This design comes from an exercise in tuning for small area on the open sky130 flow, not from production work. Where RTL was checked, it was by simulation tests only, not by an equivalence proof against the original. Some runs may be left out. An edit can pass the tests and still lose a function that they never use. No functional check of the RTL was part of runs 4 and 5.

run_1/by_instance.png
The bar under the picture is 100 µm long. Other sequential cells in the stronger grey, the rest of the logic in the fainter grey.
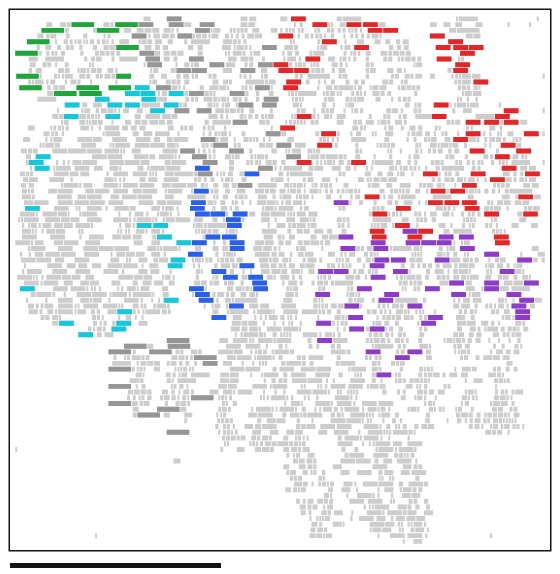
run_1/congestion.png
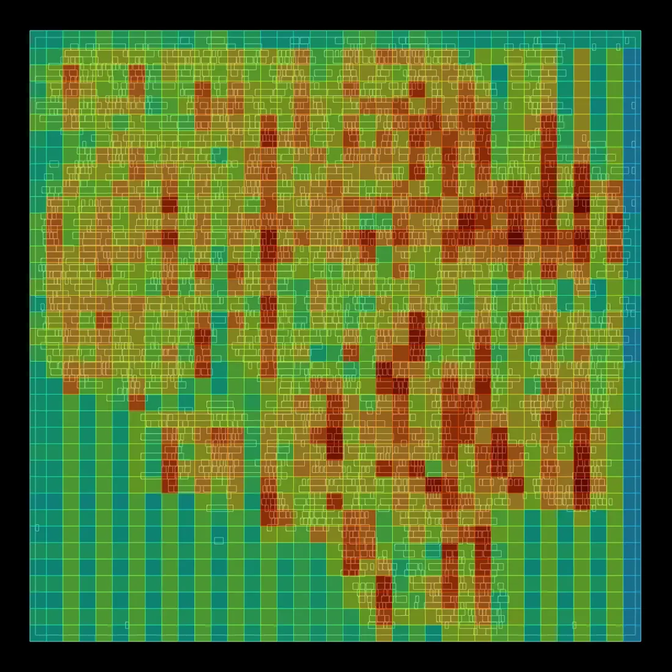
run_1/layer_met3.png
The bar under the picture is 100 µm long.
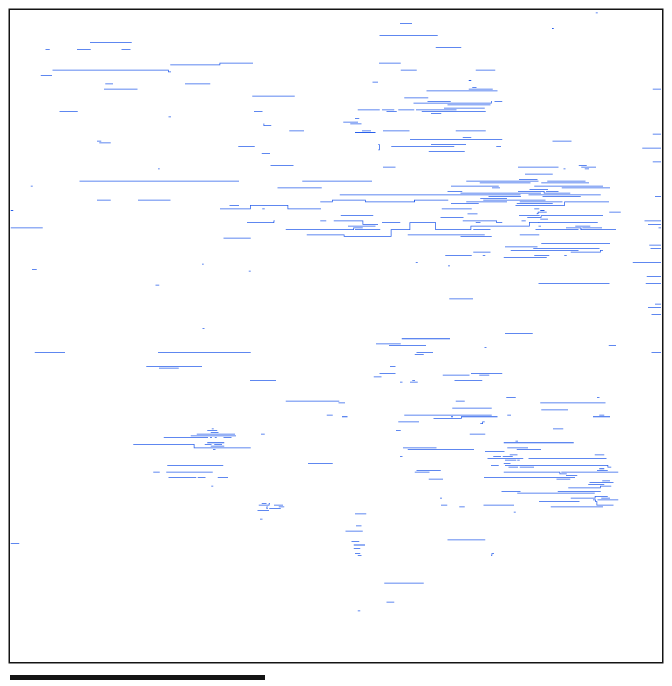
<file path="flow/run.sh">
#!/bin/bash
# synth_recipe.tcl (not shown) runs the flow's synth.tcl, then flattens the netlist and writes it again
# the make line also repeats each setting of config.mk as NAME=value (left out here)
make -C /OpenROAD-flow-scripts/flow DESIGN_CONFIG=/design/flow/config.mk WORK_HOME=/design/flow/orfs CLKGATE_MAP_FILE= SYNTH_SCRIPT=/design/flow/synth_recipe.tcl finish
</file>
<file path="flow/config.mk">
export PLATFORM = sky130hd
export DESIGN_NAME = boom_pro
export DESIGN_NICKNAME = boom_pro
export VERILOG_FILES = /design/flow/design.v
export SDC_FILE = /design/flow/constraint.sdc
export NUM_CORES = 4
export LEC_CHECK = 0
export CAP_MARGIN = 20
export CORE_MARGIN = 2
export CORE_UTILIZATION = 40
export SLEW_MARGIN = 20
</file>
<file path="flow/constraint.sdc">
create_clock -name core_clock -period 20.0 [get_ports {clk}]
set_input_delay 4.0000 -clock core_clock [delete_from_list [all_inputs] [get_ports {clk}]]
set_output_delay 4.0000 -clock core_clock [all_outputs]
set_load 0.01 [all_outputs]
</file>
<file path="flow/design.v">
module debounce(btn,clk,btn_pulse);
    parameter times=5000;
    input btn,clk;
    output reg btn_pulse;
    reg [12:0] N;		     
    always@(posedge clk) begin
        if (btn_pulse) begin
            if (btn==0&&N>0) begin
                N<=N-1;
            end
            else if(btn==0&&N==0) begin
                N<=0;
                btn_pulse<=0;
            end
            else begin
                N<=5000;
            end
        end
        else begin
            if (btn&&N<times) begin
                N<=N+1;
            end
            else if(btn&&N==times) begin
                N<=N;
                btn_pulse<=1;
            end
            else begin
                N<=0;
            end
        end
    end
endmodule
module rand_gen (clk,sw7,out);
    input clk,sw7;
    output reg [6:0] out;
    reg [31:0] state;
    always @(posedge clk) begin
        if (!sw7) begin
            state <= 0;
        end
        else begin
            state <= state * 32'h343fd + 32'h269EC3;
        end
        out <= (state >> 16) & 16'h7fff;
    end
endmodule
module segment (seg_data,seg_led);
    input [3:0] seg_data;
    output [7:0] seg_led;
    reg [7:0] seg_led_r;
    always @(*) begin
        case (seg_data)
            4'd0: seg_led_r = 8'h3f;
            4'd1: seg_led_r = 8'h06;
            4'd2: seg_led_r = 8'h5b;
            4'd3: seg_led_r = 8'h4f;
            4'd4: seg_led_r = 8'h66;
            4'd5: seg_led_r = 8'h6d;
            4'd6: seg_led_r = 8'h7d;
            4'd7: seg_led_r = 8'h07;
            4'd8: seg_led_r = 8'h7f;
            4'd9: seg_led_r = 8'h6f;
            default: seg_led_r = 8'h00;
        endcase
    end
    assign seg_led = seg_led_r;
endmodule
module countdown(clk,countdown_times,leave_times,sw7,game_state,countdown_state);
    input clk,sw7;
    input [1:0] game_state;
    input [4:0] countdown_times;
    output reg [4:0] leave_times;
    output reg [1:0] countdown_state;
    reg [19:0] second;           
    always @(posedge clk) begin
        if (!sw7) begin
            leave_times<=0;
            countdown_state<=0;
            second<=0;
        end
        else begin
            if (game_state==1) begin
                if (countdown_state==0) begin
                    leave_times<=countdown_times;
                    countdown_state<=1;
                end
                else begin
                    if (second==999999) begin
                        if (leave_times>1) begin
                            leave_times<=leave_times-1;
                            second<=0;
                        end
                        else begin
                            countdown_state<=2;
                            leave_times<=0;
                            second<=0;
                        end
                    end
                    else begin
                        second<=second+1;
                    end
                end
            end
            else if (game_state==2) begin
                if(countdown_state==2) begin
                    leave_times<=countdown_times;
                    countdown_state<=3;
                end
                else begin
                    if (second==999999) begin
                        if (leave_times>1) begin
                            leave_times<=leave_times-1;
                            second<=0;
                        end
                        else begin
                            countdown_state<=0;
                            leave_times<=0;
                            second<=0;
                        end
                    end
                    else begin
                        second<=second+1;
                    end
                end
            end
            else begin
                leave_times<=0;
                countdown_state<=0;
                second<=0;
            end
        end
    end
endmodule
module disp(clk,sw7,game_state,leave_times,seg_cat,seg_led,user_defined_cdtime);
    input clk;
    input sw7;
    input [4:0] leave_times;
    input [1:0] game_state;
    input [4:0] user_defined_cdtime;
    output reg [7:0] seg_cat;
    output [7:0] seg_led;
    reg [3:0] num [0:1];     
    always @(posedge clk) begin
        if (!sw7) begin
            num[0]<=15;
            num[1]<=15;
            seg_cat<=8'b11111111;
        end
        else begin
            if(game_state==0) begin
                if (seg_cat==8'b11111111) begin
                    seg_cat<=8'b11111110;
                end
                else begin
                    if (user_defined_cdtime>=30) begin
                        num[1]<=3;
                        num[0]<=0;
                    end
                    else if (user_defined_cdtime>=20) begin
                        num[1]<=2;
                        num[0]<=user_defined_cdtime-20;
                    end
                    else if (user_defined_cdtime>=10) begin
                        num[1]<=1;
                        num[0]<=user_defined_cdtime-10;
                    end
                    else begin
                        num[1]<=0;
                        num[0]<=user_defined_cdtime;
                    end
                    if (seg_cat==8'b11111110) begin
                        seg_cat<=8'b11111101;
                    end
                    else if(seg_cat==8'b11111101) begin
                        seg_cat<=8'b11111110;
                    end
                    else begin
                        seg_cat<=8'b11111111;
                    end
                end
            end
            else if (game_state==1||game_state==2) begin
                if (seg_cat==8'b11111111) begin
                    seg_cat<=8'b11111110;
                end
                else begin
                    if (leave_times-1>=20) begin
                        num[1]<=2;
                        num[0]<=leave_times-21;
                    end
                    else if (leave_times-1>=10) begin
                        num[1]<=1;
                        num[0]<=leave_times-11;
                    end
                    else begin
                        num[1]<=0;
                        num[0]<=leave_times-1;
                    end
                    if (seg_cat==8'b11111110) begin
                        seg_cat<=8'b11111101;
                    end
                    else if(seg_cat==8'b11111101) begin
                        seg_cat<=8'b11111110;
                    end
                    else begin
                        seg_cat<=8'b11111111;
                    end
                end
            end
            else begin
                num[0]<=15;
                num[1]<=15;
                seg_cat<=8'b11111111;
            end
        end
    end
    segment segment1(
                .seg_data(num[seg_cat[0]]),
                .seg_led(seg_led)
            );
endmodule
module music(clk,sw7,buzzer,success,music_state,game_state,leave_times);
    input clk,sw7,success;
    input [4:0] leave_times;
    input [1:0] game_state;
    output reg buzzer;
    output reg [1:0] music_state;
    reg [10:0] per;
    reg [6:0] cnt0;
    reg [16:0] time_cnt;
    reg [11:0] one_cnt;
    reg di;
    localparam
        A2 = 110,
        A2_ = 117,
        B2 = 123,
        C3 = 131,
        C3_ = 139,
        D3 = 147,
        D3_ = 156,
        E3 = 165,
        F3 = 175,
        F3_ = 185,
        G3 = 196,
        G3_ = 208,
        A3 = 220,
        A3_ = 233,
        B3 = 247,
        C4 = 262,
        C4_ = 277,
        D4 = 294,
        D4_ = 311,
        E4 = 330,
        F4 = 349,
        F4_ = 370,
        G4 = 392,
        G4_ = 415,
        A4 = 440,
        A4_ = 466,
        B4 = 494,
        C5 = 522,
        C5_ = 554,
        D5 = 587,
        D5_ = 622,
        E5 = 659,
        F5 = 698,
        F5_ = 740,
        G5 = 784,
        G5_ = 831,
        A5 = 880,
        A5_ = 932,
        B5 = 988,
        C6 = 1047;
    always @(posedge clk) begin
        if (!sw7) begin
            per<=0;
            cnt0<=0;
            time_cnt<=0;
            one_cnt<=0;
            music_state<=0;
            buzzer<=0;
            di<=0;
        end
        else
        if (game_state==2) begin
            if (di==1) begin
                if (one_cnt<958) begin
                    one_cnt<=one_cnt+1;
                end
                else begin
                    one_cnt<=0;
                    buzzer<=!buzzer;
                end
                if (per<=1023) begin
                    if (cnt0<121) begin
                        cnt0<=cnt0+1;
                    end
                    else begin
                        cnt0<=0;
                        per<=per+1;
                    end
                end
                else begin
                    buzzer<=0;
                    one_cnt<=0;
                    per<=0;
                    cnt0<=0;
                    di<=0;
                end
            end
            else begin
                if (one_cnt<15+leave_times*43) begin
                    if(per<999) begin
                        per<=per+1;
                    end
                    else begin
                        per<=0;
                        one_cnt<=one_cnt+1;
                    end
                end
                else begin
                    one_cnt<=0;
                    per<=0;
                    di<=1;
                end
            end
        end
        else if (game_state==3) begin
            if (music_state==0) begin
                music_state<=1;
                one_cnt<=0;
                time_cnt<=0;
                buzzer<=0;
                per<=0;
                cnt0<=0;
            end
            else begin
                if (success==1) begin
                    case (cnt0)
                        0:
                            per=G3;
                        1:
                            per=G3;
                        2:
                            per=G3;
                        3:
                            per=C4;
                        4:
                            per=C4;
                        5:
                            per=E4;
                        6:
                            per=E4;
                        7:
                            per=E4;
                        8:
                            per=G4;
                        9:
                            per=G4;
                        10:
                            per=G4;
                        11:
                            per=C5;
                        12:
                            per=C5;
                        13:
                            per=E5;
                        14:
                            per=E5;
                        15:
                            per=E5;
                        16:
                            per=G5;
                        17:
                            per=G5;
                        18:
                            per=G5;
                        19:
                            per=G5;
                        20:
                            per=G5;
                        21:
                            per=G5;
                        22:
                            per=G5;
                        23:
                            per=G5;
                        24:
                            per=E5;
                        25:
                            per=E5;
                        26:
                            per=E5;
                        27:
                            per=E5;
                        28:
                            per=E5;
                        29:
                            per=E5;
                        30:
                            per=E5;
                        31:
                            per=E5;
                        32:
                            per=G3_;
                        33:
                            per=G3_;
                        34:
                            per=G3_;
                        35:
                            per=C4;
                        36:
                            per=C4;
                        37:
                            per=D4_;
                        38:
                            per=D4_;
                        39:
                            per=D4_;
                        40:
                            per=G4_;
                        41:
                            per=G4_;
                        42:
                            per=G4_;
                        43:
                            per=C5;
                        44:
                            per=C5;
                        45:
                            per=D5_;
                        46:
                            per=D5_;
                        47:
                            per=D5_;
                        48:
                            per=A5_;
                        49:
                            per=A5_;
                        50:
                            per=A5_;
                        51:
                            per=A5_;
                        52:
                            per=A5_;
                        53:
                            per=A5_;
                        54:
                            per=A5_;
                        55:
                            per=A5_;
                        56:
                            per=D5_;
                        57:
                            per=D5_;
                        58:
                            per=D5_;
                        59:
                            per=D5_;
                        60:
                            per=D5_;
                        61:
                            per=D5_;
                        62:
                            per=D5_;
                        63:
                            per=D5_;
                        64:
                            per=A3_;
                        65:
                            per=A3_;
                        66:
                            per=A3_;
                        67:
                            per=D4;
                        68:
                            per=D4;
                        69:
                            per=F4;
                        70:
                            per=F4;
                        71:
                            per=F4;
                        72:
                            per=A4_;
                        73:
                            per=A4_;
                        74:
                            per=A4_;
                        75:
                            per=D5;
                        76:
                            per=D5;
                        77:
                            per=F5;
                        78:
                            per=F5;
                        79:
                            per=F5;
                        80:
                            per=A5_;
                        81:
                            per=A5_;
                        82:
                            per=A5_;
                        83:
                            per=A5_;
                        84:
                            per=A5_;
                        85:
                            per=A5_;
                        86:
                            per=A5_;
                        87:
                            per=A5_;
                        88:
                            per=A5_;
                        89:
                            per=A5_;
                        90:
                            per=A5_;
                        91:
                            per=A5_;
                        92:
                            per=A5_;
                        93:
                            per=A5_;
                        94:
                            per=A5_;
                        95:
                            per=A5_;
                        96:
                            per=C6;
                        97:
                            per=C6;
                        98:
                            per=C6;
                        99:
                            per=C6;
                        100:
                            per=C6;
                        101:
                            per=C6;
                        102:
                            per=C6;
                        103:
                            per=C6;
                        104:
                            per=C6;
                        105:
                            per=C6;
                        106:
                            per=C6;
                        107:
                            per=C6;
                        108:
                            per=C6;
                        109:
                            per=C6;
                        110:
                            per=C6;
                        111:
                            per=C6;
                        default: begin
                            music_state<=2;
                        end
                    endcase
                end
                else begin
                    case (cnt0)
                        0:
                            per=C5;
                        1:
                            per=C5;
                        2:
                            per=C5;
                        3:
                            per=C5;
                        4:
                            per=C5;
                        5:
                            per=G4;
                        6:
                            per=G4;
                        7:
                            per=G4;
                        8:
                            per=G4;
                        9:
                            per=G4;
                        10:
                            per=E4;
                        11:
                            per=E4;
                        12:
                            per=E4;
                        13:
                            per=E4;
                        14:
                            per=A4;
                        15:
                            per=A4;
                        16:
                            per=B4;
                        17:
                            per=B4;
                        18:
                            per=A4;
                        19:
                            per=A4;
                        20:
                            per=G4_;
                        21:
                            per=G4_;
                        22:
                            per=A4_;
                        23:
                            per=A4_;
                        24:
                            per=G4_;
                        25:
                            per=G4_;
                        26:
                            per=E4;
                        27:
                            per=E4;
                        28:
                            per=D4;
                        29:
                            per=D4;
                        30:
                            per=E4;
                        31:
                            per=E4;
                        32:
                            per=E4;
                        33:
                            per=E4;
                        34:
                            per=E4;
                        35:
                            per=E4;
                        36:
                            per=E4;
                        37:
                            per=E4;
                        default: begin
                            music_state<=2;
                        end
                    endcase
                end
                if (time_cnt<=120000-success*60000-1) begin
                    time_cnt<=time_cnt+1;
                    if(one_cnt*per<=500000) begin
                        one_cnt<=one_cnt+1;
                    end
                    else begin
                        one_cnt<=0;
                        buzzer<=!buzzer;
                    end
                end
                else begin
                    buzzer<=0;
                    time_cnt<=0;
                    cnt0<=cnt0+1;
                    one_cnt<=0;
                end
            end
        end
        else begin
            music_state<=0;
            buzzer<=0;
            per<=0;
            cnt0<=0;
            time_cnt<=0;
            one_cnt<=0;
        end
    end
endmodule
module cartoon (sw7,game_state,clk,green,red,row,leave_times,success);
    input [1:0] game_state;
    input success;
    input clk,sw7;
    input [4:0] leave_times;
    output [7:0] green,red;
    output reg [7:0] row;
    reg [7:0] red_cartoon [7:0];     
    reg [7:0] green_cartoon [7:0];   
    wire [7:0] scan [7:0];           
    reg [2:0] cnt;                   
    reg [20:0] times;                
    assign scan[0]=8'b11111110;
    assign scan[1]=8'b11111101;
    assign scan[2]=8'b11111011;
    assign scan[3]=8'b11110111;
    assign scan[4]=8'b11101111;
    assign scan[5]=8'b11011111;
    assign scan[6]=8'b10111111;
    assign scan[7]=8'b01111111;
    always @(posedge clk) begin
        if (!sw7) begin
            cnt<=0;
            row<=scan[0];
        end
        else begin
            cnt<=cnt+3'd1;
            row<=scan[cnt+3'd1];
        end
    end
    always @(posedge clk) begin
        if (!sw7) begin
            times<=0;
            red_cartoon[0]<=8'b00000000;
            red_cartoon[1]<=8'b00000000;
            red_cartoon[2]<=8'b00000000;
            red_cartoon[3]<=8'b00000000;
            red_cartoon[4]<=8'b00000000;
            red_cartoon[5]<=8'b00000000;
            red_cartoon[6]<=8'b00000000;
            red_cartoon[7]<=8'b00000000;
            green_cartoon[0]<=8'b00000000;
            green_cartoon[1]<=8'b00000000;
            green_cartoon[2]<=8'b00000000;
            green_cartoon[3]<=8'b00000000;
            green_cartoon[4]<=8'b00000000;
            green_cartoon[5]<=8'b00000000;
            green_cartoon[6]<=8'b00000000;
            green_cartoon[7]<=8'b00000000;
        end
        else begin 
            if (game_state==0) begin
                red_cartoon[0]<=8'b00011000;
                red_cartoon[1]<=8'b00011000;
                red_cartoon[2]<=8'b00011000;
                red_cartoon[3]<=8'b00011000;
                red_cartoon[4]<=8'b00011000;
                red_cartoon[5]<=8'b00100100;
                red_cartoon[6]<=8'b00100100;
                red_cartoon[7]<=8'b00011000;
                green_cartoon[0]<=8'b00011000;
                green_cartoon[1]<=8'b00011000;
                green_cartoon[2]<=8'b00011000;
                green_cartoon[3]<=8'b00011000;
                green_cartoon[4]<=8'b00000000;
                green_cartoon[5]<=8'b00000000;
                green_cartoon[6]<=8'b00000000;
                green_cartoon[7]<=8'b00000000;
            end
            else if (game_state==1) begin
                red_cartoon[0]<=8'b00011000;
                red_cartoon[1]<=8'b00011000;
                red_cartoon[2]<=8'b00011000;
                red_cartoon[3]<=8'b00011000;
                red_cartoon[4]<=8'b00011000;
                red_cartoon[5]<=8'b00100100;
                red_cartoon[6]<=8'b00100100;
                red_cartoon[7]<=8'b00011000;
                green_cartoon[0]<=8'b00011000;
                green_cartoon[1]<=8'b00011000;
                green_cartoon[2]<=8'b00011000;
                green_cartoon[3]<=8'b00011000;
                green_cartoon[4]<=8'b00000000;
                green_cartoon[5]<=8'b00000000;
                green_cartoon[6]<=8'b00000000;
                green_cartoon[7]<=8'b00000000;
            end
            else if (game_state==2) begin
                if (leave_times-1>=15) begin
                    red_cartoon[0]<=8'b00011000;
                    red_cartoon[1]<=8'b00011000;
                    red_cartoon[2]<=8'b00011000;
                    red_cartoon[3]<=8'b00011000;
                    red_cartoon[4]<=8'b00011000;
                    red_cartoon[5]<=8'b00100100;
                    red_cartoon[6]<=8'b00100100;
                    red_cartoon[7]<=8'b00011000;
                    green_cartoon[0]<=8'b00011000;
                    green_cartoon[1]<=8'b00011000;
                    green_cartoon[2]<=8'b00011000;
                    green_cartoon[3]<=8'b00011000;
                    green_cartoon[4]<=8'b00000000;
                    green_cartoon[5]<=8'b00000000;
                    green_cartoon[6]<=8'b00000000;
                    green_cartoon[7]<=8'b00000000;
                end
                else if (leave_times-1>=10) begin
                    red_cartoon[0]<=8'b00000000;
                    green_cartoon[0]<=8'b00000000;
                end
                else if(leave_times-1>=5) begin
                    red_cartoon[1]<=8'b00000000;
                    green_cartoon[1]<=8'b00000000;
                end
                else if (leave_times-1>0) begin
                    red_cartoon[2]<=8'b00000000;
                    green_cartoon[2]<=8'b00000000;
                end
                else begin
                    red_cartoon[3]<=8'b00000000;
                    green_cartoon[3]<=8'b00000000;
                end
                times<=0;
            end
            else if(game_state==3) begin
                green_cartoon[0]<=8'b00000000;
                green_cartoon[1]<=8'b00000000;
                green_cartoon[2]<=8'b00000000;
                green_cartoon[3]<=8'b00000000;
                green_cartoon[4]<=8'b00000000;
                green_cartoon[5]<=8'b00000000;
                green_cartoon[6]<=8'b00000000;
                green_cartoon[7]<=8'b00000000;
                if (success==1) begin
                    times<=times+1;
                    if (times<=100000) begin
                        red_cartoon[0]<=8'b00000000;
                        red_cartoon[1]<=8'b01100110;
                        red_cartoon[2]<=8'b00000000;
                        red_cartoon[3]<=8'b00000000;
                        red_cartoon[4]<=8'b00000000;
                        red_cartoon[5]<=8'b00000000;
                        red_cartoon[6]<=8'b00000000;
                        red_cartoon[7]<=8'b00000000;
                    end
                    else if(times<=200000) begin
                        red_cartoon[2]<=8'b11111111;
                    end
                    else if(times<=300000) begin
                        red_cartoon[3]<=8'b11111111;
                    end
                    else if(times<=400000) begin
                        red_cartoon[1]<=8'b00000000;
                        red_cartoon[4]<=8'b11111111;
                    end
                    else if (times<=500000) begin
                        red_cartoon[2]<=8'b00000000;
                        red_cartoon[5]<=8'b01111110;
                    end
                    else if(times<=600000) begin
                        red_cartoon[3]<=8'b00000000;
                        red_cartoon[6]<=8'b00111100;
                    end
                    else if(times<=700000) begin
                        red_cartoon[4]<=8'b00000000;
                        red_cartoon[7]<=8'b00011000;
                    end
                    else if (times<=800000) begin
                        red_cartoon[5]<=8'b00000000;
                    end
                    else if(times<=900000) begin
                        red_cartoon[6]<=8'b00000000;
                    end
                    else if(times<=1000000) begin
                        red_cartoon[7]<=8'b00000000;
                    end
                    else if(times<=1250000) begin
                        red_cartoon[0]<=8'b00000000;
                        red_cartoon[1]<=8'b01100110;
                        red_cartoon[2]<=8'b11111111;
                        red_cartoon[3]<=8'b11111111;
                        red_cartoon[4]<=8'b11111111;
                        red_cartoon[5]<=8'b01111110;
                        red_cartoon[6]<=8'b00111100;
                        red_cartoon[7]<=8'b00011000;
                    end
                    else if(times<=1500000) begin
                        red_cartoon[0]<=8'b00000000;
                        red_cartoon[1]<=8'b00000000;
                        red_cartoon[2]<=8'b00000000;
                        red_cartoon[3]<=8'b00000000;
                        red_cartoon[4]<=8'b00000000;
                        red_cartoon[5]<=8'b00000000;
                        red_cartoon[6]<=8'b00000000;
                        red_cartoon[7]<=8'b00000000;
                    end
                    else if(times<=1750000) begin
                        red_cartoon[0]<=8'b00000000;
                        red_cartoon[1]<=8'b01100110;
                        red_cartoon[2]<=8'b11111111;
                        red_cartoon[3]<=8'b11111111;
                        red_cartoon[4]<=8'b11111111;
                        red_cartoon[5]<=8'b01111110;
                        red_cartoon[6]<=8'b00111100;
                        red_cartoon[7]<=8'b00011000;
                    end
                    else if(times<=2000000) begin
                        red_cartoon[0]<=8'b00000000;
                        red_cartoon[1]<=8'b00000000;
                        red_cartoon[2]<=8'b00000000;
                        red_cartoon[3]<=8'b00000000;
                        red_cartoon[4]<=8'b00000000;
                        red_cartoon[5]<=8'b00000000;
                        red_cartoon[6]<=8'b00000000;
                        red_cartoon[7]<=8'b00000000;
                    end
                    else begin
                        times<=0;
                    end
                end
                else begin
                    if (times<=500000) begin
                        times<=times+1;
                        red_cartoon[0]<=8'b00000000;
                        red_cartoon[1]<=8'b01000000;
                        red_cartoon[2]<=8'b11110111;
                        red_cartoon[3]<=8'b01010101;
                        red_cartoon[4]<=8'b01010101;
                        red_cartoon[5]<=8'b01010101;
                        red_cartoon[6]<=8'b01010111;
                        red_cartoon[7]<=8'b00000000;
                    end
                    else if(times<=1000000) begin
                        times<=times+1;
                        red_cartoon[0]<=8'b00000000;
                        red_cartoon[1]<=8'b11000100;
                        red_cartoon[2]<=8'b00000100;
                        red_cartoon[3]<=8'b11011111;
                        red_cartoon[4]<=8'b00010101;
                        red_cartoon[5]<=8'b00011111;
                        red_cartoon[6]<=8'b01010101;
                        red_cartoon[7]<=8'b10011111;
                    end
                    else begin
                        times<=0;
                    end
                end
            end
        end
    end
    assign red=red_cartoon[cnt];
    assign green=green_cartoon[cnt];
endmodule
module boom_pro(sw7,start,clk,led,seg,sw_input,row,seg_cat,btn6,buzzer,green,red);
    input sw7,start,clk,btn6;        
    input [6:0] sw_input;            
    output buzzer;                   
    output [7:0] row,red,green;      
    output [7:0] seg_cat;            
    output [7:0] seg;                
    output reg [6:0] led;            
    reg [1:0] ps_input_times;        
    reg success;                     
    reg [6:0] password;              
    reg [1:0] game_state;            
    reg [4:0] countdown_times;       
    reg [4:0] user_defined_cdtime;   
    reg btn6_before;                 
    wire [4:0] leave_times;          
    wire [1:0] music_state;          
    wire [1:0] countdown_state;      
    wire [6:0] changing_pw;          
    wire btn6_pulse;                 
    wire start_pulse;                
    always @(posedge clk) begin
        if (!sw7) begin
            btn6_before<=0;
            user_defined_cdtime<=0;
            ps_input_times<=0;
            led<=0;
            success<=0;
            game_state<=0;
            password<=0;
            countdown_times<=0;
            user_defined_cdtime<=0;
        end
        else begin
            if (game_state==0) begin
                if (start_pulse) begin
                    success<=0;
                    btn6_before<=0;
                    game_state<=1;
                    countdown_times<=5;
                    password<=changing_pw;
                end
                if (sw_input[6]==1) begin
                    if (sw_input[4:0]>30) begin
                        user_defined_cdtime<=30;
                    end
                    else begin
                        user_defined_cdtime<=sw_input[4:0];
                    end
                end
                else begin
                    user_defined_cdtime<=20;
                end
            end
            else if (game_state==1) begin
                led<=password;
                if (countdown_state==2&&leave_times==0) begin
                    countdown_times<=user_defined_cdtime;
                    game_state<=2;
                    led<=0;
                end
            end
            else if (game_state==2) begin
                led<=sw_input;
                if (ps_input_times<2) begin
                    if (btn6_pulse==1&&btn6_before==0) begin
                        if (sw_input==password) begin
                            game_state<=3;
                            success<=1;
                            led<=0;
                        end
                        else begin
                            ps_input_times<=ps_input_times+1;
                        end
                    end
                    if (countdown_state==0&&leave_times==0) begin
                        game_state<=3;
                        success<=0;
                        led<=0;
                    end
                end
                else begin
                    game_state<=3;
                    success<=0;
                    led<=0;
                end
                btn6_before<=btn6_pulse;
            end
            else if (game_state==3) begin
                if (music_state==2) begin
                    game_state<=0;
                    success<=0;
                    password<=0;
                    countdown_times<=0;
                    ps_input_times<=0;
                end
            end
        end
    end
    debounce debounce1(
                 .btn(start),
                 .clk(clk),
                 .btn_pulse(start_pulse));
    debounce debounce2(
                 .btn(btn6),
                 .clk(clk),
                 .btn_pulse(btn6_pulse));
    rand_gen rand1(
             .clk(clk),
             .sw7(sw7),
             .out(changing_pw));
    disp disp1(
             .clk(clk),
             .sw7(sw7),
             .leave_times(leave_times),
             .user_defined_cdtime(user_defined_cdtime),
             .game_state (game_state),
             .seg_cat(seg_cat),
             .seg_led(seg));
    countdown countdown1(
                  .clk(clk),
                  .sw7(sw7),
                  .game_state(game_state),
                  .countdown_times(countdown_times),
                  .leave_times(leave_times),
                  .countdown_state(countdown_state));
    music music1(
              .clk(clk),
              .sw7(sw7),
              .success(success),
              .game_state(game_state),
              .leave_times(leave_times),
              .buzzer(buzzer),
              .music_state(music_state));
    cartoon cartoon1(
                .game_state(game_state),
                .success(success),
                .clk(clk),
                .sw7(sw7),
                .leave_times(leave_times),
                .green(green),
                .red(red),
                .row(row)
            );
endmodule
</file>
==> out/results.md, run 1 <==
| Result | Reported | Unit |
|---|---|---|
| Outcome | no timing/DRC/antenna violations | - |
| Buffers, non-clock | 59 | - |
| Setup repair after global routing missed its margin | no | - |
| Clock slew at reported path FFs | 60 | ps |
| Seq cells | 245 | - |
| Critical path's most frequent cell | sky130_fd_sc_hd__fa_1 | - |
| Worst setup path category | flop to flop | - |
| Worst-case reg-to-reg path depth | 27 | - |
| Chip Width | 256 | µm |
| Type of the worst min-delay path | flop to flop | - |
| Met2 routing resource usage after global routing | 34.1 | % |
| Met2 Routed Length | 31500 | µm |
| Post-placement worst setup slack | 10650 | ps |
| Maximum capacitance violations | 0 | - |
| Filler cells | 6253 | - |
| Multi-input combinational cell count | 2369 | - |
| Count of antenna diodes in the layout | 0 | - |
| Starting Density | 40.4 | % |
| Combinational family with the most area after synthesis | adder cells | - |
| Peak per-stage delay on the critical path | 880 | ps |
| Height of the die | 256 | µm |
| Row Count | 92 | - |
| Worst clock skew on the final layout | 28.7 | ps |
| Parity-gate share of the synthesized area counting xor and xnor cells | 4.70 | % |
| Clock sink count | 245 | - |
| Maximum number of pins on one net before global-route repair | 78 | - |
| Yosys reg bits | 245 | - |
| Total core area | 62900 | µm² |
| Share of final-layout standard cells stronger than drive strength 1 | 4.42 | % |
| Slew of the pin with the lowest slew margin | 1140 | ps |
| Detailed-routing iteration count for the pre-antenna-repair pass | 8 | - |
| CP required | 20500 | ps |
| Post-synthesis cell count | 3055 | - |
| Remaining global-route overflow | 0 | - |
| Wire length of the first global-routing pass | 112000 | µm |
| Area fraction in compound gates after synthesis | 18.0 | % |
| Routed length on met1 | 30200 | µm |
| Simple logic cell fraction of the synthesized area | 21.0 | % |
| Boundary pin count | 59 | - |
| Kind of cell adding the most delay to the critical path | adder cells | - |
| Hold buffers post-CTS | 0 | - |
| Sequential cell area fraction in the yosys report | 20.4 | % |
| Synth warn | 12 | - |
| Worst path setup slack after routing | 10520 | ps |
| Number of unique standard cell types used by synthesis | 107 | - |
| Register Area | 5160 | µm² |
| Buffer levels on the longest clock path | 3 | - |
| Detailed-routed wire length on met3 | 3200 | µm |
| Number of gates given a new drive strength after cts | 0 | - |
| Cell area after synthesis | 25400 | µm² |
| Setup fix buffers added after clock tree synthesis | 0 | - |
| Vias in the first global route | 21800 | - |
| Remaining number of nets flagged by the antenna check after routing | 0 | - |
| Reg-to-Reg End | music1.one_cnt[5] | - |
| Register-to-register setup slack | 10520 | ps |
| Adder-Cell Fraction of Synth Area | 27.8 | % |
| Number of port buffers | 45 | - |
| Clock distribution area overhead in the final layout | 4.04 | % |
| Initial DRC Count | 1484 | - |
| Final instance area | 27400 | µm² |
| Area fraction of the dominant cell type after synthesis | 17.3 | % |
| Top flip-flop cell by instance count after synthesis | sky130_fd_sc_hd__dfxtp_1 | - |
| Inverters | 286 | - |
| Critical path origin | music1.cnt0[0] | - |
| Clock tree from TritonCTS | built | - |
| Number of antenna violations at the first check in global routing | 0 | - |
| Top cells by area, synth | sky130_fd_sc_hd__dfxtp_1 17%, sky130_fd_sc_hd__fa_1 16%, sky130_fd_sc_hd__ha_1 12%, sky130_fd_sc_hd__inv_1 4.2%, sky130_fd_sc_hd__nor2_1 4.1% | - |
| Number of design rule violations left after detail routing | 0 | - |
| Number of nets in the final layout | 3442 | - |
| Share of cell area taken by muxes after synthesis | 1.07 | % |
| Worst Path Arrival | 9980 | ps |
| Highest-count cells in the layout ignoring fill and taps | 283 x sky130_fd_sc_hd__inv_1, 278 x sky130_fd_sc_hd__nor2_1, 270 x sky130_fd_sc_hd__nand2_1, 237 x sky130_fd_sc_hd__ha_1, 219 x sky130_fd_sc_hd__dfxtp_1 | - |
| Final count of pins violating max slew | 0 | - |
| CP endpoint kind | flop | - |
| Biggest Area Class | multi-input combinational cells | - |
| Levels on crit path | 27 | - |
| Count of final hold-check violations | 0 | - |
| Number of flops mapped to enable cells by yosys | 26 | - |
| Proportion of final cell area spent on non-clock buffers | 2.01 | % |
| Clock buf count | 36 | - |
| Startpoint type of the worst setup path | flop | - |
| Setup TNS | 0 | ps |
| Period utilization | 47.4 | % |
| Post-detailed-route via-to-cell ratio | 5.65 | - |
| Buffers and inverters on the worst path | 1 | - |
| Share of the final layout cell area in multi-input gates | 67.3 | % |
| Average cell area after synthesis | 8.30 | µm² |
| Clock insertion delay at the later pin of the skew report | 580 | ps |
| Share of cell area taken by flip-flops and latches | 18.8 | % |
| Largest fanout on the critical path | 13 | - |
## Picture notes: by_instance.png
[green] debounce1 | sequential cells: 14 | where: top left
[purple] music1 | sequential cells: 51
[red] cartoon1 | sequential cells: 70 | where: top right
[cyan] rand1 | sequential cells: 30
[blue] countdown1 | sequential cells: 27 | where: middle
non-filler cells in the finished layout: 3857
floorplan die area: 65400 µm²
Util after Layout: 43.6%

## Picture notes: congestion.png
overall routing resource usage: 20.1%
GRT busiest layer: met2
average wire per standard cell: 17.2 µm

## Picture notes: layer_met3.png
nets with wire on the layer: 218
longest straight run: 70.6 µm
main direction: horizontal
met3 capacity usage during global routing: 2.02%
detailed-route via count: 21800
detailed-route wire length: 66200 µm

run 1: how the worst min path moves through the flow:
stage,start,depth (start not counted),endpoint
after global placement,rand1.state[22],0,rand1.out[6]
after global routing,rand1.state[22],0,rand1.out[6]
final,rand1.state[22],0,rand1.out[6]
after CTS,rand1.state[22],0,rand1.out[6]
after detailed placement,rand1.state[22],0,rand1.out[6]
after floorplan,rand1.state[22],0,rand1.out[6]
run 1: registers in the layout, summed over array words and instances (netlist names), 8 cells and up:
signal	flops
cartoon1.red_cartoon	34
rand1.state	23
cartoon1.times	21
countdown1.second	20
music1.time_cnt	17
debounce1.N	13
debounce2.N	13
music1.one_cnt	12
music1.per	11
cartoon1.row	8
run 1: cell families after synthesis:
group / after synthesis
xor gates and xnor gates: 136
and+or+nand+nor: 1067
muxes: 26
AOI/OAI and AO/OA: 686
other: 2
adders and majority gates: 441
buffers and inverters: 452
DFF: 245
run 1: per-stage QoR:
stage | hold slack [ps] | instances | util [%]
final | 372 | 3857 | 43.6
after global routing | 385 | 3857 | 43.6
after CTS | 376 | 3857 | 43.6
after detailed placement | 360 | 3805 | 41.8
after global placement | 359 | 3805 | 41.8
after floorplan | 349 | 3066 | -
--- run 2 (changed files replaced; the others as in run 1) ---
==> flow/design.v <==
module debounce(btn,clk,btn_pulse);
    input btn,clk;
    output reg btn_pulse;
    reg [12:0] M;
    always @(posedge clk) begin
        if (btn == btn_pulse) begin
            M <= 0;
        end
        else if (M == 13'd5000) begin
            M <= 0;
            btn_pulse <= btn;
        end
        else begin
            M <= M + 13'd1;
        end
    end
endmodule
module rand_gen (clk,sw7,out);
    input clk,sw7;
    output [6:0] out;
    reg [22:0] S;
    reg sw7d;
    always @(posedge clk) begin
        sw7d <= sw7;
        if (!sw7d)
            S <= 0;
        else
            S <= S * 23'h343fd + 23'h269EC3;
    end
    assign out = S[22:16];
endmodule
module segment (seg_data,seg_led);
    input [3:0] seg_data;
    output reg [7:0] seg_led;
    always @(*) begin
        case (seg_data)
            4'd0: seg_led = 8'h3f;
            4'd1: seg_led = 8'h06;
            4'd2: seg_led = 8'h5b;
            4'd3: seg_led = 8'h4f;
            4'd4: seg_led = 8'h66;
            4'd5: seg_led = 8'h6d;
            4'd6: seg_led = 8'h7d;
            4'd7: seg_led = 8'h07;
            4'd8: seg_led = 8'h7f;
            4'd9: seg_led = 8'h6f;
            default: seg_led = 8'h00;
        endcase
    end
endmodule
module boom_pro(sw7,start,clk,led,seg,sw_input,row,seg_cat,btn6,buzzer,green,red);
    input sw7,start,clk,btn6;
    input [6:0] sw_input;
    output reg buzzer;
    output [7:0] row,red,green;
    output [7:0] seg_cat;
    output [7:0] seg;
    output [6:0] led;
    function [11:0] tog_at;
        input succ;
        input [6:0] note;
        begin
            if (succ) begin
                case (note)
                    7'd0: tog_at = 12'd2552;
                    7'd1: tog_at = 12'd2552;
                    7'd2: tog_at = 12'd2552;
                    7'd3: tog_at = 12'd1909;
                    7'd4: tog_at = 12'd1909;
                    7'd5: tog_at = 12'd1516;
                    7'd6: tog_at = 12'd1516;
                    7'd7: tog_at = 12'd1516;
                    7'd8: tog_at = 12'd1276;
                    7'd9: tog_at = 12'd1276;
                    7'd10: tog_at = 12'd1276;
                    7'd11: tog_at = 12'd958;
                    7'd12: tog_at = 12'd958;
                    7'd13: tog_at = 12'd759;
                    7'd14: tog_at = 12'd759;
                    7'd15: tog_at = 12'd759;
                    7'd16: tog_at = 12'd638;
                    7'd17: tog_at = 12'd638;
                    7'd18: tog_at = 12'd638;
                    7'd19: tog_at = 12'd638;
                    7'd20: tog_at = 12'd638;
                    7'd21: tog_at = 12'd638;
                    7'd22: tog_at = 12'd638;
                    7'd23: tog_at = 12'd638;
                    7'd24: tog_at = 12'd759;
                    7'd25: tog_at = 12'd759;
                    7'd26: tog_at = 12'd759;
                    7'd27: tog_at = 12'd759;
                    7'd28: tog_at = 12'd759;
                    7'd29: tog_at = 12'd759;
                    7'd30: tog_at = 12'd759;
                    7'd31: tog_at = 12'd759;
                    7'd32: tog_at = 12'd2404;
                    7'd33: tog_at = 12'd2404;
                    7'd34: tog_at = 12'd2404;
                    7'd35: tog_at = 12'd1909;
                    7'd36: tog_at = 12'd1909;
                    7'd37: tog_at = 12'd1608;
                    7'd38: tog_at = 12'd1608;
                    7'd39: tog_at = 12'd1608;
                    7'd40: tog_at = 12'd1205;
                    7'd41: tog_at = 12'd1205;
                    7'd42: tog_at = 12'd1205;
                    7'd43: tog_at = 12'd958;
                    7'd44: tog_at = 12'd958;
                    7'd45: tog_at = 12'd804;
                    7'd46: tog_at = 12'd804;
                    7'd47: tog_at = 12'd804;
                    7'd48: tog_at = 12'd537;
                    7'd49: tog_at = 12'd537;
                    7'd50: tog_at = 12'd537;
                    7'd51: tog_at = 12'd537;
                    7'd52: tog_at = 12'd537;
                    7'd53: tog_at = 12'd537;
                    7'd54: tog_at = 12'd537;
                    7'd55: tog_at = 12'd537;
                    7'd56: tog_at = 12'd804;
                    7'd57: tog_at = 12'd804;
                    7'd58: tog_at = 12'd804;
                    7'd59: tog_at = 12'd804;
                    7'd60: tog_at = 12'd804;
                    7'd61: tog_at = 12'd804;
                    7'd62: tog_at = 12'd804;
                    7'd63: tog_at = 12'd804;
                    7'd64: tog_at = 12'd2146;
                    7'd65: tog_at = 12'd2146;
                    7'd66: tog_at = 12'd2146;
                    7'd67: tog_at = 12'd1701;
                    7'd68: tog_at = 12'd1701;
                    7'd69: tog_at = 12'd1433;
                    7'd70: tog_at = 12'd1433;
                    7'd71: tog_at = 12'd1433;
                    7'd72: tog_at = 12'd1073;
                    7'd73: tog_at = 12'd1073;
                    7'd74: tog_at = 12'd1073;
                    7'd75: tog_at = 12'd852;
                    7'd76: tog_at = 12'd852;
                    7'd77: tog_at = 12'd717;
                    7'd78: tog_at = 12'd717;
                    7'd79: tog_at = 12'd717;
                    7'd80: tog_at = 12'd537;
                    7'd81: tog_at = 12'd537;
                    7'd82: tog_at = 12'd537;
                    7'd83: tog_at = 12'd537;
                    7'd84: tog_at = 12'd537;
                    7'd85: tog_at = 12'd537;
                    7'd86: tog_at = 12'd537;
                    7'd87: tog_at = 12'd537;
                    7'd88: tog_at = 12'd537;
                    7'd89: tog_at = 12'd537;
                    7'd90: tog_at = 12'd537;
                    7'd91: tog_at = 12'd537;
                    7'd92: tog_at = 12'd537;
                    7'd93: tog_at = 12'd537;
                    7'd94: tog_at = 12'd537;
                    7'd95: tog_at = 12'd537;
                    7'd96: tog_at = 12'd478;
                    7'd97: tog_at = 12'd478;
                    7'd98: tog_at = 12'd478;
                    7'd99: tog_at = 12'd478;
                    7'd100: tog_at = 12'd478;
                    7'd101: tog_at = 12'd478;
                    7'd102: tog_at = 12'd478;
                    7'd103: tog_at = 12'd478;
                    7'd104: tog_at = 12'd478;
                    7'd105: tog_at = 12'd478;
                    7'd106: tog_at = 12'd478;
                    7'd107: tog_at = 12'd478;
                    7'd108: tog_at = 12'd478;
                    7'd109: tog_at = 12'd478;
                    7'd110: tog_at = 12'd478;
                    7'd111: tog_at = 12'd478;
                    default: tog_at = 12'd478;
                endcase
            end else begin
                case (note)
                    7'd0: tog_at = 12'd958;
                    7'd1: tog_at = 12'd958;
                    7'd2: tog_at = 12'd958;
                    7'd3: tog_at = 12'd958;
                    7'd4: tog_at = 12'd958;
                    7'd5: tog_at = 12'd1276;
                    7'd6: tog_at = 12'd1276;
                    7'd7: tog_at = 12'd1276;
                    7'd8: tog_at = 12'd1276;
                    7'd9: tog_at = 12'd1276;
                    7'd10: tog_at = 12'd1516;
                    7'd11: tog_at = 12'd1516;
                    7'd12: tog_at = 12'd1516;
                    7'd13: tog_at = 12'd1516;
                    7'd14: tog_at = 12'd1137;
                    7'd15: tog_at = 12'd1137;
                    7'd16: tog_at = 12'd1013;
                    7'd17: tog_at = 12'd1013;
                    7'd18: tog_at = 12'd1137;
                    7'd19: tog_at = 12'd1137;
                    7'd20: tog_at = 12'd1205;
                    7'd21: tog_at = 12'd1205;
                    7'd22: tog_at = 12'd1073;
                    7'd23: tog_at = 12'd1073;
                    7'd24: tog_at = 12'd1205;
                    7'd25: tog_at = 12'd1205;
                    7'd26: tog_at = 12'd1516;
                    7'd27: tog_at = 12'd1516;
                    7'd28: tog_at = 12'd1701;
                    7'd29: tog_at = 12'd1701;
                    7'd30: tog_at = 12'd1516;
                    7'd31: tog_at = 12'd1516;
                    7'd32: tog_at = 12'd1516;
                    7'd33: tog_at = 12'd1516;
                    7'd34: tog_at = 12'd1516;
                    7'd35: tog_at = 12'd1516;
                    7'd36: tog_at = 12'd1516;
                    7'd37: tog_at = 12'd1516;
                    default: tog_at = 12'd1516;
                endcase
            end
        end
    endfunction
    reg  [1:0]  game_state;
    reg  [1:0]  pit;           
    reg         btn6_before;
    reg  [6:0]  password;
    reg  [6:0]  swd;           
    reg  [4:0]  leave_times;
    reg  [1:0]  cs;            
    reg  [20:0] sec;           
    reg  [1:0]  sc;            
    reg  [4:0]  dv;            
    reg  [16:0] tcnt;          
    reg  [11:0] one_cnt;
    reg  [6:0]  note;          
    reg         di;
    reg  [2:0]  cnt;           
    reg  [4:0]  fc;            
    wire start_pulse, btn6_pulse;
    wire [6:0] changing_pw;
    debounce debounce1(.btn(start), .clk(clk), .btn_pulse(start_pulse));
    debounce debounce2(.btn(btn6),  .clk(clk), .btn_pulse(btn6_pulse));
    rand_gen rand1(.clk(clk), .sw7(sw7), .out(changing_pw));
    wire gs0 = game_state == 2'd0;
    wire gs1 = game_state == 2'd1;
    wire gs2 = game_state == 2'd2;
    wire gs3 = game_state == 2'd3;
    wire success = pit == 2'd3;
    wire first3 = gs3 && sc != 2'b11;       
    wire [4:0] udc = swd[6] ? ((swd[4:0] > 5'd30) ? 5'd30 : swd[4:0]) : 5'd20;
    wire last_note = success ? (note >= 7'd112) : (note >= 7'd38);
    wire music_done = gs3 && !first3 && last_note && tcnt[0];    
    wire entry = btn6_pulse && !btn6_before;
    wire timeout = cs == 2'd0 && leave_times == 5'd0;
    always @(posedge clk) begin
        if (!game_state[0])
            swd <= sw_input;
        if (gs0 && start_pulse)
            password <= changing_pw;
        btn6_before <= sw7 && gs2 && btn6_pulse;
    end
    always @(posedge clk) begin
        if (!sw7) begin
            game_state <= 0;
            pit <= 0;
        end
        else begin
            case (game_state)
                2'd0: if (start_pulse) game_state <= 1;
                2'd1: if (cs == 2'd2 && leave_times == 5'd0) game_state <= 2;
                2'd2: begin
                    if (!pit[1]) begin
                        if (entry) begin
                            if (sw_input == password) begin
                                game_state <= 3;
                                pit <= 3;
                            end
                            else
                                pit <= pit + 2'd1;
                        end
                        if (timeout) begin
                            game_state <= 3;
                            if (entry) pit <= (sw_input == password) ? pit : pit + 2'd1;
                        end
                    end
                    else
                        game_state <= 3;
                end
                2'd3: if (music_done) begin
                    game_state <= 0;
                    pit <= 0;
                end
            endcase
        end
    end
    assign led = (gs1 && cs != 2'd0) ? password :
                 (gs2 && cs != 2'd2) ? swd : 7'd0;
    always @(posedge clk) begin
        if (!sw7) begin
            leave_times <= 0;
            cs <= 0;
            sec <= 0;
        end
        else if (gs1 || gs2) begin
            if (gs1 ? cs == 2'd0 : cs == 2'd2) begin
                leave_times <= gs1 ? 5'd5 : udc;
                cs <= gs1 ? 2'd1 : 2'd3;
            end
            else if (sec == 21'd999999) begin
                sec <= 0;
                if (leave_times > 5'd1)
                    leave_times <= leave_times - 5'd1;
                else begin
                    leave_times <= 0;
                    cs <= gs1 ? 2'd2 : 2'd0;
                end
            end
            else
                sec <= sec + 21'd1;
        end
        else begin
            leave_times <= 0;
            cs <= 0;
            if (gs3) begin
                if (first3)
                    sec <= 21'd1;
                else if (success ? sec == 21'd2000001 : sec == 21'd1000001)
                    sec <= 0;
                else
                    sec <= sec + 21'd1;
            end
            else
                sec <= 0;
        end
    end
    always @(posedge clk) begin
        if (!sw7 || gs3) begin
            sc <= 2'b11;
            dv <= 5'd31;
        end
        else if (sc == 2'b11)
            sc <= 2'b10;
        else begin
            dv <= gs0 ? udc : leave_times - 5'd1;
            sc <= (sc == 2'b10) ? 2'b01 : (sc == 2'b01) ? 2'b10 : 2'b11;
        end
    end
    reg [3:0] tens, units;
    always @(*) begin
        if (dv == 5'd31) begin
            tens = 2; units = 11;
        end
        else if (dv >= 5'd30) begin
            tens = 3; units = 0;
        end
        else if (dv >= 5'd20) begin
            tens = 2; units = dv - 5'd20;
        end
        else if (dv >= 5'd10) begin
            tens = 1; units = dv - 5'd10;
        end
        else begin
            tens = 0; units = dv[3:0];
        end
    end
    wire [7:0] seg_raw;
    segment segment1(.seg_data(sc[0] ? tens : units), .seg_led(seg_raw));
    assign seg = (sc == 2'b11) ? 8'h00 : seg_raw;
    assign seg_cat = {6'b111111, sc};
    wire [11:0] tog = tog_at(success, note);
    always @(posedge clk) begin
        if (!sw7) begin
            buzzer <= 0;
            tcnt <= 0;
            one_cnt <= 0;
            di <= 0;
        end
        else if (gs2) begin
            if (di) begin
                if (one_cnt != 12'd958)
                    one_cnt <= one_cnt + 12'd1;
                else begin
                    one_cnt <= 0;
                    buzzer <= !buzzer;
                end
                if (tcnt != 17'd124928)
                    tcnt <= tcnt + 17'd1;
                else begin
                    buzzer <= 0;
                    one_cnt <= 0;
                    tcnt <= 0;
                    di <= 0;
                end
            end
            else begin
                if (one_cnt < 12'd15 + leave_times * 12'd43) begin
                    if (tcnt != 17'd999)
                        tcnt <= tcnt + 17'd1;
                    else begin
                        tcnt <= 0;
                        one_cnt <= one_cnt + 12'd1;
                    end
                end
                else begin
                    one_cnt <= 0;
                    tcnt <= 0;
                    di <= 1;
                end
            end
        end
        else if (gs3) begin
            if (first3) begin
                one_cnt <= 0;
                tcnt <= 0;
                buzzer <= 0;
                note <= 0;
            end
            else if (tcnt != (success ? 17'd60000 : 17'd120000)) begin
                tcnt <= tcnt + 17'd1;
                if (one_cnt != tog)
                    one_cnt <= one_cnt + 12'd1;
                else begin
                    one_cnt <= 0;
                    buzzer <= !buzzer;
                end
            end
            else begin
                buzzer <= 0;
                tcnt <= 0;
                note <= note + 7'd1;
                one_cnt <= 0;
            end
        end
        else begin
            buzzer <= 0;
            tcnt <= 0;
            one_cnt <= 0;
        end
    end
    always @(posedge clk) begin
        if (!sw7)
            cnt <= 0;
        else
            cnt <= cnt + 3'd1;
    end
    assign row = ~(8'd1 << cnt);
    always @(posedge clk) begin
        if (!sw7)
            fc <= 5'd0;
        else if (gs0 || gs1)
            fc <= 5'b10000;
        else if (gs2) begin
            if (leave_times == 5'd0 || leave_times >= 5'd16)
                fc <= 5'b10000;
            else if (leave_times >= 5'd11)
                fc <= fc | 5'b10001;
            else if (leave_times >= 5'd6)
                fc <= fc | 5'b10010;
            else if (leave_times >= 5'd2)
                fc <= fc | 5'b10100;
            else
                fc <= fc | 5'b11000;
        end
        else if (first3)
            fc <= success ? 5'd1 : 5'd11;
        else if (success) begin
            if      (sec <= 21'd100000)  fc <= 5'd1;
            else if (sec <= 21'd200000)  fc <= 5'd2;
            else if (sec <= 21'd300000)  fc <= 5'd3;
            else if (sec <= 21'd400000)  fc <= 5'd4;
            else if (sec <= 21'd500000)  fc <= 5'd5;
            else if (sec <= 21'd600000)  fc <= 5'd6;
            else if (sec <= 21'd700000)  fc <= 5'd7;
            else if (sec <= 21'd800000)  fc <= 5'd8;
            else if (sec <= 21'd900000)  fc <= 5'd9;
            else if (sec <= 21'd1000000) fc <= 5'd0;
            else if (sec <= 21'd1250000) fc <= 5'd10;
            else if (sec <= 21'd1500000) fc <= 5'd0;
            else if (sec <= 21'd1750000) fc <= 5'd10;
            else                         fc <= 5'd0;
        end
        else begin
            if (sec <= 21'd500000)       fc <= 5'd11;
            else                         fc <= 5'd12;
        end
    end
    reg [7:0] r, g;
    always @(*) begin
        r = 8'h00;
        g = 8'h00;
        if (fc[4]) begin
            case (cnt)
                3'd5, 3'd6: r = 8'h24;
                default:    r = 8'h18;
            endcase
            g = (cnt[2] == 1'b0) ? 8'h18 : 8'h00;
            if (cnt[2] == 1'b0 && fc[cnt[1:0]]) begin
                r = 8'h00;
                g = 8'h00;
            end
        end
        else begin
            case (fc[3:0])
                4'd1: case (cnt) 3'd1: r = 8'h66; default: r = 8'h00; endcase
                4'd2: case (cnt) 3'd1: r = 8'h66; 3'd2: r = 8'hff; default: r = 8'h00; endcase
                4'd3: case (cnt) 3'd1: r = 8'h66; 3'd2, 3'd3: r = 8'hff; default: r = 8'h00; endcase
                4'd4: case (cnt) 3'd2, 3'd3, 3'd4: r = 8'hff; default: r = 8'h00; endcase
                4'd5: case (cnt) 3'd3, 3'd4: r = 8'hff; 3'd5: r = 8'h7e; default: r = 8'h00; endcase
                4'd6: case (cnt) 3'd4: r = 8'hff; 3'd5: r = 8'h7e; 3'd6: r = 8'h3c; default: r = 8'h00; endcase
                4'd7: case (cnt) 3'd5: r = 8'h7e; 3'd6: r = 8'h3c; 3'd7: r = 8'h18; default: r = 8'h00; endcase
                4'd8: case (cnt) 3'd6: r = 8'h3c; 3'd7: r = 8'h18; default: r = 8'h00; endcase
                4'd9: case (cnt) 3'd7: r = 8'h18; default: r = 8'h00; endcase
                4'd10: case (cnt)
                    3'd0: r = 8'h00; 3'd1: r = 8'h66; 3'd2, 3'd3, 3'd4: r = 8'hff;
                    3'd5: r = 8'h7e; 3'd6: r = 8'h3c; default: r = 8'h18;
                endcase
                4'd11: case (cnt)
                    3'd1: r = 8'h40; 3'd2: r = 8'hf7; 3'd6: r = 8'h57;
                    3'd3, 3'd4, 3'd5: r = 8'h55; default: r = 8'h00;
                endcase
                4'd12: case (cnt)
                    3'd0: r = 8'h00; 3'd1: r = 8'hc4; 3'd2: r = 8'h04; 3'd3: r = 8'hdf;
                    3'd4: r = 8'h15; 3'd5: r = 8'h1f; 3'd6: r = 8'h55; default: r = 8'h9f;
                endcase
                default: r = 8'h00;
            endcase
        end
    end
    assign red = r;
    assign green = g;
endmodule
run_2/io_fan.png
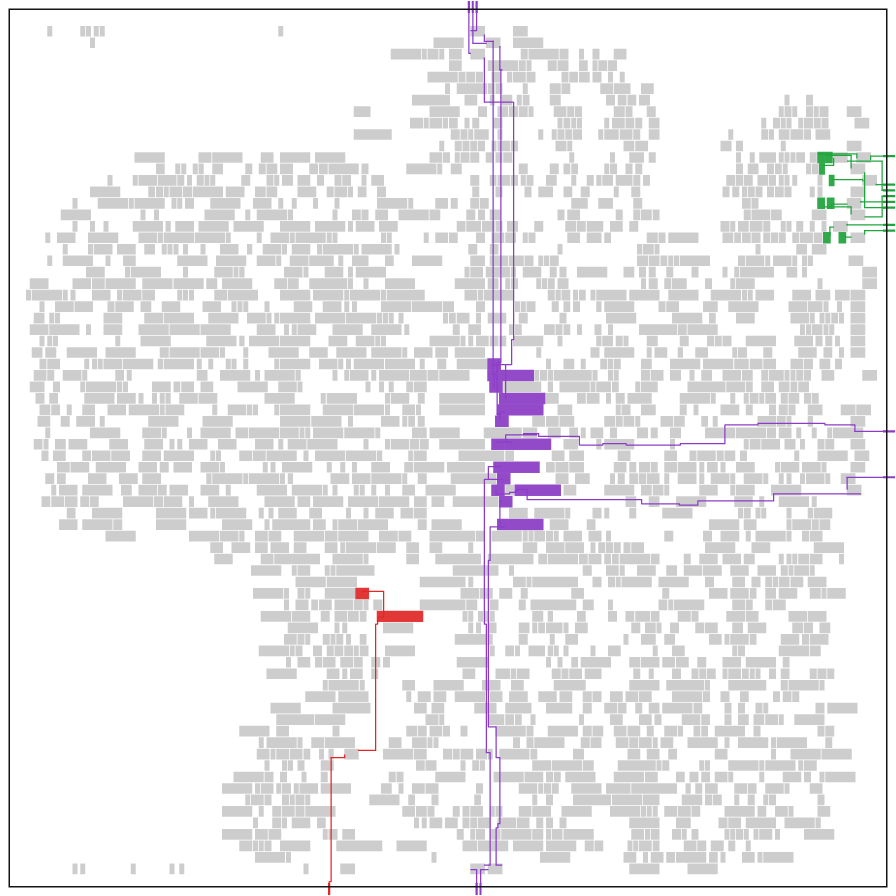
[red] btn6 | bits: 1 | direction: input | edge: bottom | end cells: 2 | wire: 83.7 µm
[green] red | bits: 8 | direction: output | edge: right | end cells: 8 | wire: 114 µm
boundary pin count: 59
number of port buffers: 45

run_2/flops_by_reg.png
The bar under the picture is 50 µm long. Other sequential cells in the stronger grey, the rest of the logic in the fainter grey.
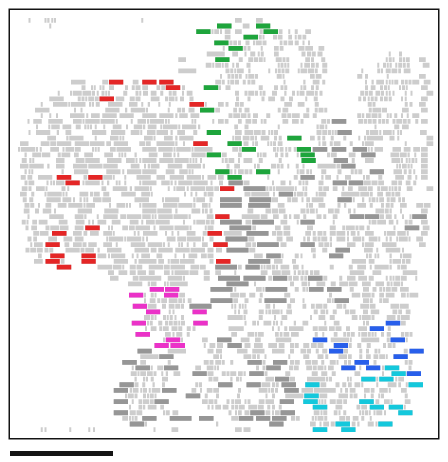
[green] sec | sequential cells: 21
[cyan] tcnt | sequential cells: 17 | where: bottom right
[magenta] debounce2.M | sequential cells: 13
[blue] one_cnt | sequential cells: 12 | where: bottom right
[red] rand1.S | sequential cells: 23
Register Area: 3690 µm²
share of cell area taken by flip-flops and latches: 20.5%
Util after Layout: 44.0%

run_2/layer_met3.png
The bar under the picture is 50 µm long.
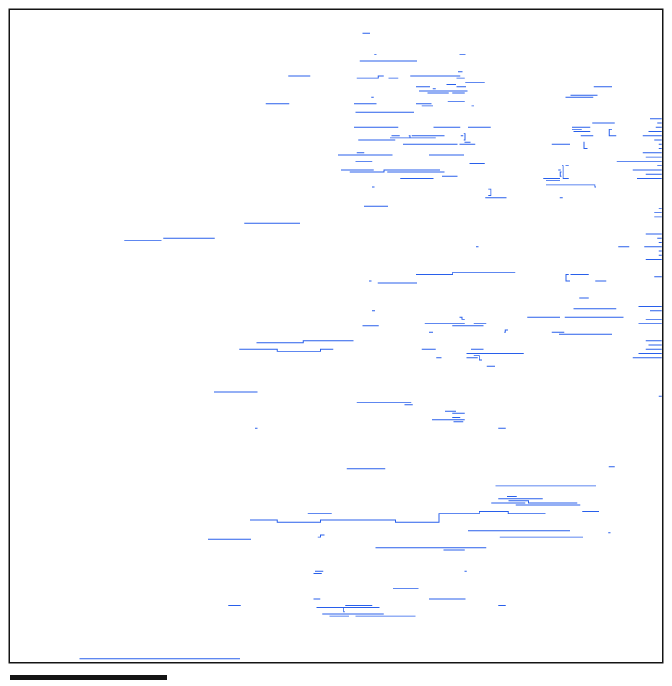
share of all routed wire: 3.6%
main direction: horizontal
detailed-route wire length: 40700 µm
detailed-route via count: 13500
met3 capacity usage during global routing: 2.31%

==> out/results.md, run 2 <==
| Result | Reported | Unit | Delta |
|---|---|---|---|
| Outcome | no timing/DRC/antenna violations | - |  |
| Worst clock skew on the final layout | 9.43 | ps | -19.3 ps |
| Number of gates given a new drive strength after cts | 0 | - | unchanged |
| Overall routing resource usage | 19.1 | % | -0.96 points |
| Number of flops mapped to enable cells by yosys | 23 | - | -12% |
| Chip Width | 208 | µm | -19% |
| Remaining global-route overflow | 0 | - | unchanged |
| Initial DRC Count | 1110 | - | -25% |
| Reg-to-Reg End | rand1.S[21] | - |  |
| Yosys reg bits | 173 | - | -29% |
| Hold Path Origin | sc[1] | - |  |
| Number of unique standard cell types used by synthesis | 97 | - | -9.3% |
| Share of final-layout standard cells stronger than drive strength 1 | 4.34 | % | -0.080 points |
| Average cell area after synthesis | 8.51 | µm² | +2.5% |
| Total core area | 40900 | µm² | -35% |
| Highest-count cells in the layout ignoring fill and taps | 259 x sky130_fd_sc_hd__inv_1, 173 x sky130_fd_sc_hd__ha_1, 159 x sky130_fd_sc_hd__nor2_1, 150 x sky130_fd_sc_hd__dfxtp_1, 112 x sky130_fd_sc_hd__nand2_1 | - |  |
| Post-detailed-route via-to-cell ratio | 5.43 | - | -3.9% |
| Clock sink count | 173 | - | -29% |
| Slew of the pin with the lowest slew margin | 913 | ps | -229 ps |
| Hold buffers post-CTS | 0 | - | unchanged |
| Maximum number of pins on one net before global-route repair | 25 | - | -68% |
| Met2 routing resource usage after global routing | 31.9 | % | -2.3 points |
| Worst setup path category | flop to output pin | - |  |
| Final count of pins violating max slew | 0 | - | unchanged |
| Peak per-stage delay on the critical path | 610 | ps | -270 ps |
| Synth warn | 4 | - | -8 |
| CP endpoint kind | output pin | - |  |
| Number of antenna violations at the first check in global routing | 0 | - | unchanged |
| Register-to-register setup slack | 13690 | ps | +3170 ps |
| Starting Density | 40.5 | % | +0.20 points |
| Top flip-flop cell by instance count after synthesis | sky130_fd_sc_hd__dfxtp_1 | - |  |
| Maximum capacitance violations | 0 | - | unchanged |
| Buffer levels on the longest clock path | 2 | - | -1 |
| Number of nets in the final layout | 2240 | - | -35% |
| Count of antenna diodes in the layout | 0 | - | unchanged |
| Area fraction of the dominant cell type after synthesis | 18.1 | % | +0.81 points |
| Detailed-routing iteration count for the pre-antenna-repair pass | 7 | - | -1 |
==> run 2: final cells by class <==
class / count / area (µm²)
fill: 4056 / 22900
tap: 532 / 666
multi-input combinational: 1444 / 11600
clock buffer: 20 / 458
timing repair buffer: 52 / 503
inverter: 259 / 972
sequential: 173 / 3690
clock inverter: 12 / 153
==> run 2: how the worst max path moves through the flow <==
stage / start / endpoint / depth (start not counted)
6_report: dv[1] / seg[3] / 12
5_1_grt: dv[1] / seg[3] / 12
4_1_cts: dv[1] / seg[3] / 12
3_5_place_dp: dv[1] / seg[3] / 12
3_3_place_gp: dv[1] / seg[3] / 12
2_1_floorplan: dv[1] / seg[3] / 11
==> run 2: cell families (layout without fill, tap and decap cells) <==
logic type	count (synthesis)	after routing	synth area share [%]
AOI/OAI and AO/OA	406	406	16.8
xor gates and xnor gates	132	132	6.97
DFF	173	173	22.3
other	2	13	0.0453
muxes	11	11	0.762
buffers and inverters	344	343	8.33
adders and majority gates	282	282	26.2
and+or+nand+nor	600	600	18.7
==> run 2: worst max-delay path: cells and delay by family (launching register included) <==
kind,cells,cell delay [ps]
compound gates,2,1080
buf+inv,3,820
fa+ha+maj,2,530
flops,1,490
simple gates,4,450
mux,1,140
==> run 3: a larger rewrite; changed files in full <==
==> flow/design.v <==
module debounce(btn,clk,btn_pulse);
    input btn,clk;
    output reg btn_pulse;
    reg [12:0] M;
    always @(posedge clk) begin
        if (btn == btn_pulse) begin
            M <= 0;
        end
        else if (M == 13'd5000) begin
            M <= 0;
            btn_pulse <= btn;
        end
        else begin
            M <= M + 13'd1;
        end
    end
endmodule
module rand_gen (clk,sw7,out);
    input clk,sw7;
    output [6:0] out;
    reg [22:0] R;
    reg sw7d;
    wire s1 = R[0] ^ R[1];
    wire c2 = R[0] | R[1];
    wire s3 = R[1] ^ R[2] ^ c2;
    wire c4 = (R[1] & R[2]) | (R[1] & c2) | (R[2] & c2);
    wire s5 = R[2] ^ R[3] ^ c4;
    wire c6 = (R[2] & R[3]) | (R[2] & c4) | (R[3] & c4);
    wire s7 = s3 ^ s5;
    wire c8 = s3 & s5;
    wire s9 = R[3] ^ R[4] ^ c6;
    wire c10 = (R[3] & R[4]) | (R[3] & c6) | (R[4] & c6);
    wire s11 = c8 ^ s9;
    wire c12 = c8 & s9;
    wire s13 = R[4] ^ R[5] ^ c10;
    wire c14 = (R[4] & R[5]) | (R[4] & c10) | (R[5] & c10);
    wire s15 = c12 ^ s13;
    wire c16 = c12 & s13;
    wire s17 = R[5] ^ R[6];
    wire c18 = R[5] | R[6];
    wire s19 = c14 ^ c16 ^ ~s17;
    wire c20 = (c14 & c16) | (c14 & ~s17) | (c16 & ~s17);
    wire s21 = R[6] ^ R[7];
    wire c22 = R[6] | R[7];
    wire s23 = c18 ^ c20 ^ ~s21;
    wire c24 = (c18 & c20) | (c18 & ~s21) | (c20 & ~s21);
    wire s25 = R[7] ^ R[8] ^ c22;
    wire c26 = (R[7] & R[8]) | (R[7] & c22) | (R[8] & c22);
    wire s27 = c24 ^ s25;
    wire c28 = c24 & s25;
    wire s29 = R[8] ^ R[9];
    wire c30 = R[8] | R[9];
    wire s31 = c26 ^ c28 ^ ~s29;
    wire c32 = (c26 & c28) | (c26 & ~s29) | (c28 & ~s29);
    wire s33 = R[9] ^ R[10] ^ c30;
    wire c34 = (R[9] & R[10]) | (R[9] & c30) | (R[10] & c30);
    wire s35 = c32 ^ s33;
    wire c36 = c32 | s33;
    wire s37 = R[0] ^ s35;
    wire c38 = ~(R[0] | s35);
    wire s39 = R[10] ^ R[11];
    wire c40 = R[10] | R[11];
    wire s41 = c34 ^ c36 ^ c38;
    wire c42 = (c34 & c36) | (c34 & c38) | (c36 & c38);
    wire s43 = ~R[1] ^ ~s39 ^ s41;
    wire c44 = (~R[1] & ~s39) | (~R[1] & s41) | (~s39 & s41);
    wire s45 = R[11] ^ R[12];
    wire c46 = R[11] | R[12];
    wire s47 = c40 ^ c42 ^ c44;
    wire c48 = (c40 & c42) | (c40 & c44) | (c42 & c44);
    wire s49 = ~R[2] ^ ~s45 ^ s47;
    wire c50 = (~R[2] & ~s45) | (~R[2] & s47) | (~s45 & s47);
    wire s51 = R[12] ^ R[13] ^ c46;
    wire c52 = (R[12] & R[13]) | (R[12] & c46) | (R[13] & c46);
    wire s53 = c48 ^ c50 ^ s51;
    wire c54 = (c48 & c50) | (c48 & s51) | (c50 & s51);
    wire s55 = R[3] ^ s53;
    wire c56 = ~R[3] & s53;
    wire s57 = R[13] ^ R[14] ^ c52;
    wire c58 = (R[13] & R[14]) | (R[13] & c52) | (R[14] & c52);
    wire s59 = c54 ^ c56 ^ s57;
    wire c60 = (c54 & c56) | (c54 & s57) | (c56 & s57);
    wire s61 = ~R[0] ^ ~R[4] ^ s59;
    wire c62 = (~R[0] & ~R[4]) | (~R[0] & s59) | (~R[4] & s59);
    wire s63 = R[14] ^ R[15] ^ c58;
    wire c64 = (R[14] & R[15]) | (R[14] & c58) | (R[15] & c58);
    wire s65 = c60 ^ c62 ^ s63;
    wire c66 = (c60 & c62) | (c60 & s63) | (c62 & s63);
    wire s67 = R[1] ^ R[5];
    wire c68 = R[1] & R[5];
    wire s69 = s65 ^ s67;
    wire c70 = s65 & ~s67;
    wire s71 = R[15] ^ R[16] ^ c64;
    wire c72 = (R[15] & R[16]) | (R[15] & c64) | (R[16] & c64);
    wire s73 = c66 ^ c70 ^ s71;
    wire c74 = (c66 & c70) | (c66 & s71) | (c70 & s71);
    wire s75 = R[0] ^ R[2] ^ R[6];
    wire c76 = (R[0] & R[2]) | (R[0] & R[6]) | (R[2] & R[6]);
    wire s77 = ~c68 ^ s73 ^ ~s75;
    wire c78 = (~c68 & s73) | (~c68 & ~s75) | (s73 & ~s75);
    wire s79 = R[16] ^ R[17];
    wire c80 = R[16] | R[17];
    wire s81 = c72 ^ c74 ^ c78;
    wire c82 = (c72 & c74) | (c72 & c78) | (c74 & c78);
    wire s83 = R[0] ^ R[1] ^ R[3];
    wire c84 = (R[0] & R[1]) | (R[0] & R[3]) | (R[1] & R[3]);
    wire s85 = R[7] ^ c76 ^ s79;
    wire c86 = (R[7] & c76) | (R[7] & s79) | (c76 & s79);
    wire s87 = s81 ^ ~s83 ^ ~s85;
    wire c88 = (s81 & ~s83) | (s81 & ~s85) | (~s83 & ~s85);
    wire s89 = R[17] ^ R[18] ^ c80;
    wire c90 = (R[17] & R[18]) | (R[17] & c80) | (R[18] & c80);
    wire s91 = c82 ^ c88 ^ s89;
    wire c92 = (c82 & c88) | (c82 & s89) | (c88 & s89);
    wire s93 = R[1] ^ R[2] ^ R[4];
    wire c94 = (R[1] & R[2]) | (R[1] & R[4]) | (R[2] & R[4]);
    wire s95 = R[8] ^ c84 ^ c86;
    wire c96 = (R[8] & c84) | (R[8] & c86) | (c84 & c86);
    wire s97 = s93 ^ s95;
    wire c98 = s93 & s95;
    wire s99 = s91 ^ s97;
    wire c100 = s91 & ~s97;
    wire s101 = R[18] ^ R[19] ^ c90;
    wire c102 = (R[18] & R[19]) | (R[18] & c90) | (R[19] & c90);
    wire s103 = c92 ^ c100 ^ s101;
    wire c104 = (c92 & c100) | (c92 & s101) | (c100 & s101);
    wire s105 = R[2] ^ R[3] ^ R[5];
    wire c106 = (R[2] & R[3]) | (R[2] & R[5]) | (R[3] & R[5]);
    wire s107 = R[9] ^ c94 ^ c96;
    wire c108 = (R[9] & c94) | (R[9] & c96) | (c94 & c96);
    wire s109 = c98 ^ s105 ^ s107;
    wire c110 = (c98 & s105) | (c98 & s107) | (s105 & s107);
    wire s111 = s103 ^ s109;
    wire c112 = s103 & ~s109;
    wire s113 = R[19] ^ R[20] ^ c102;
    wire c114 = (R[19] & R[20]) | (R[19] & c102) | (R[20] & c102);
    wire s115 = c104 ^ c112 ^ s113;
    wire c116 = (c104 & c112) | (c104 & s113) | (c112 & s113);
    wire s117 = R[3] ^ R[4] ^ R[6];
    wire c118 = (R[3] & R[4]) | (R[3] & R[6]) | (R[4] & R[6]);
    wire s119 = R[10] ^ c106 ^ c108;
    wire c120 = (R[10] & c106) | (R[10] & c108) | (c106 & c108);
    wire s121 = c110 ^ s117 ^ s119;
    wire c122 = (c110 & s117) | (c110 & s119) | (s117 & s119);
    wire s123 = s115 ^ s121;
    wire c124 = s115 & ~s121;
    wire s125 = R[20] ^ R[21];
    wire c126 = R[20] | R[21];
    wire s127 = c114 ^ c116 ^ c124;
    wire c128 = (c114 & c116) | (c114 & c124) | (c116 & c124);
    wire s129 = R[4] ^ R[5] ^ R[7];
    wire c130 = (R[4] & R[5]) | (R[4] & R[7]) | (R[5] & R[7]);
    wire s131 = R[11] ^ c118 ^ c120;
    wire c132 = (R[11] & c118) | (R[11] & c120) | (c118 & c120);
    wire s133 = c122 ^ s125 ^ s129;
    wire c134 = (c122 & s125) | (c122 & s129) | (s125 & s129);
    wire s135 = s127 ^ ~s131 ^ ~s133;
    wire c136 = (s127 & ~s131) | (s127 & ~s133) | (~s131 & ~s133);
    wire x137 = ~R[5] ^ ~R[6] ^ ~R[8] ^ ~R[12] ^ R[21] ^ R[22] ^ c126 ^ c128 ^ ~c130 ^ ~c132 ^ ~c134 ^ c136;
    wire [22:0] nxt = {~x137, ~s135, s123, s111, s99, ~s87, ~s77, s69, ~s61, s55, ~s49, ~s43, ~s37, ~s31, ~s27, ~s23, ~s19, ~s15, ~s11, ~s7, s3, s1, ~R[0]};
    always @(posedge clk) begin
        sw7d <= sw7;
        if (!sw7d)
            R <= 23'b11111111111111111111111;
        else
            R <= nxt;
    end
    assign out = {~R[22], ~R[21], ~R[20], ~R[19], ~R[18], ~R[17], ~R[16]};
endmodule
module segment (seg_data,seg_led);
    input [3:0] seg_data;
    output reg [7:0] seg_led;
    always @(*) begin
        case (seg_data)
            4'd0: seg_led = 8'h3f;
            4'd1: seg_led = 8'h06;
            4'd2: seg_led = 8'h5b;
            4'd3: seg_led = 8'h4f;
            4'd4: seg_led = 8'h66;
            4'd5: seg_led = 8'h6d;
            4'd6: seg_led = 8'h7d;
            4'd7: seg_led = 8'h07;
            4'd8: seg_led = 8'h7f;
            4'd9: seg_led = 8'h6f;
            default: seg_led = 8'h00;
        endcase
    end
endmodule
module boom_pro(sw7,start,clk,led,seg,sw_input,row,seg_cat,btn6,buzzer,green,red);
    input sw7,start,clk,btn6;
    input [6:0] sw_input;
    output reg buzzer;
    output [7:0] row,red,green;
    output [7:0] seg_cat;
    output [7:0] seg;
    output [6:0] led;
    function [11:0] tog_at;
        input succ;
        input [6:0] note;
        begin
            if (succ) begin
                if (note <= 7'd2) tog_at = 12'd3791;
                else if (note <= 7'd4) tog_at = 12'd2833;
                else if (note <= 7'd7) tog_at = 12'd2251;
                else if (note <= 7'd10) tog_at = 12'd1885;
                else if (note <= 7'd12) tog_at = 12'd1420;
                else if (note <= 7'd15) tog_at = 12'd1116;
                else if (note <= 7'd23) tog_at = 12'd932;
                else if (note <= 7'd31) tog_at = 12'd1116;
                else if (note <= 7'd34) tog_at = 12'd3559;
                else if (note <= 7'd36) tog_at = 12'd2833;
                else if (note <= 7'd39) tog_at = 12'd2385;
                else if (note <= 7'd42) tog_at = 12'd1793;
                else if (note <= 7'd44) tog_at = 12'd1420;
                else if (note <= 7'd47) tog_at = 12'd1182;
                else if (note <= 7'd55) tog_at = 12'd789;
                else if (note <= 7'd63) tog_at = 12'd1182;
                else if (note <= 7'd66) tog_at = 12'd3175;
                else if (note <= 7'd68) tog_at = 12'd2520;
                else if (note <= 7'd71) tog_at = 12'd2126;
                else if (note <= 7'd74) tog_at = 12'd1577;
                else if (note <= 7'd76) tog_at = 12'd1251;
                else if (note <= 7'd79) tog_at = 12'd1053;
                else if (note <= 7'd95) tog_at = 12'd789;
                else tog_at = 12'd709;
            end else begin
                if (note <= 7'd4) tog_at = 12'd1420;
                else if (note <= 7'd9) tog_at = 12'd1885;
                else if (note <= 7'd13) tog_at = 12'd2251;
                else if (note <= 7'd15) tog_at = 12'd1683;
                else if (note <= 7'd17) tog_at = 12'd1496;
                else if (note <= 7'd19) tog_at = 12'd1683;
                else if (note <= 7'd21) tog_at = 12'd1793;
                else if (note <= 7'd23) tog_at = 12'd1577;
                else if (note <= 7'd25) tog_at = 12'd1793;
                else if (note <= 7'd27) tog_at = 12'd2251;
                else if (note <= 7'd29) tog_at = 12'd2520;
                else tog_at = 12'd2251;
            end
        end
    endfunction
    reg  [1:0]  game_state;
    reg  [1:0]  pit;           
    reg         btn6_before;
    reg  [6:0]  password;
    reg  [6:0]  swd;           
    reg  [4:0]  leave_times;
    reg  [1:0]  cs;            
    reg  [5:0]  sech;
    reg  [15:0] secl;
    reg  [1:0]  sc;            
    reg  [4:0]  dv;            
    reg  [16:0] tcnt;          
    reg  [5:0]  oq;
    reg  [5:0]  orr;
    reg  [6:0]  note;          
    reg         di;
    reg  [2:0]  cnt;           
    reg  [4:0]  fc;            
    wire start_pulse, btn6_pulse;
    wire [6:0] changing_pw;
    debounce debounce1(.btn(start), .clk(clk), .btn_pulse(start_pulse));
    debounce debounce2(.btn(btn6),  .clk(clk), .btn_pulse(btn6_pulse));
    rand_gen rand1(.clk(clk), .sw7(sw7), .out(changing_pw));
    wire gs0 = game_state == 2'd0;
    wire gs1 = game_state == 2'd1;
    wire gs2 = game_state == 2'd2;
    wire gs3 = game_state == 2'd3;
    wire success = pit == 2'd3;
    wire first3 = gs3 && sc != 2'b11;       
    wire [4:0] udc = swd[6] ? ((swd[4:0] > 5'd30) ? 5'd30 : swd[4:0]) : 5'd20;
    wire last_note = success ? (note >= 7'd112) : (note >= 7'd38);
    wire music_done = gs3 && !first3 && last_note && tcnt[0];    
    wire entry = btn6_pulse && !btn6_before;
    wire timeout = cs == 2'd0 && leave_times == 5'd0;
    always @(posedge clk) begin
        if (!game_state[0])
            swd <= sw_input;
        if (gs0 && start_pulse)
            password <= changing_pw;
        btn6_before <= sw7 && gs2 && btn6_pulse;
    end
    always @(posedge clk) begin
        if (!sw7) begin
            game_state <= 0;
            pit <= 0;
        end
        else begin
            case (game_state)
                2'd0: if (start_pulse) game_state <= 1;
                2'd1: if (cs == 2'd2 && leave_times == 5'd0) game_state <= 2;
                2'd2: begin
                    if (!pit[1]) begin
                        if (entry) begin
                            if (sw_input == password) begin
                                game_state <= 3;
                                pit <= 3;
                            end
                            else
                                pit <= pit + 2'd1;
                        end
                        if (timeout) begin
                            game_state <= 3;
                            if (entry) pit <= (sw_input == password) ? pit : pit + 2'd1;
                        end
                    end
                    else
                        game_state <= 3;
                end
                2'd3: if (music_done) begin
                    game_state <= 0;
                    pit <= 0;
                end
            endcase
        end
    end
    assign led = (gs1 && cs != 2'd0) ? password :
                 (gs2 && cs != 2'd2) ? swd : 7'd0;
    wire secl_end = secl == 16'd49999;
    wire sec_tick = sech == 6'd19 && secl_end;           
    always @(posedge clk) begin
        if (!sw7) begin
            leave_times <= 0;
            cs <= 0;
            sech <= 0;
            secl <= 0;
        end
        else if (gs1 || gs2) begin
            if (gs1 ? cs == 2'd0 : cs == 2'd2) begin
                leave_times <= gs1 ? 5'd5 : udc;
                cs <= gs1 ? 2'd1 : 2'd3;
            end
            else if (sec_tick) begin
                sech <= 0;
                secl <= 0;
                if (leave_times > 5'd1)
                    leave_times <= leave_times - 5'd1;
                else begin
                    leave_times <= 0;
                    cs <= gs1 ? 2'd2 : 2'd0;
                end
            end
            else begin
                secl <= secl_end ? 16'd0 : secl + 16'd1;
                if (secl_end) sech <= sech + 6'd1;
            end
        end
        else begin
            leave_times <= 0;
            cs <= 0;
            if (gs3) begin
                if (first3) begin
                    sech <= 0;
                    secl <= 0;
                end
                else if (secl == 16'd0 && sech == (success ? 6'd40 : 6'd20)) begin
                    sech <= 6'd63;
                    secl <= 16'd49999;
                end
                else begin
                    secl <= secl_end ? 16'd0 : secl + 16'd1;
                    if (secl_end) sech <= sech + 6'd1;
                end
            end
            else begin
                sech <= 0;
                secl <= 0;
            end
        end
    end
    always @(posedge clk) begin
        if (!sw7 || gs3) begin
            sc <= 2'b11;
            dv <= 5'd31;
        end
        else if (sc == 2'b11)
            sc <= 2'b10;
        else begin
            dv <= gs0 ? udc : leave_times - 5'd1;
            sc <= (sc == 2'b10) ? 2'b01 : (sc == 2'b01) ? 2'b10 : 2'b11;
        end
    end
    reg [3:0] tens, units;
    always @(*) begin
        if (dv == 5'd31) begin
            tens = 2; units = 11;
        end
        else if (dv >= 5'd30) begin
            tens = 3; units = 0;
        end
        else if (dv >= 5'd20) begin
            tens = 2; units = dv - 5'd20;
        end
        else if (dv >= 5'd10) begin
            tens = 1; units = dv - 5'd10;
        end
        else begin
            tens = 0; units = dv[3:0];
        end
    end
    wire [7:0] seg_raw;
    segment segment1(.seg_data(sc[0] ? tens : units), .seg_led(seg_raw));
    assign seg = (sc == 2'b11) ? 8'h00 : seg_raw;
    assign seg_cat = {6'b111111, sc};
    wire [11:0] tog = tog_at(success, note);
    wire orr_end = orr == 6'd42;
    wire [5:0] oq_inc = orr_end ? oq + 6'd1 : oq;
    wire [5:0] orr_inc = orr_end ? 6'd0 : orr + 6'd1;
    wire ms_wait = ({1'b0, leave_times} > oq) || ({1'b0, leave_times} == oq && orr < 6'd15);
    always @(posedge clk) begin
        if (!sw7) begin
            buzzer <= 0;
            tcnt <= 0;
            oq <= 0;
            orr <= 0;
            di <= 0;
        end
        else if (gs2) begin
            if (di) begin
                if (!(oq == 6'd22 && orr == 6'd12)) begin       
                    oq <= oq_inc;
                    orr <= orr_inc;
                end
                else begin
                    oq <= 0;
                    orr <= 0;
                    buzzer <= !buzzer;
                end
                if (tcnt != 17'd124928)
                    tcnt <= tcnt + 17'd1;
                else begin
                    buzzer <= 0;
                    oq <= 0;
                    orr <= 0;
                    tcnt <= 0;
                    di <= 0;
                end
            end
            else begin
                if (ms_wait) begin
                    if (tcnt != 17'd999)
                        tcnt <= tcnt + 17'd1;
                    else begin
                        tcnt <= 0;
                        oq <= oq_inc;
                        orr <= orr_inc;
                    end
                end
                else begin
                    oq <= 0;
                    orr <= 0;
                    tcnt <= 0;
                    di <= 1;
                end
            end
        end
        else if (gs3) begin
            if (first3) begin
                oq <= 0;
                orr <= 0;
                tcnt <= 0;
                buzzer <= 0;
                note <= 0;
            end
            else if (tcnt != (success ? 17'd60000 : 17'd120000)) begin
                tcnt <= tcnt + 17'd1;
                if ({oq, orr} != tog) begin
                    oq <= oq_inc;
                    orr <= orr_inc;
                end
                else begin
                    oq <= 0;
                    orr <= 0;
                    buzzer <= !buzzer;
                end
            end
            else begin
                buzzer <= 0;
                tcnt <= 0;
                note <= note + 7'd1;
                oq <= 0;
                orr <= 0;
            end
        end
        else begin
            buzzer <= 0;
            tcnt <= 0;
            oq <= 0;
            orr <= 0;
        end
    end
    always @(posedge clk) begin
        if (!sw7)
            cnt <= 0;
        else
            cnt <= cnt + 3'd1;
    end
    assign row = ~(8'd1 << cnt);
    always @(posedge clk) begin
        if (!sw7)
            fc <= 5'd0;
        else if (gs0 || gs1)
            fc <= 5'b10000;
        else if (gs2) begin
            if (leave_times == 5'd0 || leave_times >= 5'd16)
                fc <= 5'b10000;
            else if (leave_times >= 5'd11)
                fc <= fc | 5'b10001;
            else if (leave_times >= 5'd6)
                fc <= fc | 5'b10010;
            else if (leave_times >= 5'd2)
                fc <= fc | 5'b10100;
            else
                fc <= fc | 5'b11000;
        end
        else if (first3)
            fc <= success ? 5'd1 : 5'd11;
        else if (success) begin
            if (sech == 6'd63)
                fc <= 5'd1;
            else if (sech < 6'd18)
                fc <= {1'b0, sech[4:1]} + 5'd1;
            else if (sech >= 6'd20 && sech <= 6'd24 || sech >= 6'd30 && sech <= 6'd34)
                fc <= 5'd10;
            else
                fc <= 5'd0;
        end
        else begin
            if (sech <= 6'd9 || sech == 6'd63) fc <= 5'd11;
            else                               fc <= 5'd12;
        end
    end
    reg [7:0] r, g;
    always @(*) begin
        r = 8'h00;
        g = 8'h00;
        if (fc[4]) begin
            case (cnt)
                3'd5, 3'd6: r = 8'h24;
                default:    r = 8'h18;
            endcase
            g = (cnt[2] == 1'b0) ? 8'h18 : 8'h00;
            if (cnt[2] == 1'b0 && fc[cnt[1:0]]) begin
                r = 8'h00;
                g = 8'h00;
            end
        end
        else begin
            case (fc[3:0])
                4'd1: case (cnt) 3'd1: r = 8'h66; default: r = 8'h00; endcase
                4'd2: case (cnt) 3'd1: r = 8'h66; 3'd2: r = 8'hff; default: r = 8'h00; endcase
                4'd3: case (cnt) 3'd1: r = 8'h66; 3'd2, 3'd3: r = 8'hff; default: r = 8'h00; endcase
                4'd4: case (cnt) 3'd2, 3'd3, 3'd4: r = 8'hff; default: r = 8'h00; endcase
                4'd5: case (cnt) 3'd3, 3'd4: r = 8'hff; 3'd5: r = 8'h7e; default: r = 8'h00; endcase
                4'd6: case (cnt) 3'd4: r = 8'hff; 3'd5: r = 8'h7e; 3'd6: r = 8'h3c; default: r = 8'h00; endcase
                4'd7: case (cnt) 3'd5: r = 8'h7e; 3'd6: r = 8'h3c; 3'd7: r = 8'h18; default: r = 8'h00; endcase
                4'd8: case (cnt) 3'd6: r = 8'h3c; 3'd7: r = 8'h18; default: r = 8'h00; endcase
                4'd9: case (cnt) 3'd7: r = 8'h18; default: r = 8'h00; endcase
                4'd10: case (cnt)
                    3'd0: r = 8'h00; 3'd1: r = 8'h66; 3'd2, 3'd3, 3'd4: r = 8'hff;
                    3'd5: r = 8'h7e; 3'd6: r = 8'h3c; default: r = 8'h18;
                endcase
                4'd11: case (cnt)
                    3'd1: r = 8'h40; 3'd2: r = 8'hf7; 3'd6: r = 8'h57;
                    3'd3, 3'd4, 3'd5: r = 8'h55; default: r = 8'h00;
                endcase
                4'd12: case (cnt)
                    3'd0: r = 8'h00; 3'd1: r = 8'hc4; 3'd2: r = 8'h04; 3'd3: r = 8'hdf;
                    3'd4: r = 8'h15; 3'd5: r = 8'h1f; 3'd6: r = 8'h55; default: r = 8'h9f;
                endcase
                default: r = 8'h00;
            endcase
        end
    end
    assign red = r;
    assign green = g;
endmodule
run_3/layer_met3.png
The bar under the picture is 50 µm long.
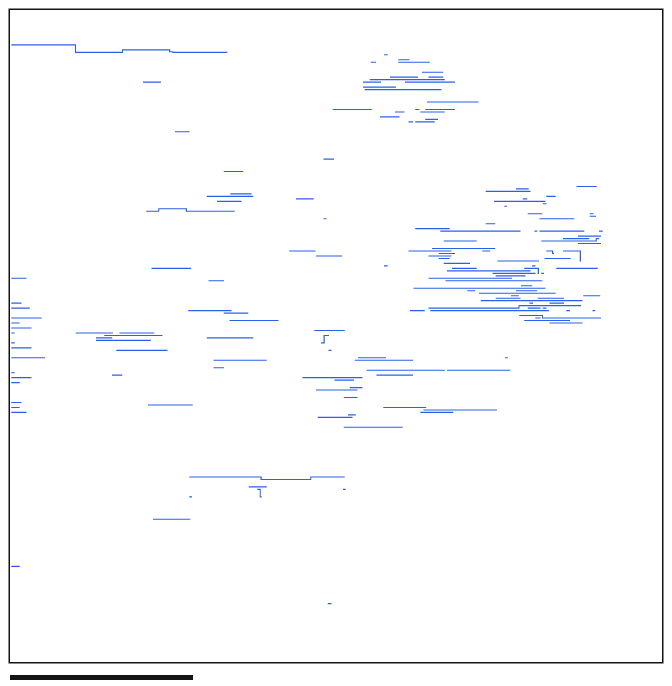
wire length on this layer: 1350 µm
main direction: horizontal
nets with wire on the layer: 121
share of all routed wire: 4.6%
detailed-route wire length: 29200 µm
met3 capacity usage during global routing: 3.01%
detailed-route via count: 10600

run_3/io_fan.png
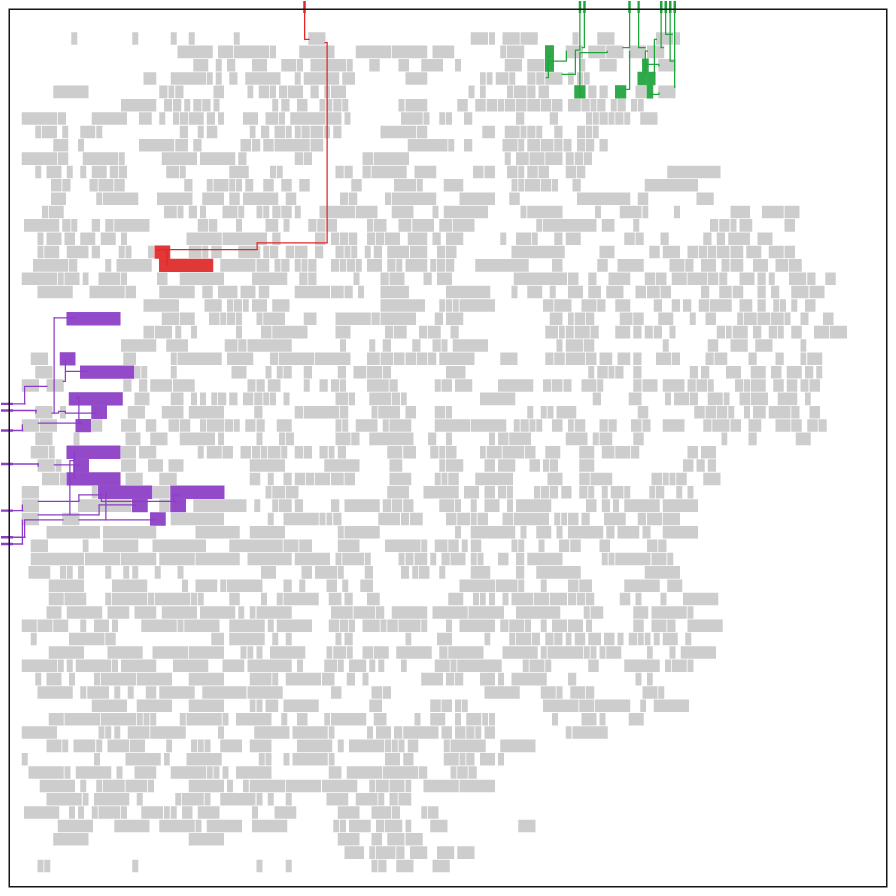
[green] red | bits: 8 | direction: output | edge: top | end cells: 8 | wire: 135 µm
[red] btn6 | bits: 1 | direction: input | edge: top | end cells: 2 | wire: 87.3 µm

run_3/cell_density.png
The die is cut into 18 by 18 equal tiles; white is low, dark blue is high, 0 to 100% covered.
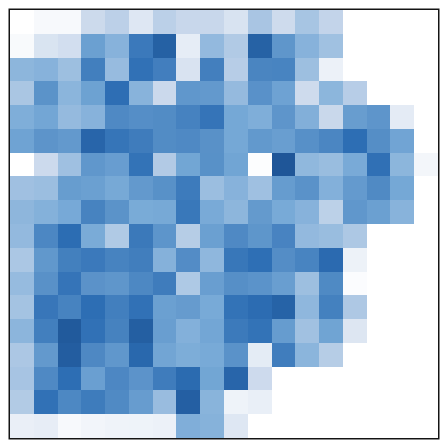
nearly empty tiles: 20%
mean over tiles: 40%
emptiest ninth of the die: bottom right
Starting Density: 40.9%
total core area: 29800 µm²
Util after Layout: 44.7%

==> out/results.md, run 3 <==
| Result | Reported | Unit | Delta |
|---|---|---|---|
| Root Buffer | sky130_fd_sc_hd__clkbuf_16 | - |  |
| Adder-Cell Fraction of Synth Area | 15.2 | % | -11 points |
| CP endpoint kind | flop | - |  |
| Simple logic cell fraction of the synthesized area | 24.1 | % | +5.5 points |
| Final worst path period need | 14710 | ps |  |
| Number of unique standard cell types used by synthesis | 94 | - | -3.1% |
| Combinational family with the most area after synthesis | simple AND/OR/NAND/NOR gates | - |  |
| Clock sink count | 153 | - | -12% |
| Maximum achievable frequency | 0.0680 | GHz |  |
| Startpoint type of the worst setup path | flop | - |  |
| Boundary pin count | 59 | - | unchanged |
| Placed instance count | 1886 | - |  |
| Final instance area | 13300 | µm² |  |
| Maximum capacitance violations | 0 | - | unchanged |
| Filler cells | 2988 | - | -26% |
| CTS H-tree lvls | 4 | - |  |
| Worst setup path category | flop to flop | - |  |
| Share of final-layout standard cells stronger than drive strength 1 | 4.84 | % | +0.51 points |
| Met2 Routed Length | 13200 | µm |  |
| Overall routing resource usage | 18.7 | % | -0.40 points |
| Yosys reg bits | 153 | - | -12% |
| Most numerous cell in the Yosys netlist | sky130_fd_sc_hd__nor2_1 | - |  |
| Kind of cell adding the most delay to the critical path | adder cells | - |  |
| Buffers and inverters on the worst path | 17 | - | +14 |
| Detailed-routing iteration count for the pre-antenna-repair pass | 5 | - | -2 |
| Area fraction in compound gates after synthesis | 18.2 | % | +1.4 points |
| Register-to-register setup slack | 5290 | ps | -8400 ps |
| Period utilization | 73.5 | % |  |
| Count of antenna diodes in the layout | 0 | - | unchanged |
| Area fraction of the dominant cell type after synthesis | 21.4 | % | +3.3 points |
| Worst clock skew on the final layout | 9.90 | ps | +0.472 ps |
| Setup repair after global routing missed its margin | no | - |  |
| Number of antenna violations at the first check in global routing | 0 | - | unchanged |
| Cell area after synthesis | 12200 | µm² |  |
| Wire length of the first global-routing pass | 49000 | µm |  |
| Remaining number of nets flagged by the antenna check after routing | 0 | - |  |
| Highest-count cells in the layout ignoring fill and taps | 167 x sky130_fd_sc_hd__nor2_1, 143 x sky130_fd_sc_hd__nand2_1, 132 x sky130_fd_sc_hd__inv_1, 130 x sky130_fd_sc_hd__dfxtp_1, 91 x sky130_fd_sc_hd__o21ai_0 | - |  |
| Slew of the pin with the lowest slew margin | 1020 | ps | +112 ps |
| Count of final hold-check violations | 0 | - |  |
| Share of cell area taken by muxes after synthesis | 1.64 | % | +0.88 points |
| Asr flop ratio synth | 0 | % |  |
| Buffer levels on the longest clock path | 2 | - | unchanged |
| Initial DRC Count | 978 | - | -12% |
| Sequential cell area fraction in the yosys report | 27.0 | % |  |
| Setup fix buffers added after clock tree synthesis | 0 | - |  |
| Number of flops mapped to enable cells by yosys | 23 | - | unchanged |
| Synth warn | 4 | - | unchanged |
| Chip Width | 179 | µm | -14% |
| Type of the worst min-delay path | flop to flop | - |  |
| Post-detailed-route via-to-cell ratio | 5.52 | - | +1.8% |
| Hold Crit Depth | 1 | - |  |
| Peak per-stage delay on the critical path | 540 | ps | -70 ps |
| Top flip-flop cell by instance count after synthesis | sky130_fd_sc_hd__dfxtp_1 | - |  |
| Number of port buffers | 45 | - | unchanged |
| Levels on crit path | 56 | - | +44 |
| Number of buffers created by CTS | 17 | - |  |
| Maximum number of pins on one net before global-route repair | 38 | - | +52% |
| Number of gates given a new drive strength after cts | 0 | - | unchanged |
| Post-placement worst setup slack | 5260 | ps |  |
| Vias in the first global route | 9856 | - |  |
| GRT busiest layer | met2 | - |  |
| Remaining global-route overflow | 0 | - | unchanged |
| Row Count | 63 | - |  |
| Parity-gate share of the synthesized area counting xor and xnor cells | 5.75 | % | -1.2 points |
| Met2 routing resource usage after global routing | 29.4 | % | -2.4 points |
| Average cell area after synthesis | 8.01 | µm² | -5.9% |
| Slew Limit Headroom | 31.7 | % |  |
| Final count of pins violating max slew | 0 | - | unchanged |
| Cell with the largest stage delay on the worst path | sky130_fd_sc_hd__fa_1 | - |  |
| Outcome | no timing/DRC/antenna violations | - |  |
| Hold buffers post-CTS | 0 | - | unchanged |
| Clock insertion delay at the later pin of the skew report | 430 | ps |  |
| Height of the die | 179 | µm |  |
| Number of nets in the final layout | 1646 | - | -27% |
| Largest registers | rand1.R x23, tcnt x17, secl x16 | - |  |
[run 3: cell types whose count changed after synthesis, moves of 30 or more]
cell	change
sky130_fd_sc_hd__ha_1	-100
sky130_fd_sc_hd__nand2_1	+31
sky130_fd_sc_hd__a21oi_1	-30
sky130_fd_sc_hd__xnor2_1	-34
sky130_fd_sc_hd__fa_1	-62
sky130_fd_sc_hd__inv_1	-127
[run 3: final cells by class]
class	instances	area, µm²	share of cell area, %
Multi-Input combinational cell	1159	7970	59.8
Sequential cell	153	3290	24.7
Timing Repair Buffer	52	503	3.77
Inverter	132	495	3.72
Tap cell	390	488	3.66
Clock buffer	18	450	3.38
Clock inverter	14	131	0.986
[run 3: cells by family (layout without fill, tap and decap cells)]
kind of cell,Yosys count,after routing
muxes,18,18
buffers and inverters,220,216
other,2,13
DFF,153,153
AOI/OAI and AO/OA,334,334
and+or+nand+nor,594,594
adders and majority gates,120,120
xor gates and xnor gates,80,80
[run 3: path summary, 6_finish.rpt]
| path | to | startpoint |
|---|---|---|
| worst max-delay path | rand1.R[22] | rand1.R[0] |
| worst min-delay path | sc[1] | sc[1] |
| worst min register to register | sc[1] | sc[1] |
| worst max register to register | rand1.R[22] | rand1.R[0] |
## Run 4: what changed since run 3
--- a/flow/design.v
+++ b/flow/design.v
@@ -8,3 +8,3 @@
         end
-        else if (M == 13'd5000) begin
+        else if (M == 13'hd82 || M == 13'h1fff) begin
             M <= 0;
@@ -13,3 +13,3 @@
         else begin
-            M <= M + 13'd1;
+            M <= {M[11:0], ~(M[12] ^ M[3] ^ M[2] ^ M[0])};
         end
@@ -199,42 +199,67 @@
         input [6:0] note;
+        reg [4:0] c;
         begin
             if (succ) begin
-                if (note <= 7'd2) tog_at = 12'd3791;
-                else if (note <= 7'd4) tog_at = 12'd2833;
-                else if (note <= 7'd7) tog_at = 12'd2251;
-                else if (note <= 7'd10) tog_at = 12'd1885;
-                else if (note <= 7'd12) tog_at = 12'd1420;
-                else if (note <= 7'd15) tog_at = 12'd1116;
-                else if (note <= 7'd23) tog_at = 12'd932;
-                else if (note <= 7'd31) tog_at = 12'd1116;
-                else if (note <= 7'd34) tog_at = 12'd3559;
-                else if (note <= 7'd36) tog_at = 12'd2833;
-                else if (note <= 7'd39) tog_at = 12'd2385;
-                else if (note <= 7'd42) tog_at = 12'd1793;
-                else if (note <= 7'd44) tog_at = 12'd1420;
-                else if (note <= 7'd47) tog_at = 12'd1182;
-                else if (note <= 7'd55) tog_at = 12'd789;
-                else if (note <= 7'd63) tog_at = 12'd1182;
-                else if (note <= 7'd66) tog_at = 12'd3175;
-                else if (note <= 7'd68) tog_at = 12'd2520;
-                else if (note <= 7'd71) tog_at = 12'd2126;
-                else if (note <= 7'd74) tog_at = 12'd1577;
-                else if (note <= 7'd76) tog_at = 12'd1251;
-                else if (note <= 7'd79) tog_at = 12'd1053;
-                else if (note <= 7'd95) tog_at = 12'd789;
-                else tog_at = 12'd709;
+                if (note <= 7'd2) c = 5'd0;
+                else if (note <= 7'd4) c = 5'd3;
+                else if (note <= 7'd7) c = 5'd6;
+                else if (note <= 7'd10) c = 5'd8;
+                else if (note <= 7'd12) c = 5'd13;
+                else if (note <= 7'd15) c = 5'd16;
+                else if (note <= 7'd23) c = 5'd18;
+                else if (note <= 7'd31) c = 5'd16;
+                else if (note <= 7'd34) c = 5'd1;
+                else if (note <= 7'd36) c = 5'd3;
+                else if (note <= 7'd39) c = 5'd5;
+                else if (note <= 7'd42) c = 5'd9;
+                else if (note <= 7'd44) c = 5'd13;
+                else if (note <= 7'd47) c = 5'd15;
+                else if (note <= 7'd55) c = 5'd19;
+                else if (note <= 7'd63) c = 5'd15;
+                else if (note <= 7'd66) c = 5'd2;
+                else if (note <= 7'd68) c = 5'd4;
+                else if (note <= 7'd71) c = 5'd7;
+                else if (note <= 7'd74) c = 5'd11;
+                else if (note <= 7'd76) c = 5'd14;
+                else if (note <= 7'd79) c = 5'd17;
+                else if (note <= 7'd95) c = 5'd19;
+                else c = 5'd20;
             end else begin
-                if (note <= 7'd4) tog_at = 12'd1420;
-                else if (note <= 7'd9) tog_at = 12'd1885;
-                else if (note <= 7'd13) tog_at = 12'd2251;
-                else if (note <= 7'd15) tog_at = 12'd1683;
-                else if (note <= 7'd17) tog_at = 12'd1496;
-                else if (note <= 7'd19) tog_at = 12'd1683;
-                else if (note <= 7'd21) tog_at = 12'd1793;
-                else if (note <= 7'd23) tog_at = 12'd1577;
-                else if (note <= 7'd25) tog_at = 12'd1793;
-                else if (note <= 7'd27) tog_at = 12'd2251;
-                else if (note <= 7'd29) tog_at = 12'd2520;
-                else tog_at = 12'd2251;
-            end
+                if (note <= 7'd4) c = 5'd13;
+                else if (note <= 7'd9) c = 5'd8;
+                else if (note <= 7'd13) c = 5'd6;
+                else if (note <= 7'd15) c = 5'd10;
+                else if (note <= 7'd17) c = 5'd12;
+                else if (note <= 7'd19) c = 5'd10;
+                else if (note <= 7'd21) c = 5'd9;
+                else if (note <= 7'd23) c = 5'd11;
+                else if (note <= 7'd25) c = 5'd9;
+                else if (note <= 7'd27) c = 5'd6;
+                else if (note <= 7'd29) c = 5'd4;
+                else c = 5'd6;
+            end
+            case (c)
+                5'd0: tog_at = 12'd3791;    
+                5'd1: tog_at = 12'd3559;    
+                5'd2: tog_at = 12'd3175;    
+                5'd3: tog_at = 12'd2833;    
+                5'd4: tog_at = 12'd2520;    
+                5'd5: tog_at = 12'd2385;    
+                5'd6: tog_at = 12'd2251;    
+                5'd7: tog_at = 12'd2126;    
+                5'd8: tog_at = 12'd1885;    
+                5'd9: tog_at = 12'd1793;    
+                5'd10: tog_at = 12'd1683;    
+                5'd11: tog_at = 12'd1577;    
+                5'd12: tog_at = 12'd1496;    
+                5'd13: tog_at = 12'd1420;    
+                5'd14: tog_at = 12'd1251;    
+                5'd15: tog_at = 12'd1182;    
+                5'd16: tog_at = 12'd1116;    
+                5'd17: tog_at = 12'd1053;    
+                5'd18: tog_at = 12'd932;    
+                5'd19: tog_at = 12'd789;    
+                5'd20: tog_at = 12'd709;    
+                default: tog_at = 12'd0;
+            endcase
         end
@@ -249,3 +274,3 @@
     reg  [5:0]  sech;
-    reg  [15:0] secl;
+    reg  [15:0] secl;          
     reg  [1:0]  sc;            
@@ -318,3 +343,4 @@
                  (gs2 && cs != 2'd2) ? swd : 7'd0;
-    wire secl_end = secl == 16'd49999;
+    wire [15:0] secl_nx = {secl[14:0], ~(secl[15] ^ secl[14] ^ secl[12] ^ secl[3])};
+    wire secl_end = secl == 16'h9487;       
     wire sec_tick = sech == 6'd19 && secl_end;           
@@ -343,3 +369,3 @@
             else begin
-                secl <= secl_end ? 16'd0 : secl + 16'd1;
+                secl <= secl_end ? 16'd0 : secl_nx;
                 if (secl_end) sech <= sech + 6'd1;
@@ -357,6 +383,6 @@
                     sech <= 6'd63;
-                    secl <= 16'd49999;
+                    secl <= 16'h9487;
                 end
                 else begin
-                    secl <= secl_end ? 16'd0 : secl + 16'd1;
+                    secl <= secl_end ? 16'd0 : secl_nx;
                     if (secl_end) sech <= sech + 6'd1;
@@ -405,2 +431,3 @@
     wire [11:0] tog = tog_at(success, note);
+    wire [16:0] tcnt_nx = {tcnt[15:0], ~(tcnt[16] ^ tcnt[13])};
     wire orr_end = orr == 6'd42;
@@ -428,4 +455,4 @@
                 end
-                if (tcnt != 17'd124928)
-                    tcnt <= tcnt + 17'd1;
+                if (tcnt != 17'h01469)
+                    tcnt <= tcnt_nx;
                 else begin
@@ -440,4 +467,4 @@
                 if (ms_wait) begin
-                    if (tcnt != 17'd999)
-                        tcnt <= tcnt + 17'd1;
+                    if (tcnt != 17'h015a0)
+                        tcnt <= tcnt_nx;
                     else begin
@@ -464,4 +491,4 @@
             end
-            else if (tcnt != (success ? 17'd60000 : 17'd120000)) begin
-                tcnt <= tcnt + 17'd1;
+            else if (tcnt != (success ? 17'h0b4e3 : 17'h1a754)) begin
+                tcnt <= tcnt_nx;
                 if ({oq, orr} != tog) begin
@@ -532,46 +559,29 @@
     end
-    reg [7:0] r, g;
+    reg [7:0] heart, jia, you, rows;
     always @(*) begin
-        r = 8'h00;
-        g = 8'h00;
-        if (fc[4]) begin
-            case (cnt)
-                3'd5, 3'd6: r = 8'h24;
-                default:    r = 8'h18;
-            endcase
-            g = (cnt[2] == 1'b0) ? 8'h18 : 8'h00;
-            if (cnt[2] == 1'b0 && fc[cnt[1:0]]) begin
-                r = 8'h00;
-                g = 8'h00;
-            end
-        end
-        else begin
-            case (fc[3:0])
-                4'd1: case (cnt) 3'd1: r = 8'h66; default: r = 8'h00; endcase
-                4'd2: case (cnt) 3'd1: r = 8'h66; 3'd2: r = 8'hff; default: r = 8'h00; endcase
-                4'd3: case (cnt) 3'd1: r = 8'h66; 3'd2, 3'd3: r = 8'hff; default: r = 8'h00; endcase
-                4'd4: case (cnt) 3'd2, 3'd3, 3'd4: r = 8'hff; default: r = 8'h00; endcase
-                4'd5: case (cnt) 3'd3, 3'd4: r = 8'hff; 3'd5: r = 8'h7e; default: r = 8'h00; endcase
-                4'd6: case (cnt) 3'd4: r = 8'hff; 3'd5: r = 8'h7e; 3'd6: r = 8'h3c; default: r = 8'h00; endcase
-                4'd7: case (cnt) 3'd5: r = 8'h7e; 3'd6: r = 8'h3c; 3'd7: r = 8'h18; default: r = 8'h00; endcase
-                4'd8: case (cnt) 3'd6: r = 8'h3c; 3'd7: r = 8'h18; default: r = 8'h00; endcase
-                4'd9: case (cnt) 3'd7: r = 8'h18; default: r = 8'h00; endcase
-                4'd10: case (cnt)
-                    3'd0: r = 8'h00; 3'd1: r = 8'h66; 3'd2, 3'd3, 3'd4: r = 8'hff;
-                    3'd5: r = 8'h7e; 3'd6: r = 8'h3c; default: r = 8'h18;
-                endcase
-                4'd11: case (cnt)
-                    3'd1: r = 8'h40; 3'd2: r = 8'hf7; 3'd6: r = 8'h57;
-                    3'd3, 3'd4, 3'd5: r = 8'h55; default: r = 8'h00;
-                endcase
-                4'd12: case (cnt)
-                    3'd0: r = 8'h00; 3'd1: r = 8'hc4; 3'd2: r = 8'h04; 3'd3: r = 8'hdf;
-                    3'd4: r = 8'h15; 3'd5: r = 8'h1f; 3'd6: r = 8'h55; default: r = 8'h9f;
-                endcase
-                default: r = 8'h00;
-            endcase
-        end
+        case (cnt)
+            3'd0: heart = 8'h00; 3'd1: heart = 8'h66; 3'd5: heart = 8'h7e;
+            3'd6: heart = 8'h3c; 3'd7: heart = 8'h18; default: heart = 8'hff;
+        endcase
+        case (cnt)
+            3'd1: jia = 8'h40; 3'd2: jia = 8'hf7; 3'd6: jia = 8'h57;
+            3'd3, 3'd4, 3'd5: jia = 8'h55; default: jia = 8'h00;
+        endcase
+        case (cnt)
+            3'd0: you = 8'h00; 3'd1: you = 8'hc4; 3'd2: you = 8'h04; 3'd3: you = 8'hdf;
+            3'd4: you = 8'h15; 3'd5: you = 8'h1f; 3'd6: you = 8'h55; default: you = 8'h9f;
+        endcase
+        case (fc[3:0])
+            4'd1: rows = 8'b00000011; 4'd2: rows = 8'b00000111; 4'd3: rows = 8'b00001110;
+            4'd4: rows = 8'b00011100; 4'd5: rows = 8'b00111000; 4'd6: rows = 8'b01110000;
+            4'd7: rows = 8'b11100000; 4'd8: rows = 8'b11000000; 4'd9: rows = 8'b10000000;
+            4'd10: rows = 8'b11111111; default: rows = 8'b00000000;
+        endcase
     end
-    assign red = r;
-    assign green = g;
+    wire bomb_on = !(cnt[2] == 1'b0 && fc[cnt[1:0]]);       
+    wire [7:0] bomb = (cnt == 3'd5 || cnt == 3'd6) ? 8'h24 : 8'h18;
+    assign red = fc[4] ? (bomb_on ? bomb : 8'h00) :
+                 fc[3:0] == 4'd11 ? jia : fc[3:0] == 4'd12 ? you :
+                 rows[cnt] ? heart : 8'h00;
+    assign green = (fc[4] && !cnt[2] && bomb_on) ? 8'h18 : 8'h00;
 endmodule
--- a/flow/config.mk
+++ b/flow/config.mk
@@ -9,3 +9,6 @@
 export CORE_MARGIN = 2
-export CORE_UTILIZATION = 40
+export CORE_UTILIZATION = 60
+export CTS_BUF_LIST = sky130_fd_sc_hd__clkbuf_8
+export CTS_CLUSTER_DIAMETER = 200
+export CTS_CLUSTER_SIZE = 50
 export SLEW_MARGIN = 20
run_4/layer_met3.png
The bar under the picture is 50 µm long.
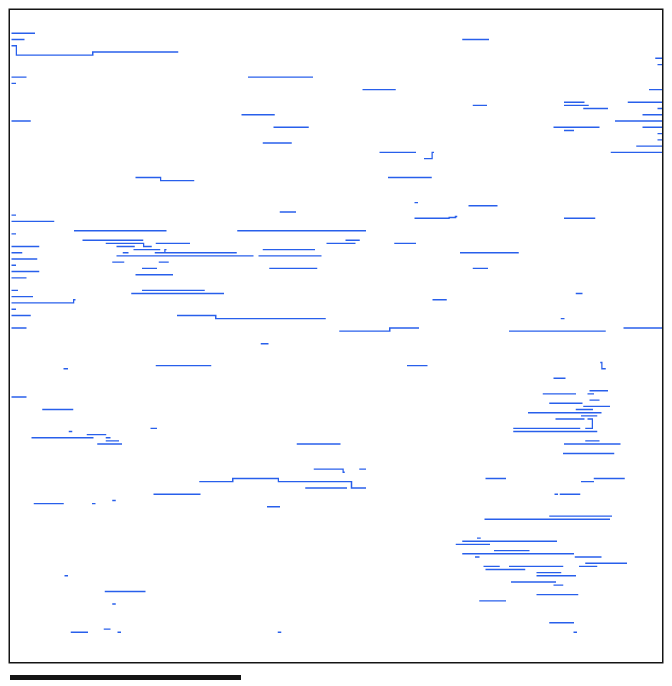
main direction: horizontal
longest straight run: 29.4 µm
share of all routed wire: 4.3%
nets with wire on the layer: 118
detailed-route via count: 9600
met3 capacity usage during global routing: 3.31%
detailed-route wire length: 25400 µm

run_4/placement.png
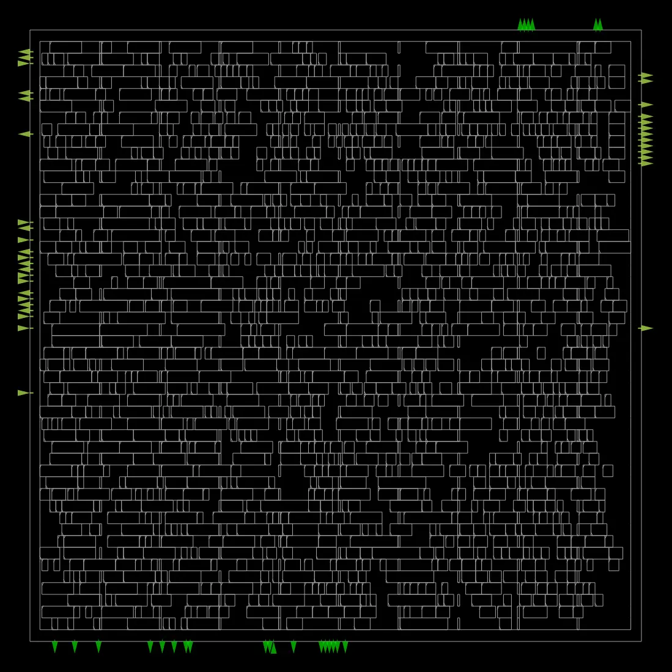
Seq cells: 153
share of cell area taken by flip-flops and latches: 27.1%
Row Count: 50
total core area: 18600 µm²

run_4/cell_density.png
The die is cut into 14 by 14 equal tiles; white is low, dark blue is high, 0 to 100% covered.
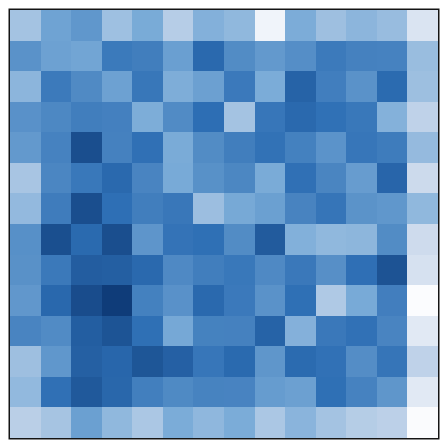
emptiest ninth of the die: bottom right
mean over tiles: 59%
tiles over 75% full: 16%
fullest tile: 95%
nearly empty tiles: 0.50%
densest ninth of the die: left middle
Util after Layout: 65.5%
Starting Density: 60.9%

==> out/results.md, run 4 <==
| Result | Reported | Unit | Delta |
|---|---|---|---|
| Outcome | no timing/DRC/antenna violations | - |  |
| Vias in the first global route | 8752 | - | -11% |
| Yosys reg bits | 153 | - | unchanged |
| Sequential cell area fraction in the yosys report | 29.1 | % | +2.1 points |
| Post-detailed-route via-to-cell ratio | 5.98 | - | +8.3% |
| Period utilization | 73.6 | % | about the same |
| Chip Width | 141 | µm | -21% |
| CTS H-tree lvls | 4 | - | unchanged |
| Boundary pin count | 59 | - | unchanged |
| Share of the final layout cell area in multi-input gates | 59.0 | % | -0.74 points |
| Slew Limit Headroom | 30.0 | % | -1.7 points |
| Clock insertion delay at the later pin of the skew report | 470 | ps | +40 ps |
| Inverters | 132 | - | unchanged |
| Number of gates given a new drive strength after cts | 0 | - | unchanged |
| Hold Crit Depth | 1 | - | unchanged |
| Clock distribution area overhead in the final layout | 3.31 | % | -1.1 points |
| Startpoint type of the worst setup path | flop | - |  |
| Cell with the largest stage delay on the worst path | sky130_fd_sc_hd__fa_1 | - |  |
| Yosys top cell by area | sky130_fd_sc_hd__dfxtp_1 | - |  |
| Average cell area after synthesis | 8.31 | µm² | +3.7% |
| Clock sink count | 153 | - | unchanged |
| Largest registers | rand1.R x23, tcnt x17, secl x16 | - |  |
| Proportion of final cell area spent on non-clock buffers | 4.11 | % | +0.34 points |
| Multi-input combinational cell count | 1005 | - | -13% |
| Final instance area | 12200 | µm² | -8.7% |
| GRT busiest layer | met2 | - |  |
| Floorplan die area | 20000 | µm² |  |
| Root Buffer | sky130_fd_sc_hd__clkbuf_8 | - |  |
| Maximum number of pins on one net before global-route repair | 32 | - | -16% |
| Final worst path period need | 14710 | ps | +9.35 ps |
| Remaining global-route overflow | 0 | - | unchanged |
| Area taken by multi-input logic gates | 7180 | µm² | -9.8% |
| Number of unique standard cell types used by synthesis | 96 | - | +2.1% |
| Buffers, non-clock | 49 | - | -5.8% |
| Number of flops mapped to enable cells by yosys | 23 | - | unchanged |
| Area fraction of the dominant cell type after synthesis | 23.0 | % | +1.6 points |
| Cell area after synthesis | 11300 | µm² | -7.1% |
| Buffer levels on the longest clock path | 2 | - | unchanged |
| Worst path setup slack after routing | 5290 | ps |  |
| Clock buf count | 17 | - | -1 |
| Post-placement worst setup slack | 5240 | ps | -21.0 ps |
| Wire length of the first global-routing pass | 42700 | µm | -13% |
| Synth warn | 4 | - | unchanged |
| Asr flop ratio synth | 0 | % | unchanged |
| Type of the worst min-delay path | flop to flop | - |  |
| Highest-count cells in the layout ignoring fill and taps | 131 x sky130_fd_sc_hd__nand2_1, 130 x sky130_fd_sc_hd__dfxtp_1, 128 x sky130_fd_sc_hd__inv_1, 105 x sky130_fd_sc_hd__nor2_1, 79 x sky130_fd_sc_hd__o21ai_0 | - |  |
| Largest fanout on the critical path | 5 | - |  |
| Highest metal layer with signal wires | met4 | - |  |
| Initial DRC Count | 647 | - | -34% |
| Maximum capacitance violations | 0 | - | unchanged |
| Setup repair after global routing missed its margin | no | - |  |
| Final count of pins violating max slew | 0 | - | unchanged |
| Register Area | 3290 | µm² | unchanged |
| Height of the die | 141 | µm | -21% |
| Most numerous cell in the Yosys netlist | sky130_fd_sc_hd__nand2_1 | - |  |
| Peak per-stage delay on the critical path | 540 | ps | about the same |
| Worst Path Arrival | 15040 | ps |  |
| Filler cells | 1607 | - | -46% |
| Worst setup path category | flop to flop | - |  |
| Well tap count | 234 | - | -40% |
| Number of port buffers | 45 | - | unchanged |
| Top flip-flop cell by instance count after synthesis | sky130_fd_sc_hd__dfxtp_1 | - |  |
| Routed length on met1 | 12000 | µm |  |
| Number of nets in the final layout | 1493 | - | -9.3% |
| Worst-case reg-to-reg path depth | 56 | - |  |
| Maximum achievable frequency | 0.0680 | GHz | about the same |
| Area post-placement | 11800 | µm² |  |
| Overall routing resource usage | 25.8 | % | +7.0 points |
| Number of buffers created by CTS | 17 | - | unchanged |
| Setup fix buffers added after clock tree synthesis | 0 | - | unchanged |
| Met2 routing resource usage after global routing | 41.5 | % | +12 points |
| Share of final-layout standard cells stronger than drive strength 1 | 4.45 | % | -0.39 points |
| Slew of the pin with the lowest slew margin | 1040 | ps | +17.7 ps |
| Remaining number of nets flagged by the antenna check after routing | 0 | - | unchanged |
| Count of antenna diodes in the layout | 0 | - | unchanged |
| Number of antenna violations at the first check in global routing | 0 | - | unchanged |
| CP endpoint kind | flop | - |  |
| Detailed-routing iteration count for the pre-antenna-repair pass | 5 | - | unchanged |
| Count of final hold-check violations | 0 | - | unchanged |
| Worst clock skew on the final layout | 17.1 | ps | +7.24 ps |
| Hold buffers post-CTS | 0 | - | unchanged |
| Biggest Area Class | multi-input combinational cells | - |  |
| Met2 Routed Length | 11700 | µm | -11% |
==> run 4: through the flow <==
step / utilization, % / instances
floorplan: - / 1374
global placement: 63.1 / 1572
detailed placement: 63.3 / 1573
CTS: 65.4 / 1605
global route: 65.5 / 1605
finish: 65.5 / 1605
==> run 4: kinds of logic after synthesis <==
group	synth area share (%)
xor gates and xnor gates	3.56
buffers and inverters	7.92
DFF	29.1
and+or+nand+nor	21.5
AOI/OAI and AO/OA	19.5
other	0.0663
muxes	1.56
adders and majority gates	16.8
==> run 4: critical path: cells and delay by family, from the launching register on <==
kind	cells	cell delay, ps
fa+ha+maj	34	12320
buf+inv	17	1020
xor+xnor	4	660
flops	1	500
simple gates	1	60
==> run 4: worst paths after layout <==
check	startpoint	endpoint	slack, ps
max	rand1.R[0]	rand1.R[22]	5290
min	debounce1.M[8]	debounce1.M[9]	460
max reg2reg	rand1.R[0]	rand1.R[22]	5290
min reg2reg	debounce1.M[8]	debounce1.M[9]	460
## Run 5: what changed since run 4
--- a/flow/design.v
+++ b/flow/design.v
@@ -17,5 +17,6 @@
 endmodule
-module rand_gen (clk,sw7,out);
+module rand_gen (clk,sw7,out,scan);
     input clk,sw7;
     output [6:0] out;
+    output [2:0] scan;
     reg [22:0] R;
@@ -168,2 +169,4 @@
     assign out = {~R[22], ~R[21], ~R[20], ~R[19], ~R[18], ~R[17], ~R[16]};
+    wire [2:0] s_lo = {~R[2], ~R[1], ~R[0]};
+    assign scan = sw7d ? {s_lo[2:1], ~s_lo[0]} : 3'd0;
 endmodule
@@ -273,2 +276,3 @@
     reg  [1:0]  cs;            
+    wire [6:0]  note = {cs, leave_times};
     reg  [5:0]  sech;
@@ -280,5 +284,3 @@
     reg  [5:0]  orr;
-    reg  [6:0]  note;          
     reg         di;
-    reg  [2:0]  cnt;           
     reg  [4:0]  fc;            
@@ -288,3 +290,4 @@
     debounce debounce2(.btn(btn6),  .clk(clk), .btn_pulse(btn6_pulse));
-    rand_gen rand1(.clk(clk), .sw7(sw7), .out(changing_pw));
+    wire [2:0] cnt;            
+    rand_gen rand1(.clk(clk), .sw7(sw7), .out(changing_pw), .scan(cnt));
     wire gs0 = game_state == 2'd0;
@@ -345,2 +348,3 @@
     wire secl_end = secl == 16'h9487;       
+    wire note_end = tcnt == (success ? 17'h0b4e3 : 17'h1a754);    
     wire sec_tick = sech == 6'd19 && secl_end;           
@@ -374,4 +378,10 @@
         else begin
-            leave_times <= 0;
-            cs <= 0;
+            if (gs3 && !first3) begin
+                if (note_end)
+                    {cs, leave_times} <= note + 7'd1;
+            end
+            else begin
+                leave_times <= 0;
+                cs <= 0;
+            end
             if (gs3) begin
@@ -489,5 +499,4 @@
                 buzzer <= 0;
-                note <= 0;
             end
-            else if (tcnt != (success ? 17'h0b4e3 : 17'h1a754)) begin
+            else if (!note_end) begin
                 tcnt <= tcnt_nx;
@@ -506,3 +515,2 @@
                 tcnt <= 0;
-                note <= note + 7'd1;
                 oq <= 0;
@@ -518,8 +526,2 @@
     end
-    always @(posedge clk) begin
-        if (!sw7)
-            cnt <= 0;
-        else
-            cnt <= cnt + 3'd1;
-    end
     assign row = ~(8'd1 << cnt);
--- a/flow/config.mk
+++ b/flow/config.mk
@@ -9,6 +9,4 @@
 export CORE_MARGIN = 2
-export CORE_UTILIZATION = 60
+export CORE_UTILIZATION = 70
 export CTS_BUF_LIST = sky130_fd_sc_hd__clkbuf_8
-export CTS_CLUSTER_DIAMETER = 200
-export CTS_CLUSTER_SIZE = 50
 export SLEW_MARGIN = 20
run_5/layer_met3.png
The bar under the picture is 50 µm long.
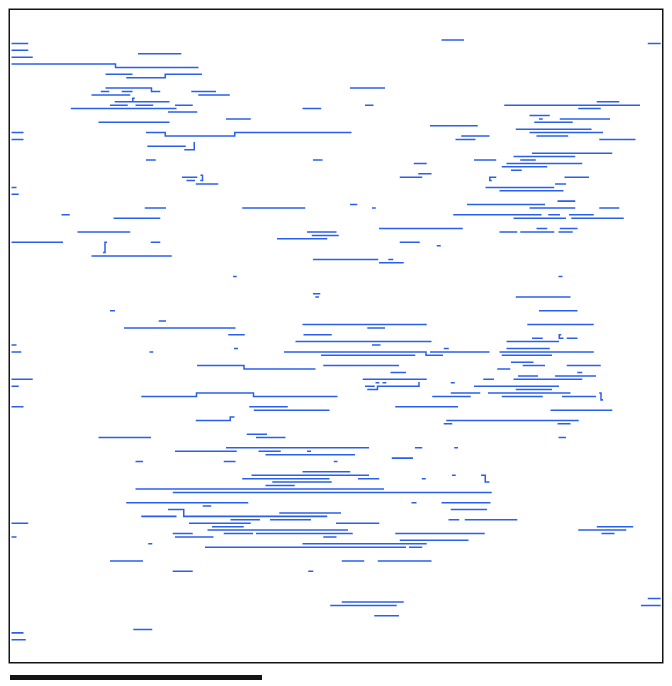
share of all routed wire: 7.2%
main direction: horizontal
detailed-route via count: 9832
detailed-route wire length: 26900 µm

run_5/by_instance.png
The bar under the picture is 50 µm long. Other sequential cells in the stronger grey, the rest of the logic in the fainter grey.
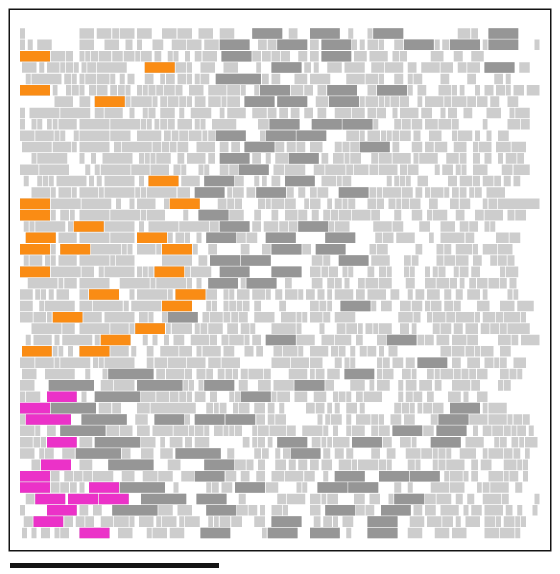
[orange] rand1 | sequential cells: 24
[magenta] debounce1 | sequential cells: 14 | where: bottom left
not coloured: 105
floorplan die area: 16700 µm²
non-filler cells in the finished layout: 1562
Util after Layout: 77.4%

run_5/congestion.png
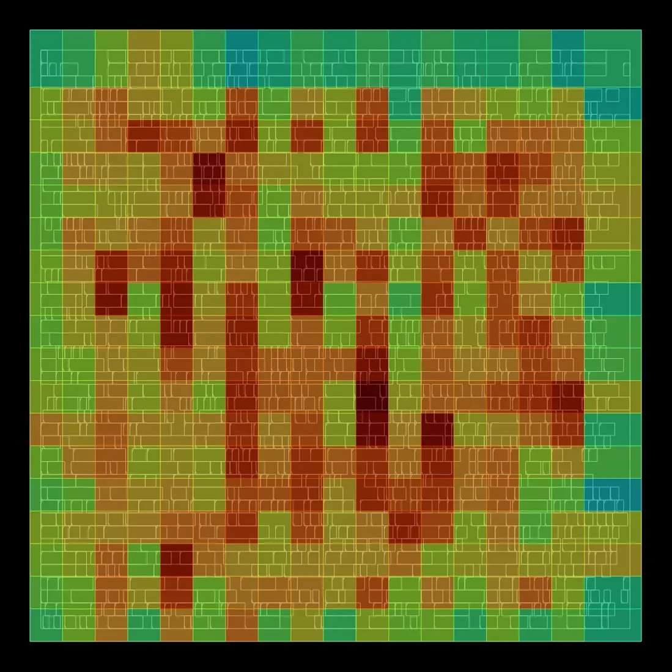
average wire per standard cell: 17.2 µm
met2 routing resource usage after global routing: 52.5%
met1 GRT Util: 45.5%
met3 capacity usage during global routing: 6.03%
overall routing resource usage: 33.2%

==> out/results.md, run 5 <==
| Result | Reported | Unit | Delta |
|---|---|---|---|
| Initial DRC Count | 1012 | - | +56% |
| Number of port buffers | 45 | - | unchanged |
| Clock sink count | 143 | - | -6.5% |
| Vias in the first global route | 9144 | - | +4.5% |
| CP endpoint kind | flop | - |  |
| Peak per-stage delay on the critical path | 780 | ps | +240 ps |
| Worst Path Arrival | 15670 | ps | +630 ps |
| Area fraction of the dominant cell type after synthesis | 23.1 | % | +0.12 points |
| Post-placement worst setup slack | 4690 | ps | -553 ps |
| Area post-placement | 11400 | µm² | -3.1% |
| Setup fix buffers added after clock tree synthesis | 0 | - | unchanged |
| Top flip-flop cell by instance count after synthesis | sky130_fd_sc_hd__dfxtp_1 | - |  |
| Combinational family with the most area after synthesis | simple AND/OR/NAND/NOR gates | - |  |
| Setup repair after global routing missed its margin | no | - |  |
| Routed length on met1 | 11800 | µm | -1.6% |
| Final count of pins violating max slew | 0 | - | unchanged |
| Row Count | 45 | - | -10% |
| Crit Reg-Reg Startpoint | rand1.R[0] | - |  |
| Final worst path period need | 15330 | ps | +614 ps |
| Cell with the largest stage delay on the worst path | sky130_fd_sc_hd__dfxtp_1 | - |  |
| Average cell area after synthesis | 8.18 | µm² | -1.6% |
| Clock insertion delay at the later pin of the skew report | 460 | ps | about the same |
| Type of the worst min-delay path | flop to flop | - |  |
| Maximum number of pins on one net before global-route repair | 38 | - | +19% |
| Sequential cell area fraction in the yosys report | 27.5 | % | -1.6 points |
| Wire length of the first global-routing pass | 44600 | µm | +4.4% |
| Chip Width | 129 | µm | -8.5% |
| Register-to-register setup slack | 4670 | ps | -610 ps |
| Share of final-layout standard cells stronger than drive strength 1 | 4.59 | % | +0.14 points |
| Final instance area | 11800 | µm² | -2.9% |
| Starting Density | 72.1 | % | +11 points |
| GRT busiest layer | met2 | - |  |
| Buffers and inverters on the worst path | 17 | - | unchanged |
| Met2 Routed Length | 12400 | µm | +6.0% |
| Reg-to-Reg End | rand1.R[22] | - |  |
| Startpoint type of the worst setup path | flop | - |  |
| Hold Crit Depth | 1 | - | unchanged |
| Outcome | no timing/DRC/antenna violations | - |  |
| Number of buffers created by CTS | 17 | - | unchanged |
| Number of unique standard cell types used by synthesis | 85 | - | -11% |
| Adder-Cell Fraction of Synth Area | 16.4 | % | -0.42 points |
| Root Buffer | sky130_fd_sc_hd__clkbuf_8 | - |  |
| Worst-case reg-to-reg path depth | 56 | - | unchanged |
| Remaining number of nets flagged by the antenna check after routing | 0 | - | unchanged |
| Placed instance count | 1530 | - | -2.7% |
==> run 5: cell types whose count changed in the layout (fill, tap and decap cells not counted), sizes merged, moves of 8 or more <==
| cell | before | now |
|---|---|---|
| ha | 77 | 69 |
| a22oi | 11 | 24 |
| nor2 | 106 | 95 |
| a21oi | 78 | 64 |
| o21ai | 82 | 69 |
==> run 5: how the worst max path moves through the flow <==
stage	from	end	slack (ps)	depth (start not counted)
after CTS	rand1.R[0]	rand1.R[22]	4630	56
after floorplan	rand1.R[1]	rand1.R[22]	5440	57
after detailed placement	rand1.R[0]	rand1.R[22]	4690	56
after global placement	rand1.R[0]	rand1.R[22]	5020	56
after global routing	rand1.R[0]	rand1.R[22]	3900	56
final	rand1.R[0]	rand1.R[22]	4670	56
==> run 5: area by class of cell <==
class | count | area (µm²)
tap | 211 | 264
inverter | 127 | 477
timing repair buffer | 53 | 510
multi-input combinational | 996 | 7120
clock buffer | 17 | 234
sequential | 143 | 3020
clock inverter | 15 | 190
fill | 1101 | 3440

## afterwards: timing with drivers on the ports
How much do the figures lean on ideal ports? The routed layouts below were timed once more, with nothing changed but the port constraints. Step 1 assumes that a clkbuf_16 drives the clock port and a buf_2 every other input. Step 2 adds t to the input delays and takes it off the output delays; t is the mean of the earliest and latest rising clock arrival at the registers after step 1. Input paths then give back, and output paths get back, about the clock's delay inside the block. Slacks: no drivers / after step 1 / after step 2; pairs: no drivers / after step 1.
run | t (ns) | setup WS [ns] | worst setup path after step 2 | clock arrival spread, ns
run 1 | 0.627 | 10.521 / 10.521 / 10.521 | register to register | 0.029 / 0.030
run 2 | 0.498 | 12.054 / 12.003 / 12.501 | register to output | 0.011 / 0.010
run 3 | 0.475 | 5.295 / 5.295 / 5.295 | register to register | 0.015 / 0.014
run 4 | 0.498 | 5.285 / 5.285 / 5.285 | register to register | 0.018 / 0.018
run 5 | 0.500 | 4.671 / 4.671 / 4.671 | register to register | 0.014 / 0.015
After both steps every run listed still meets setup and hold.
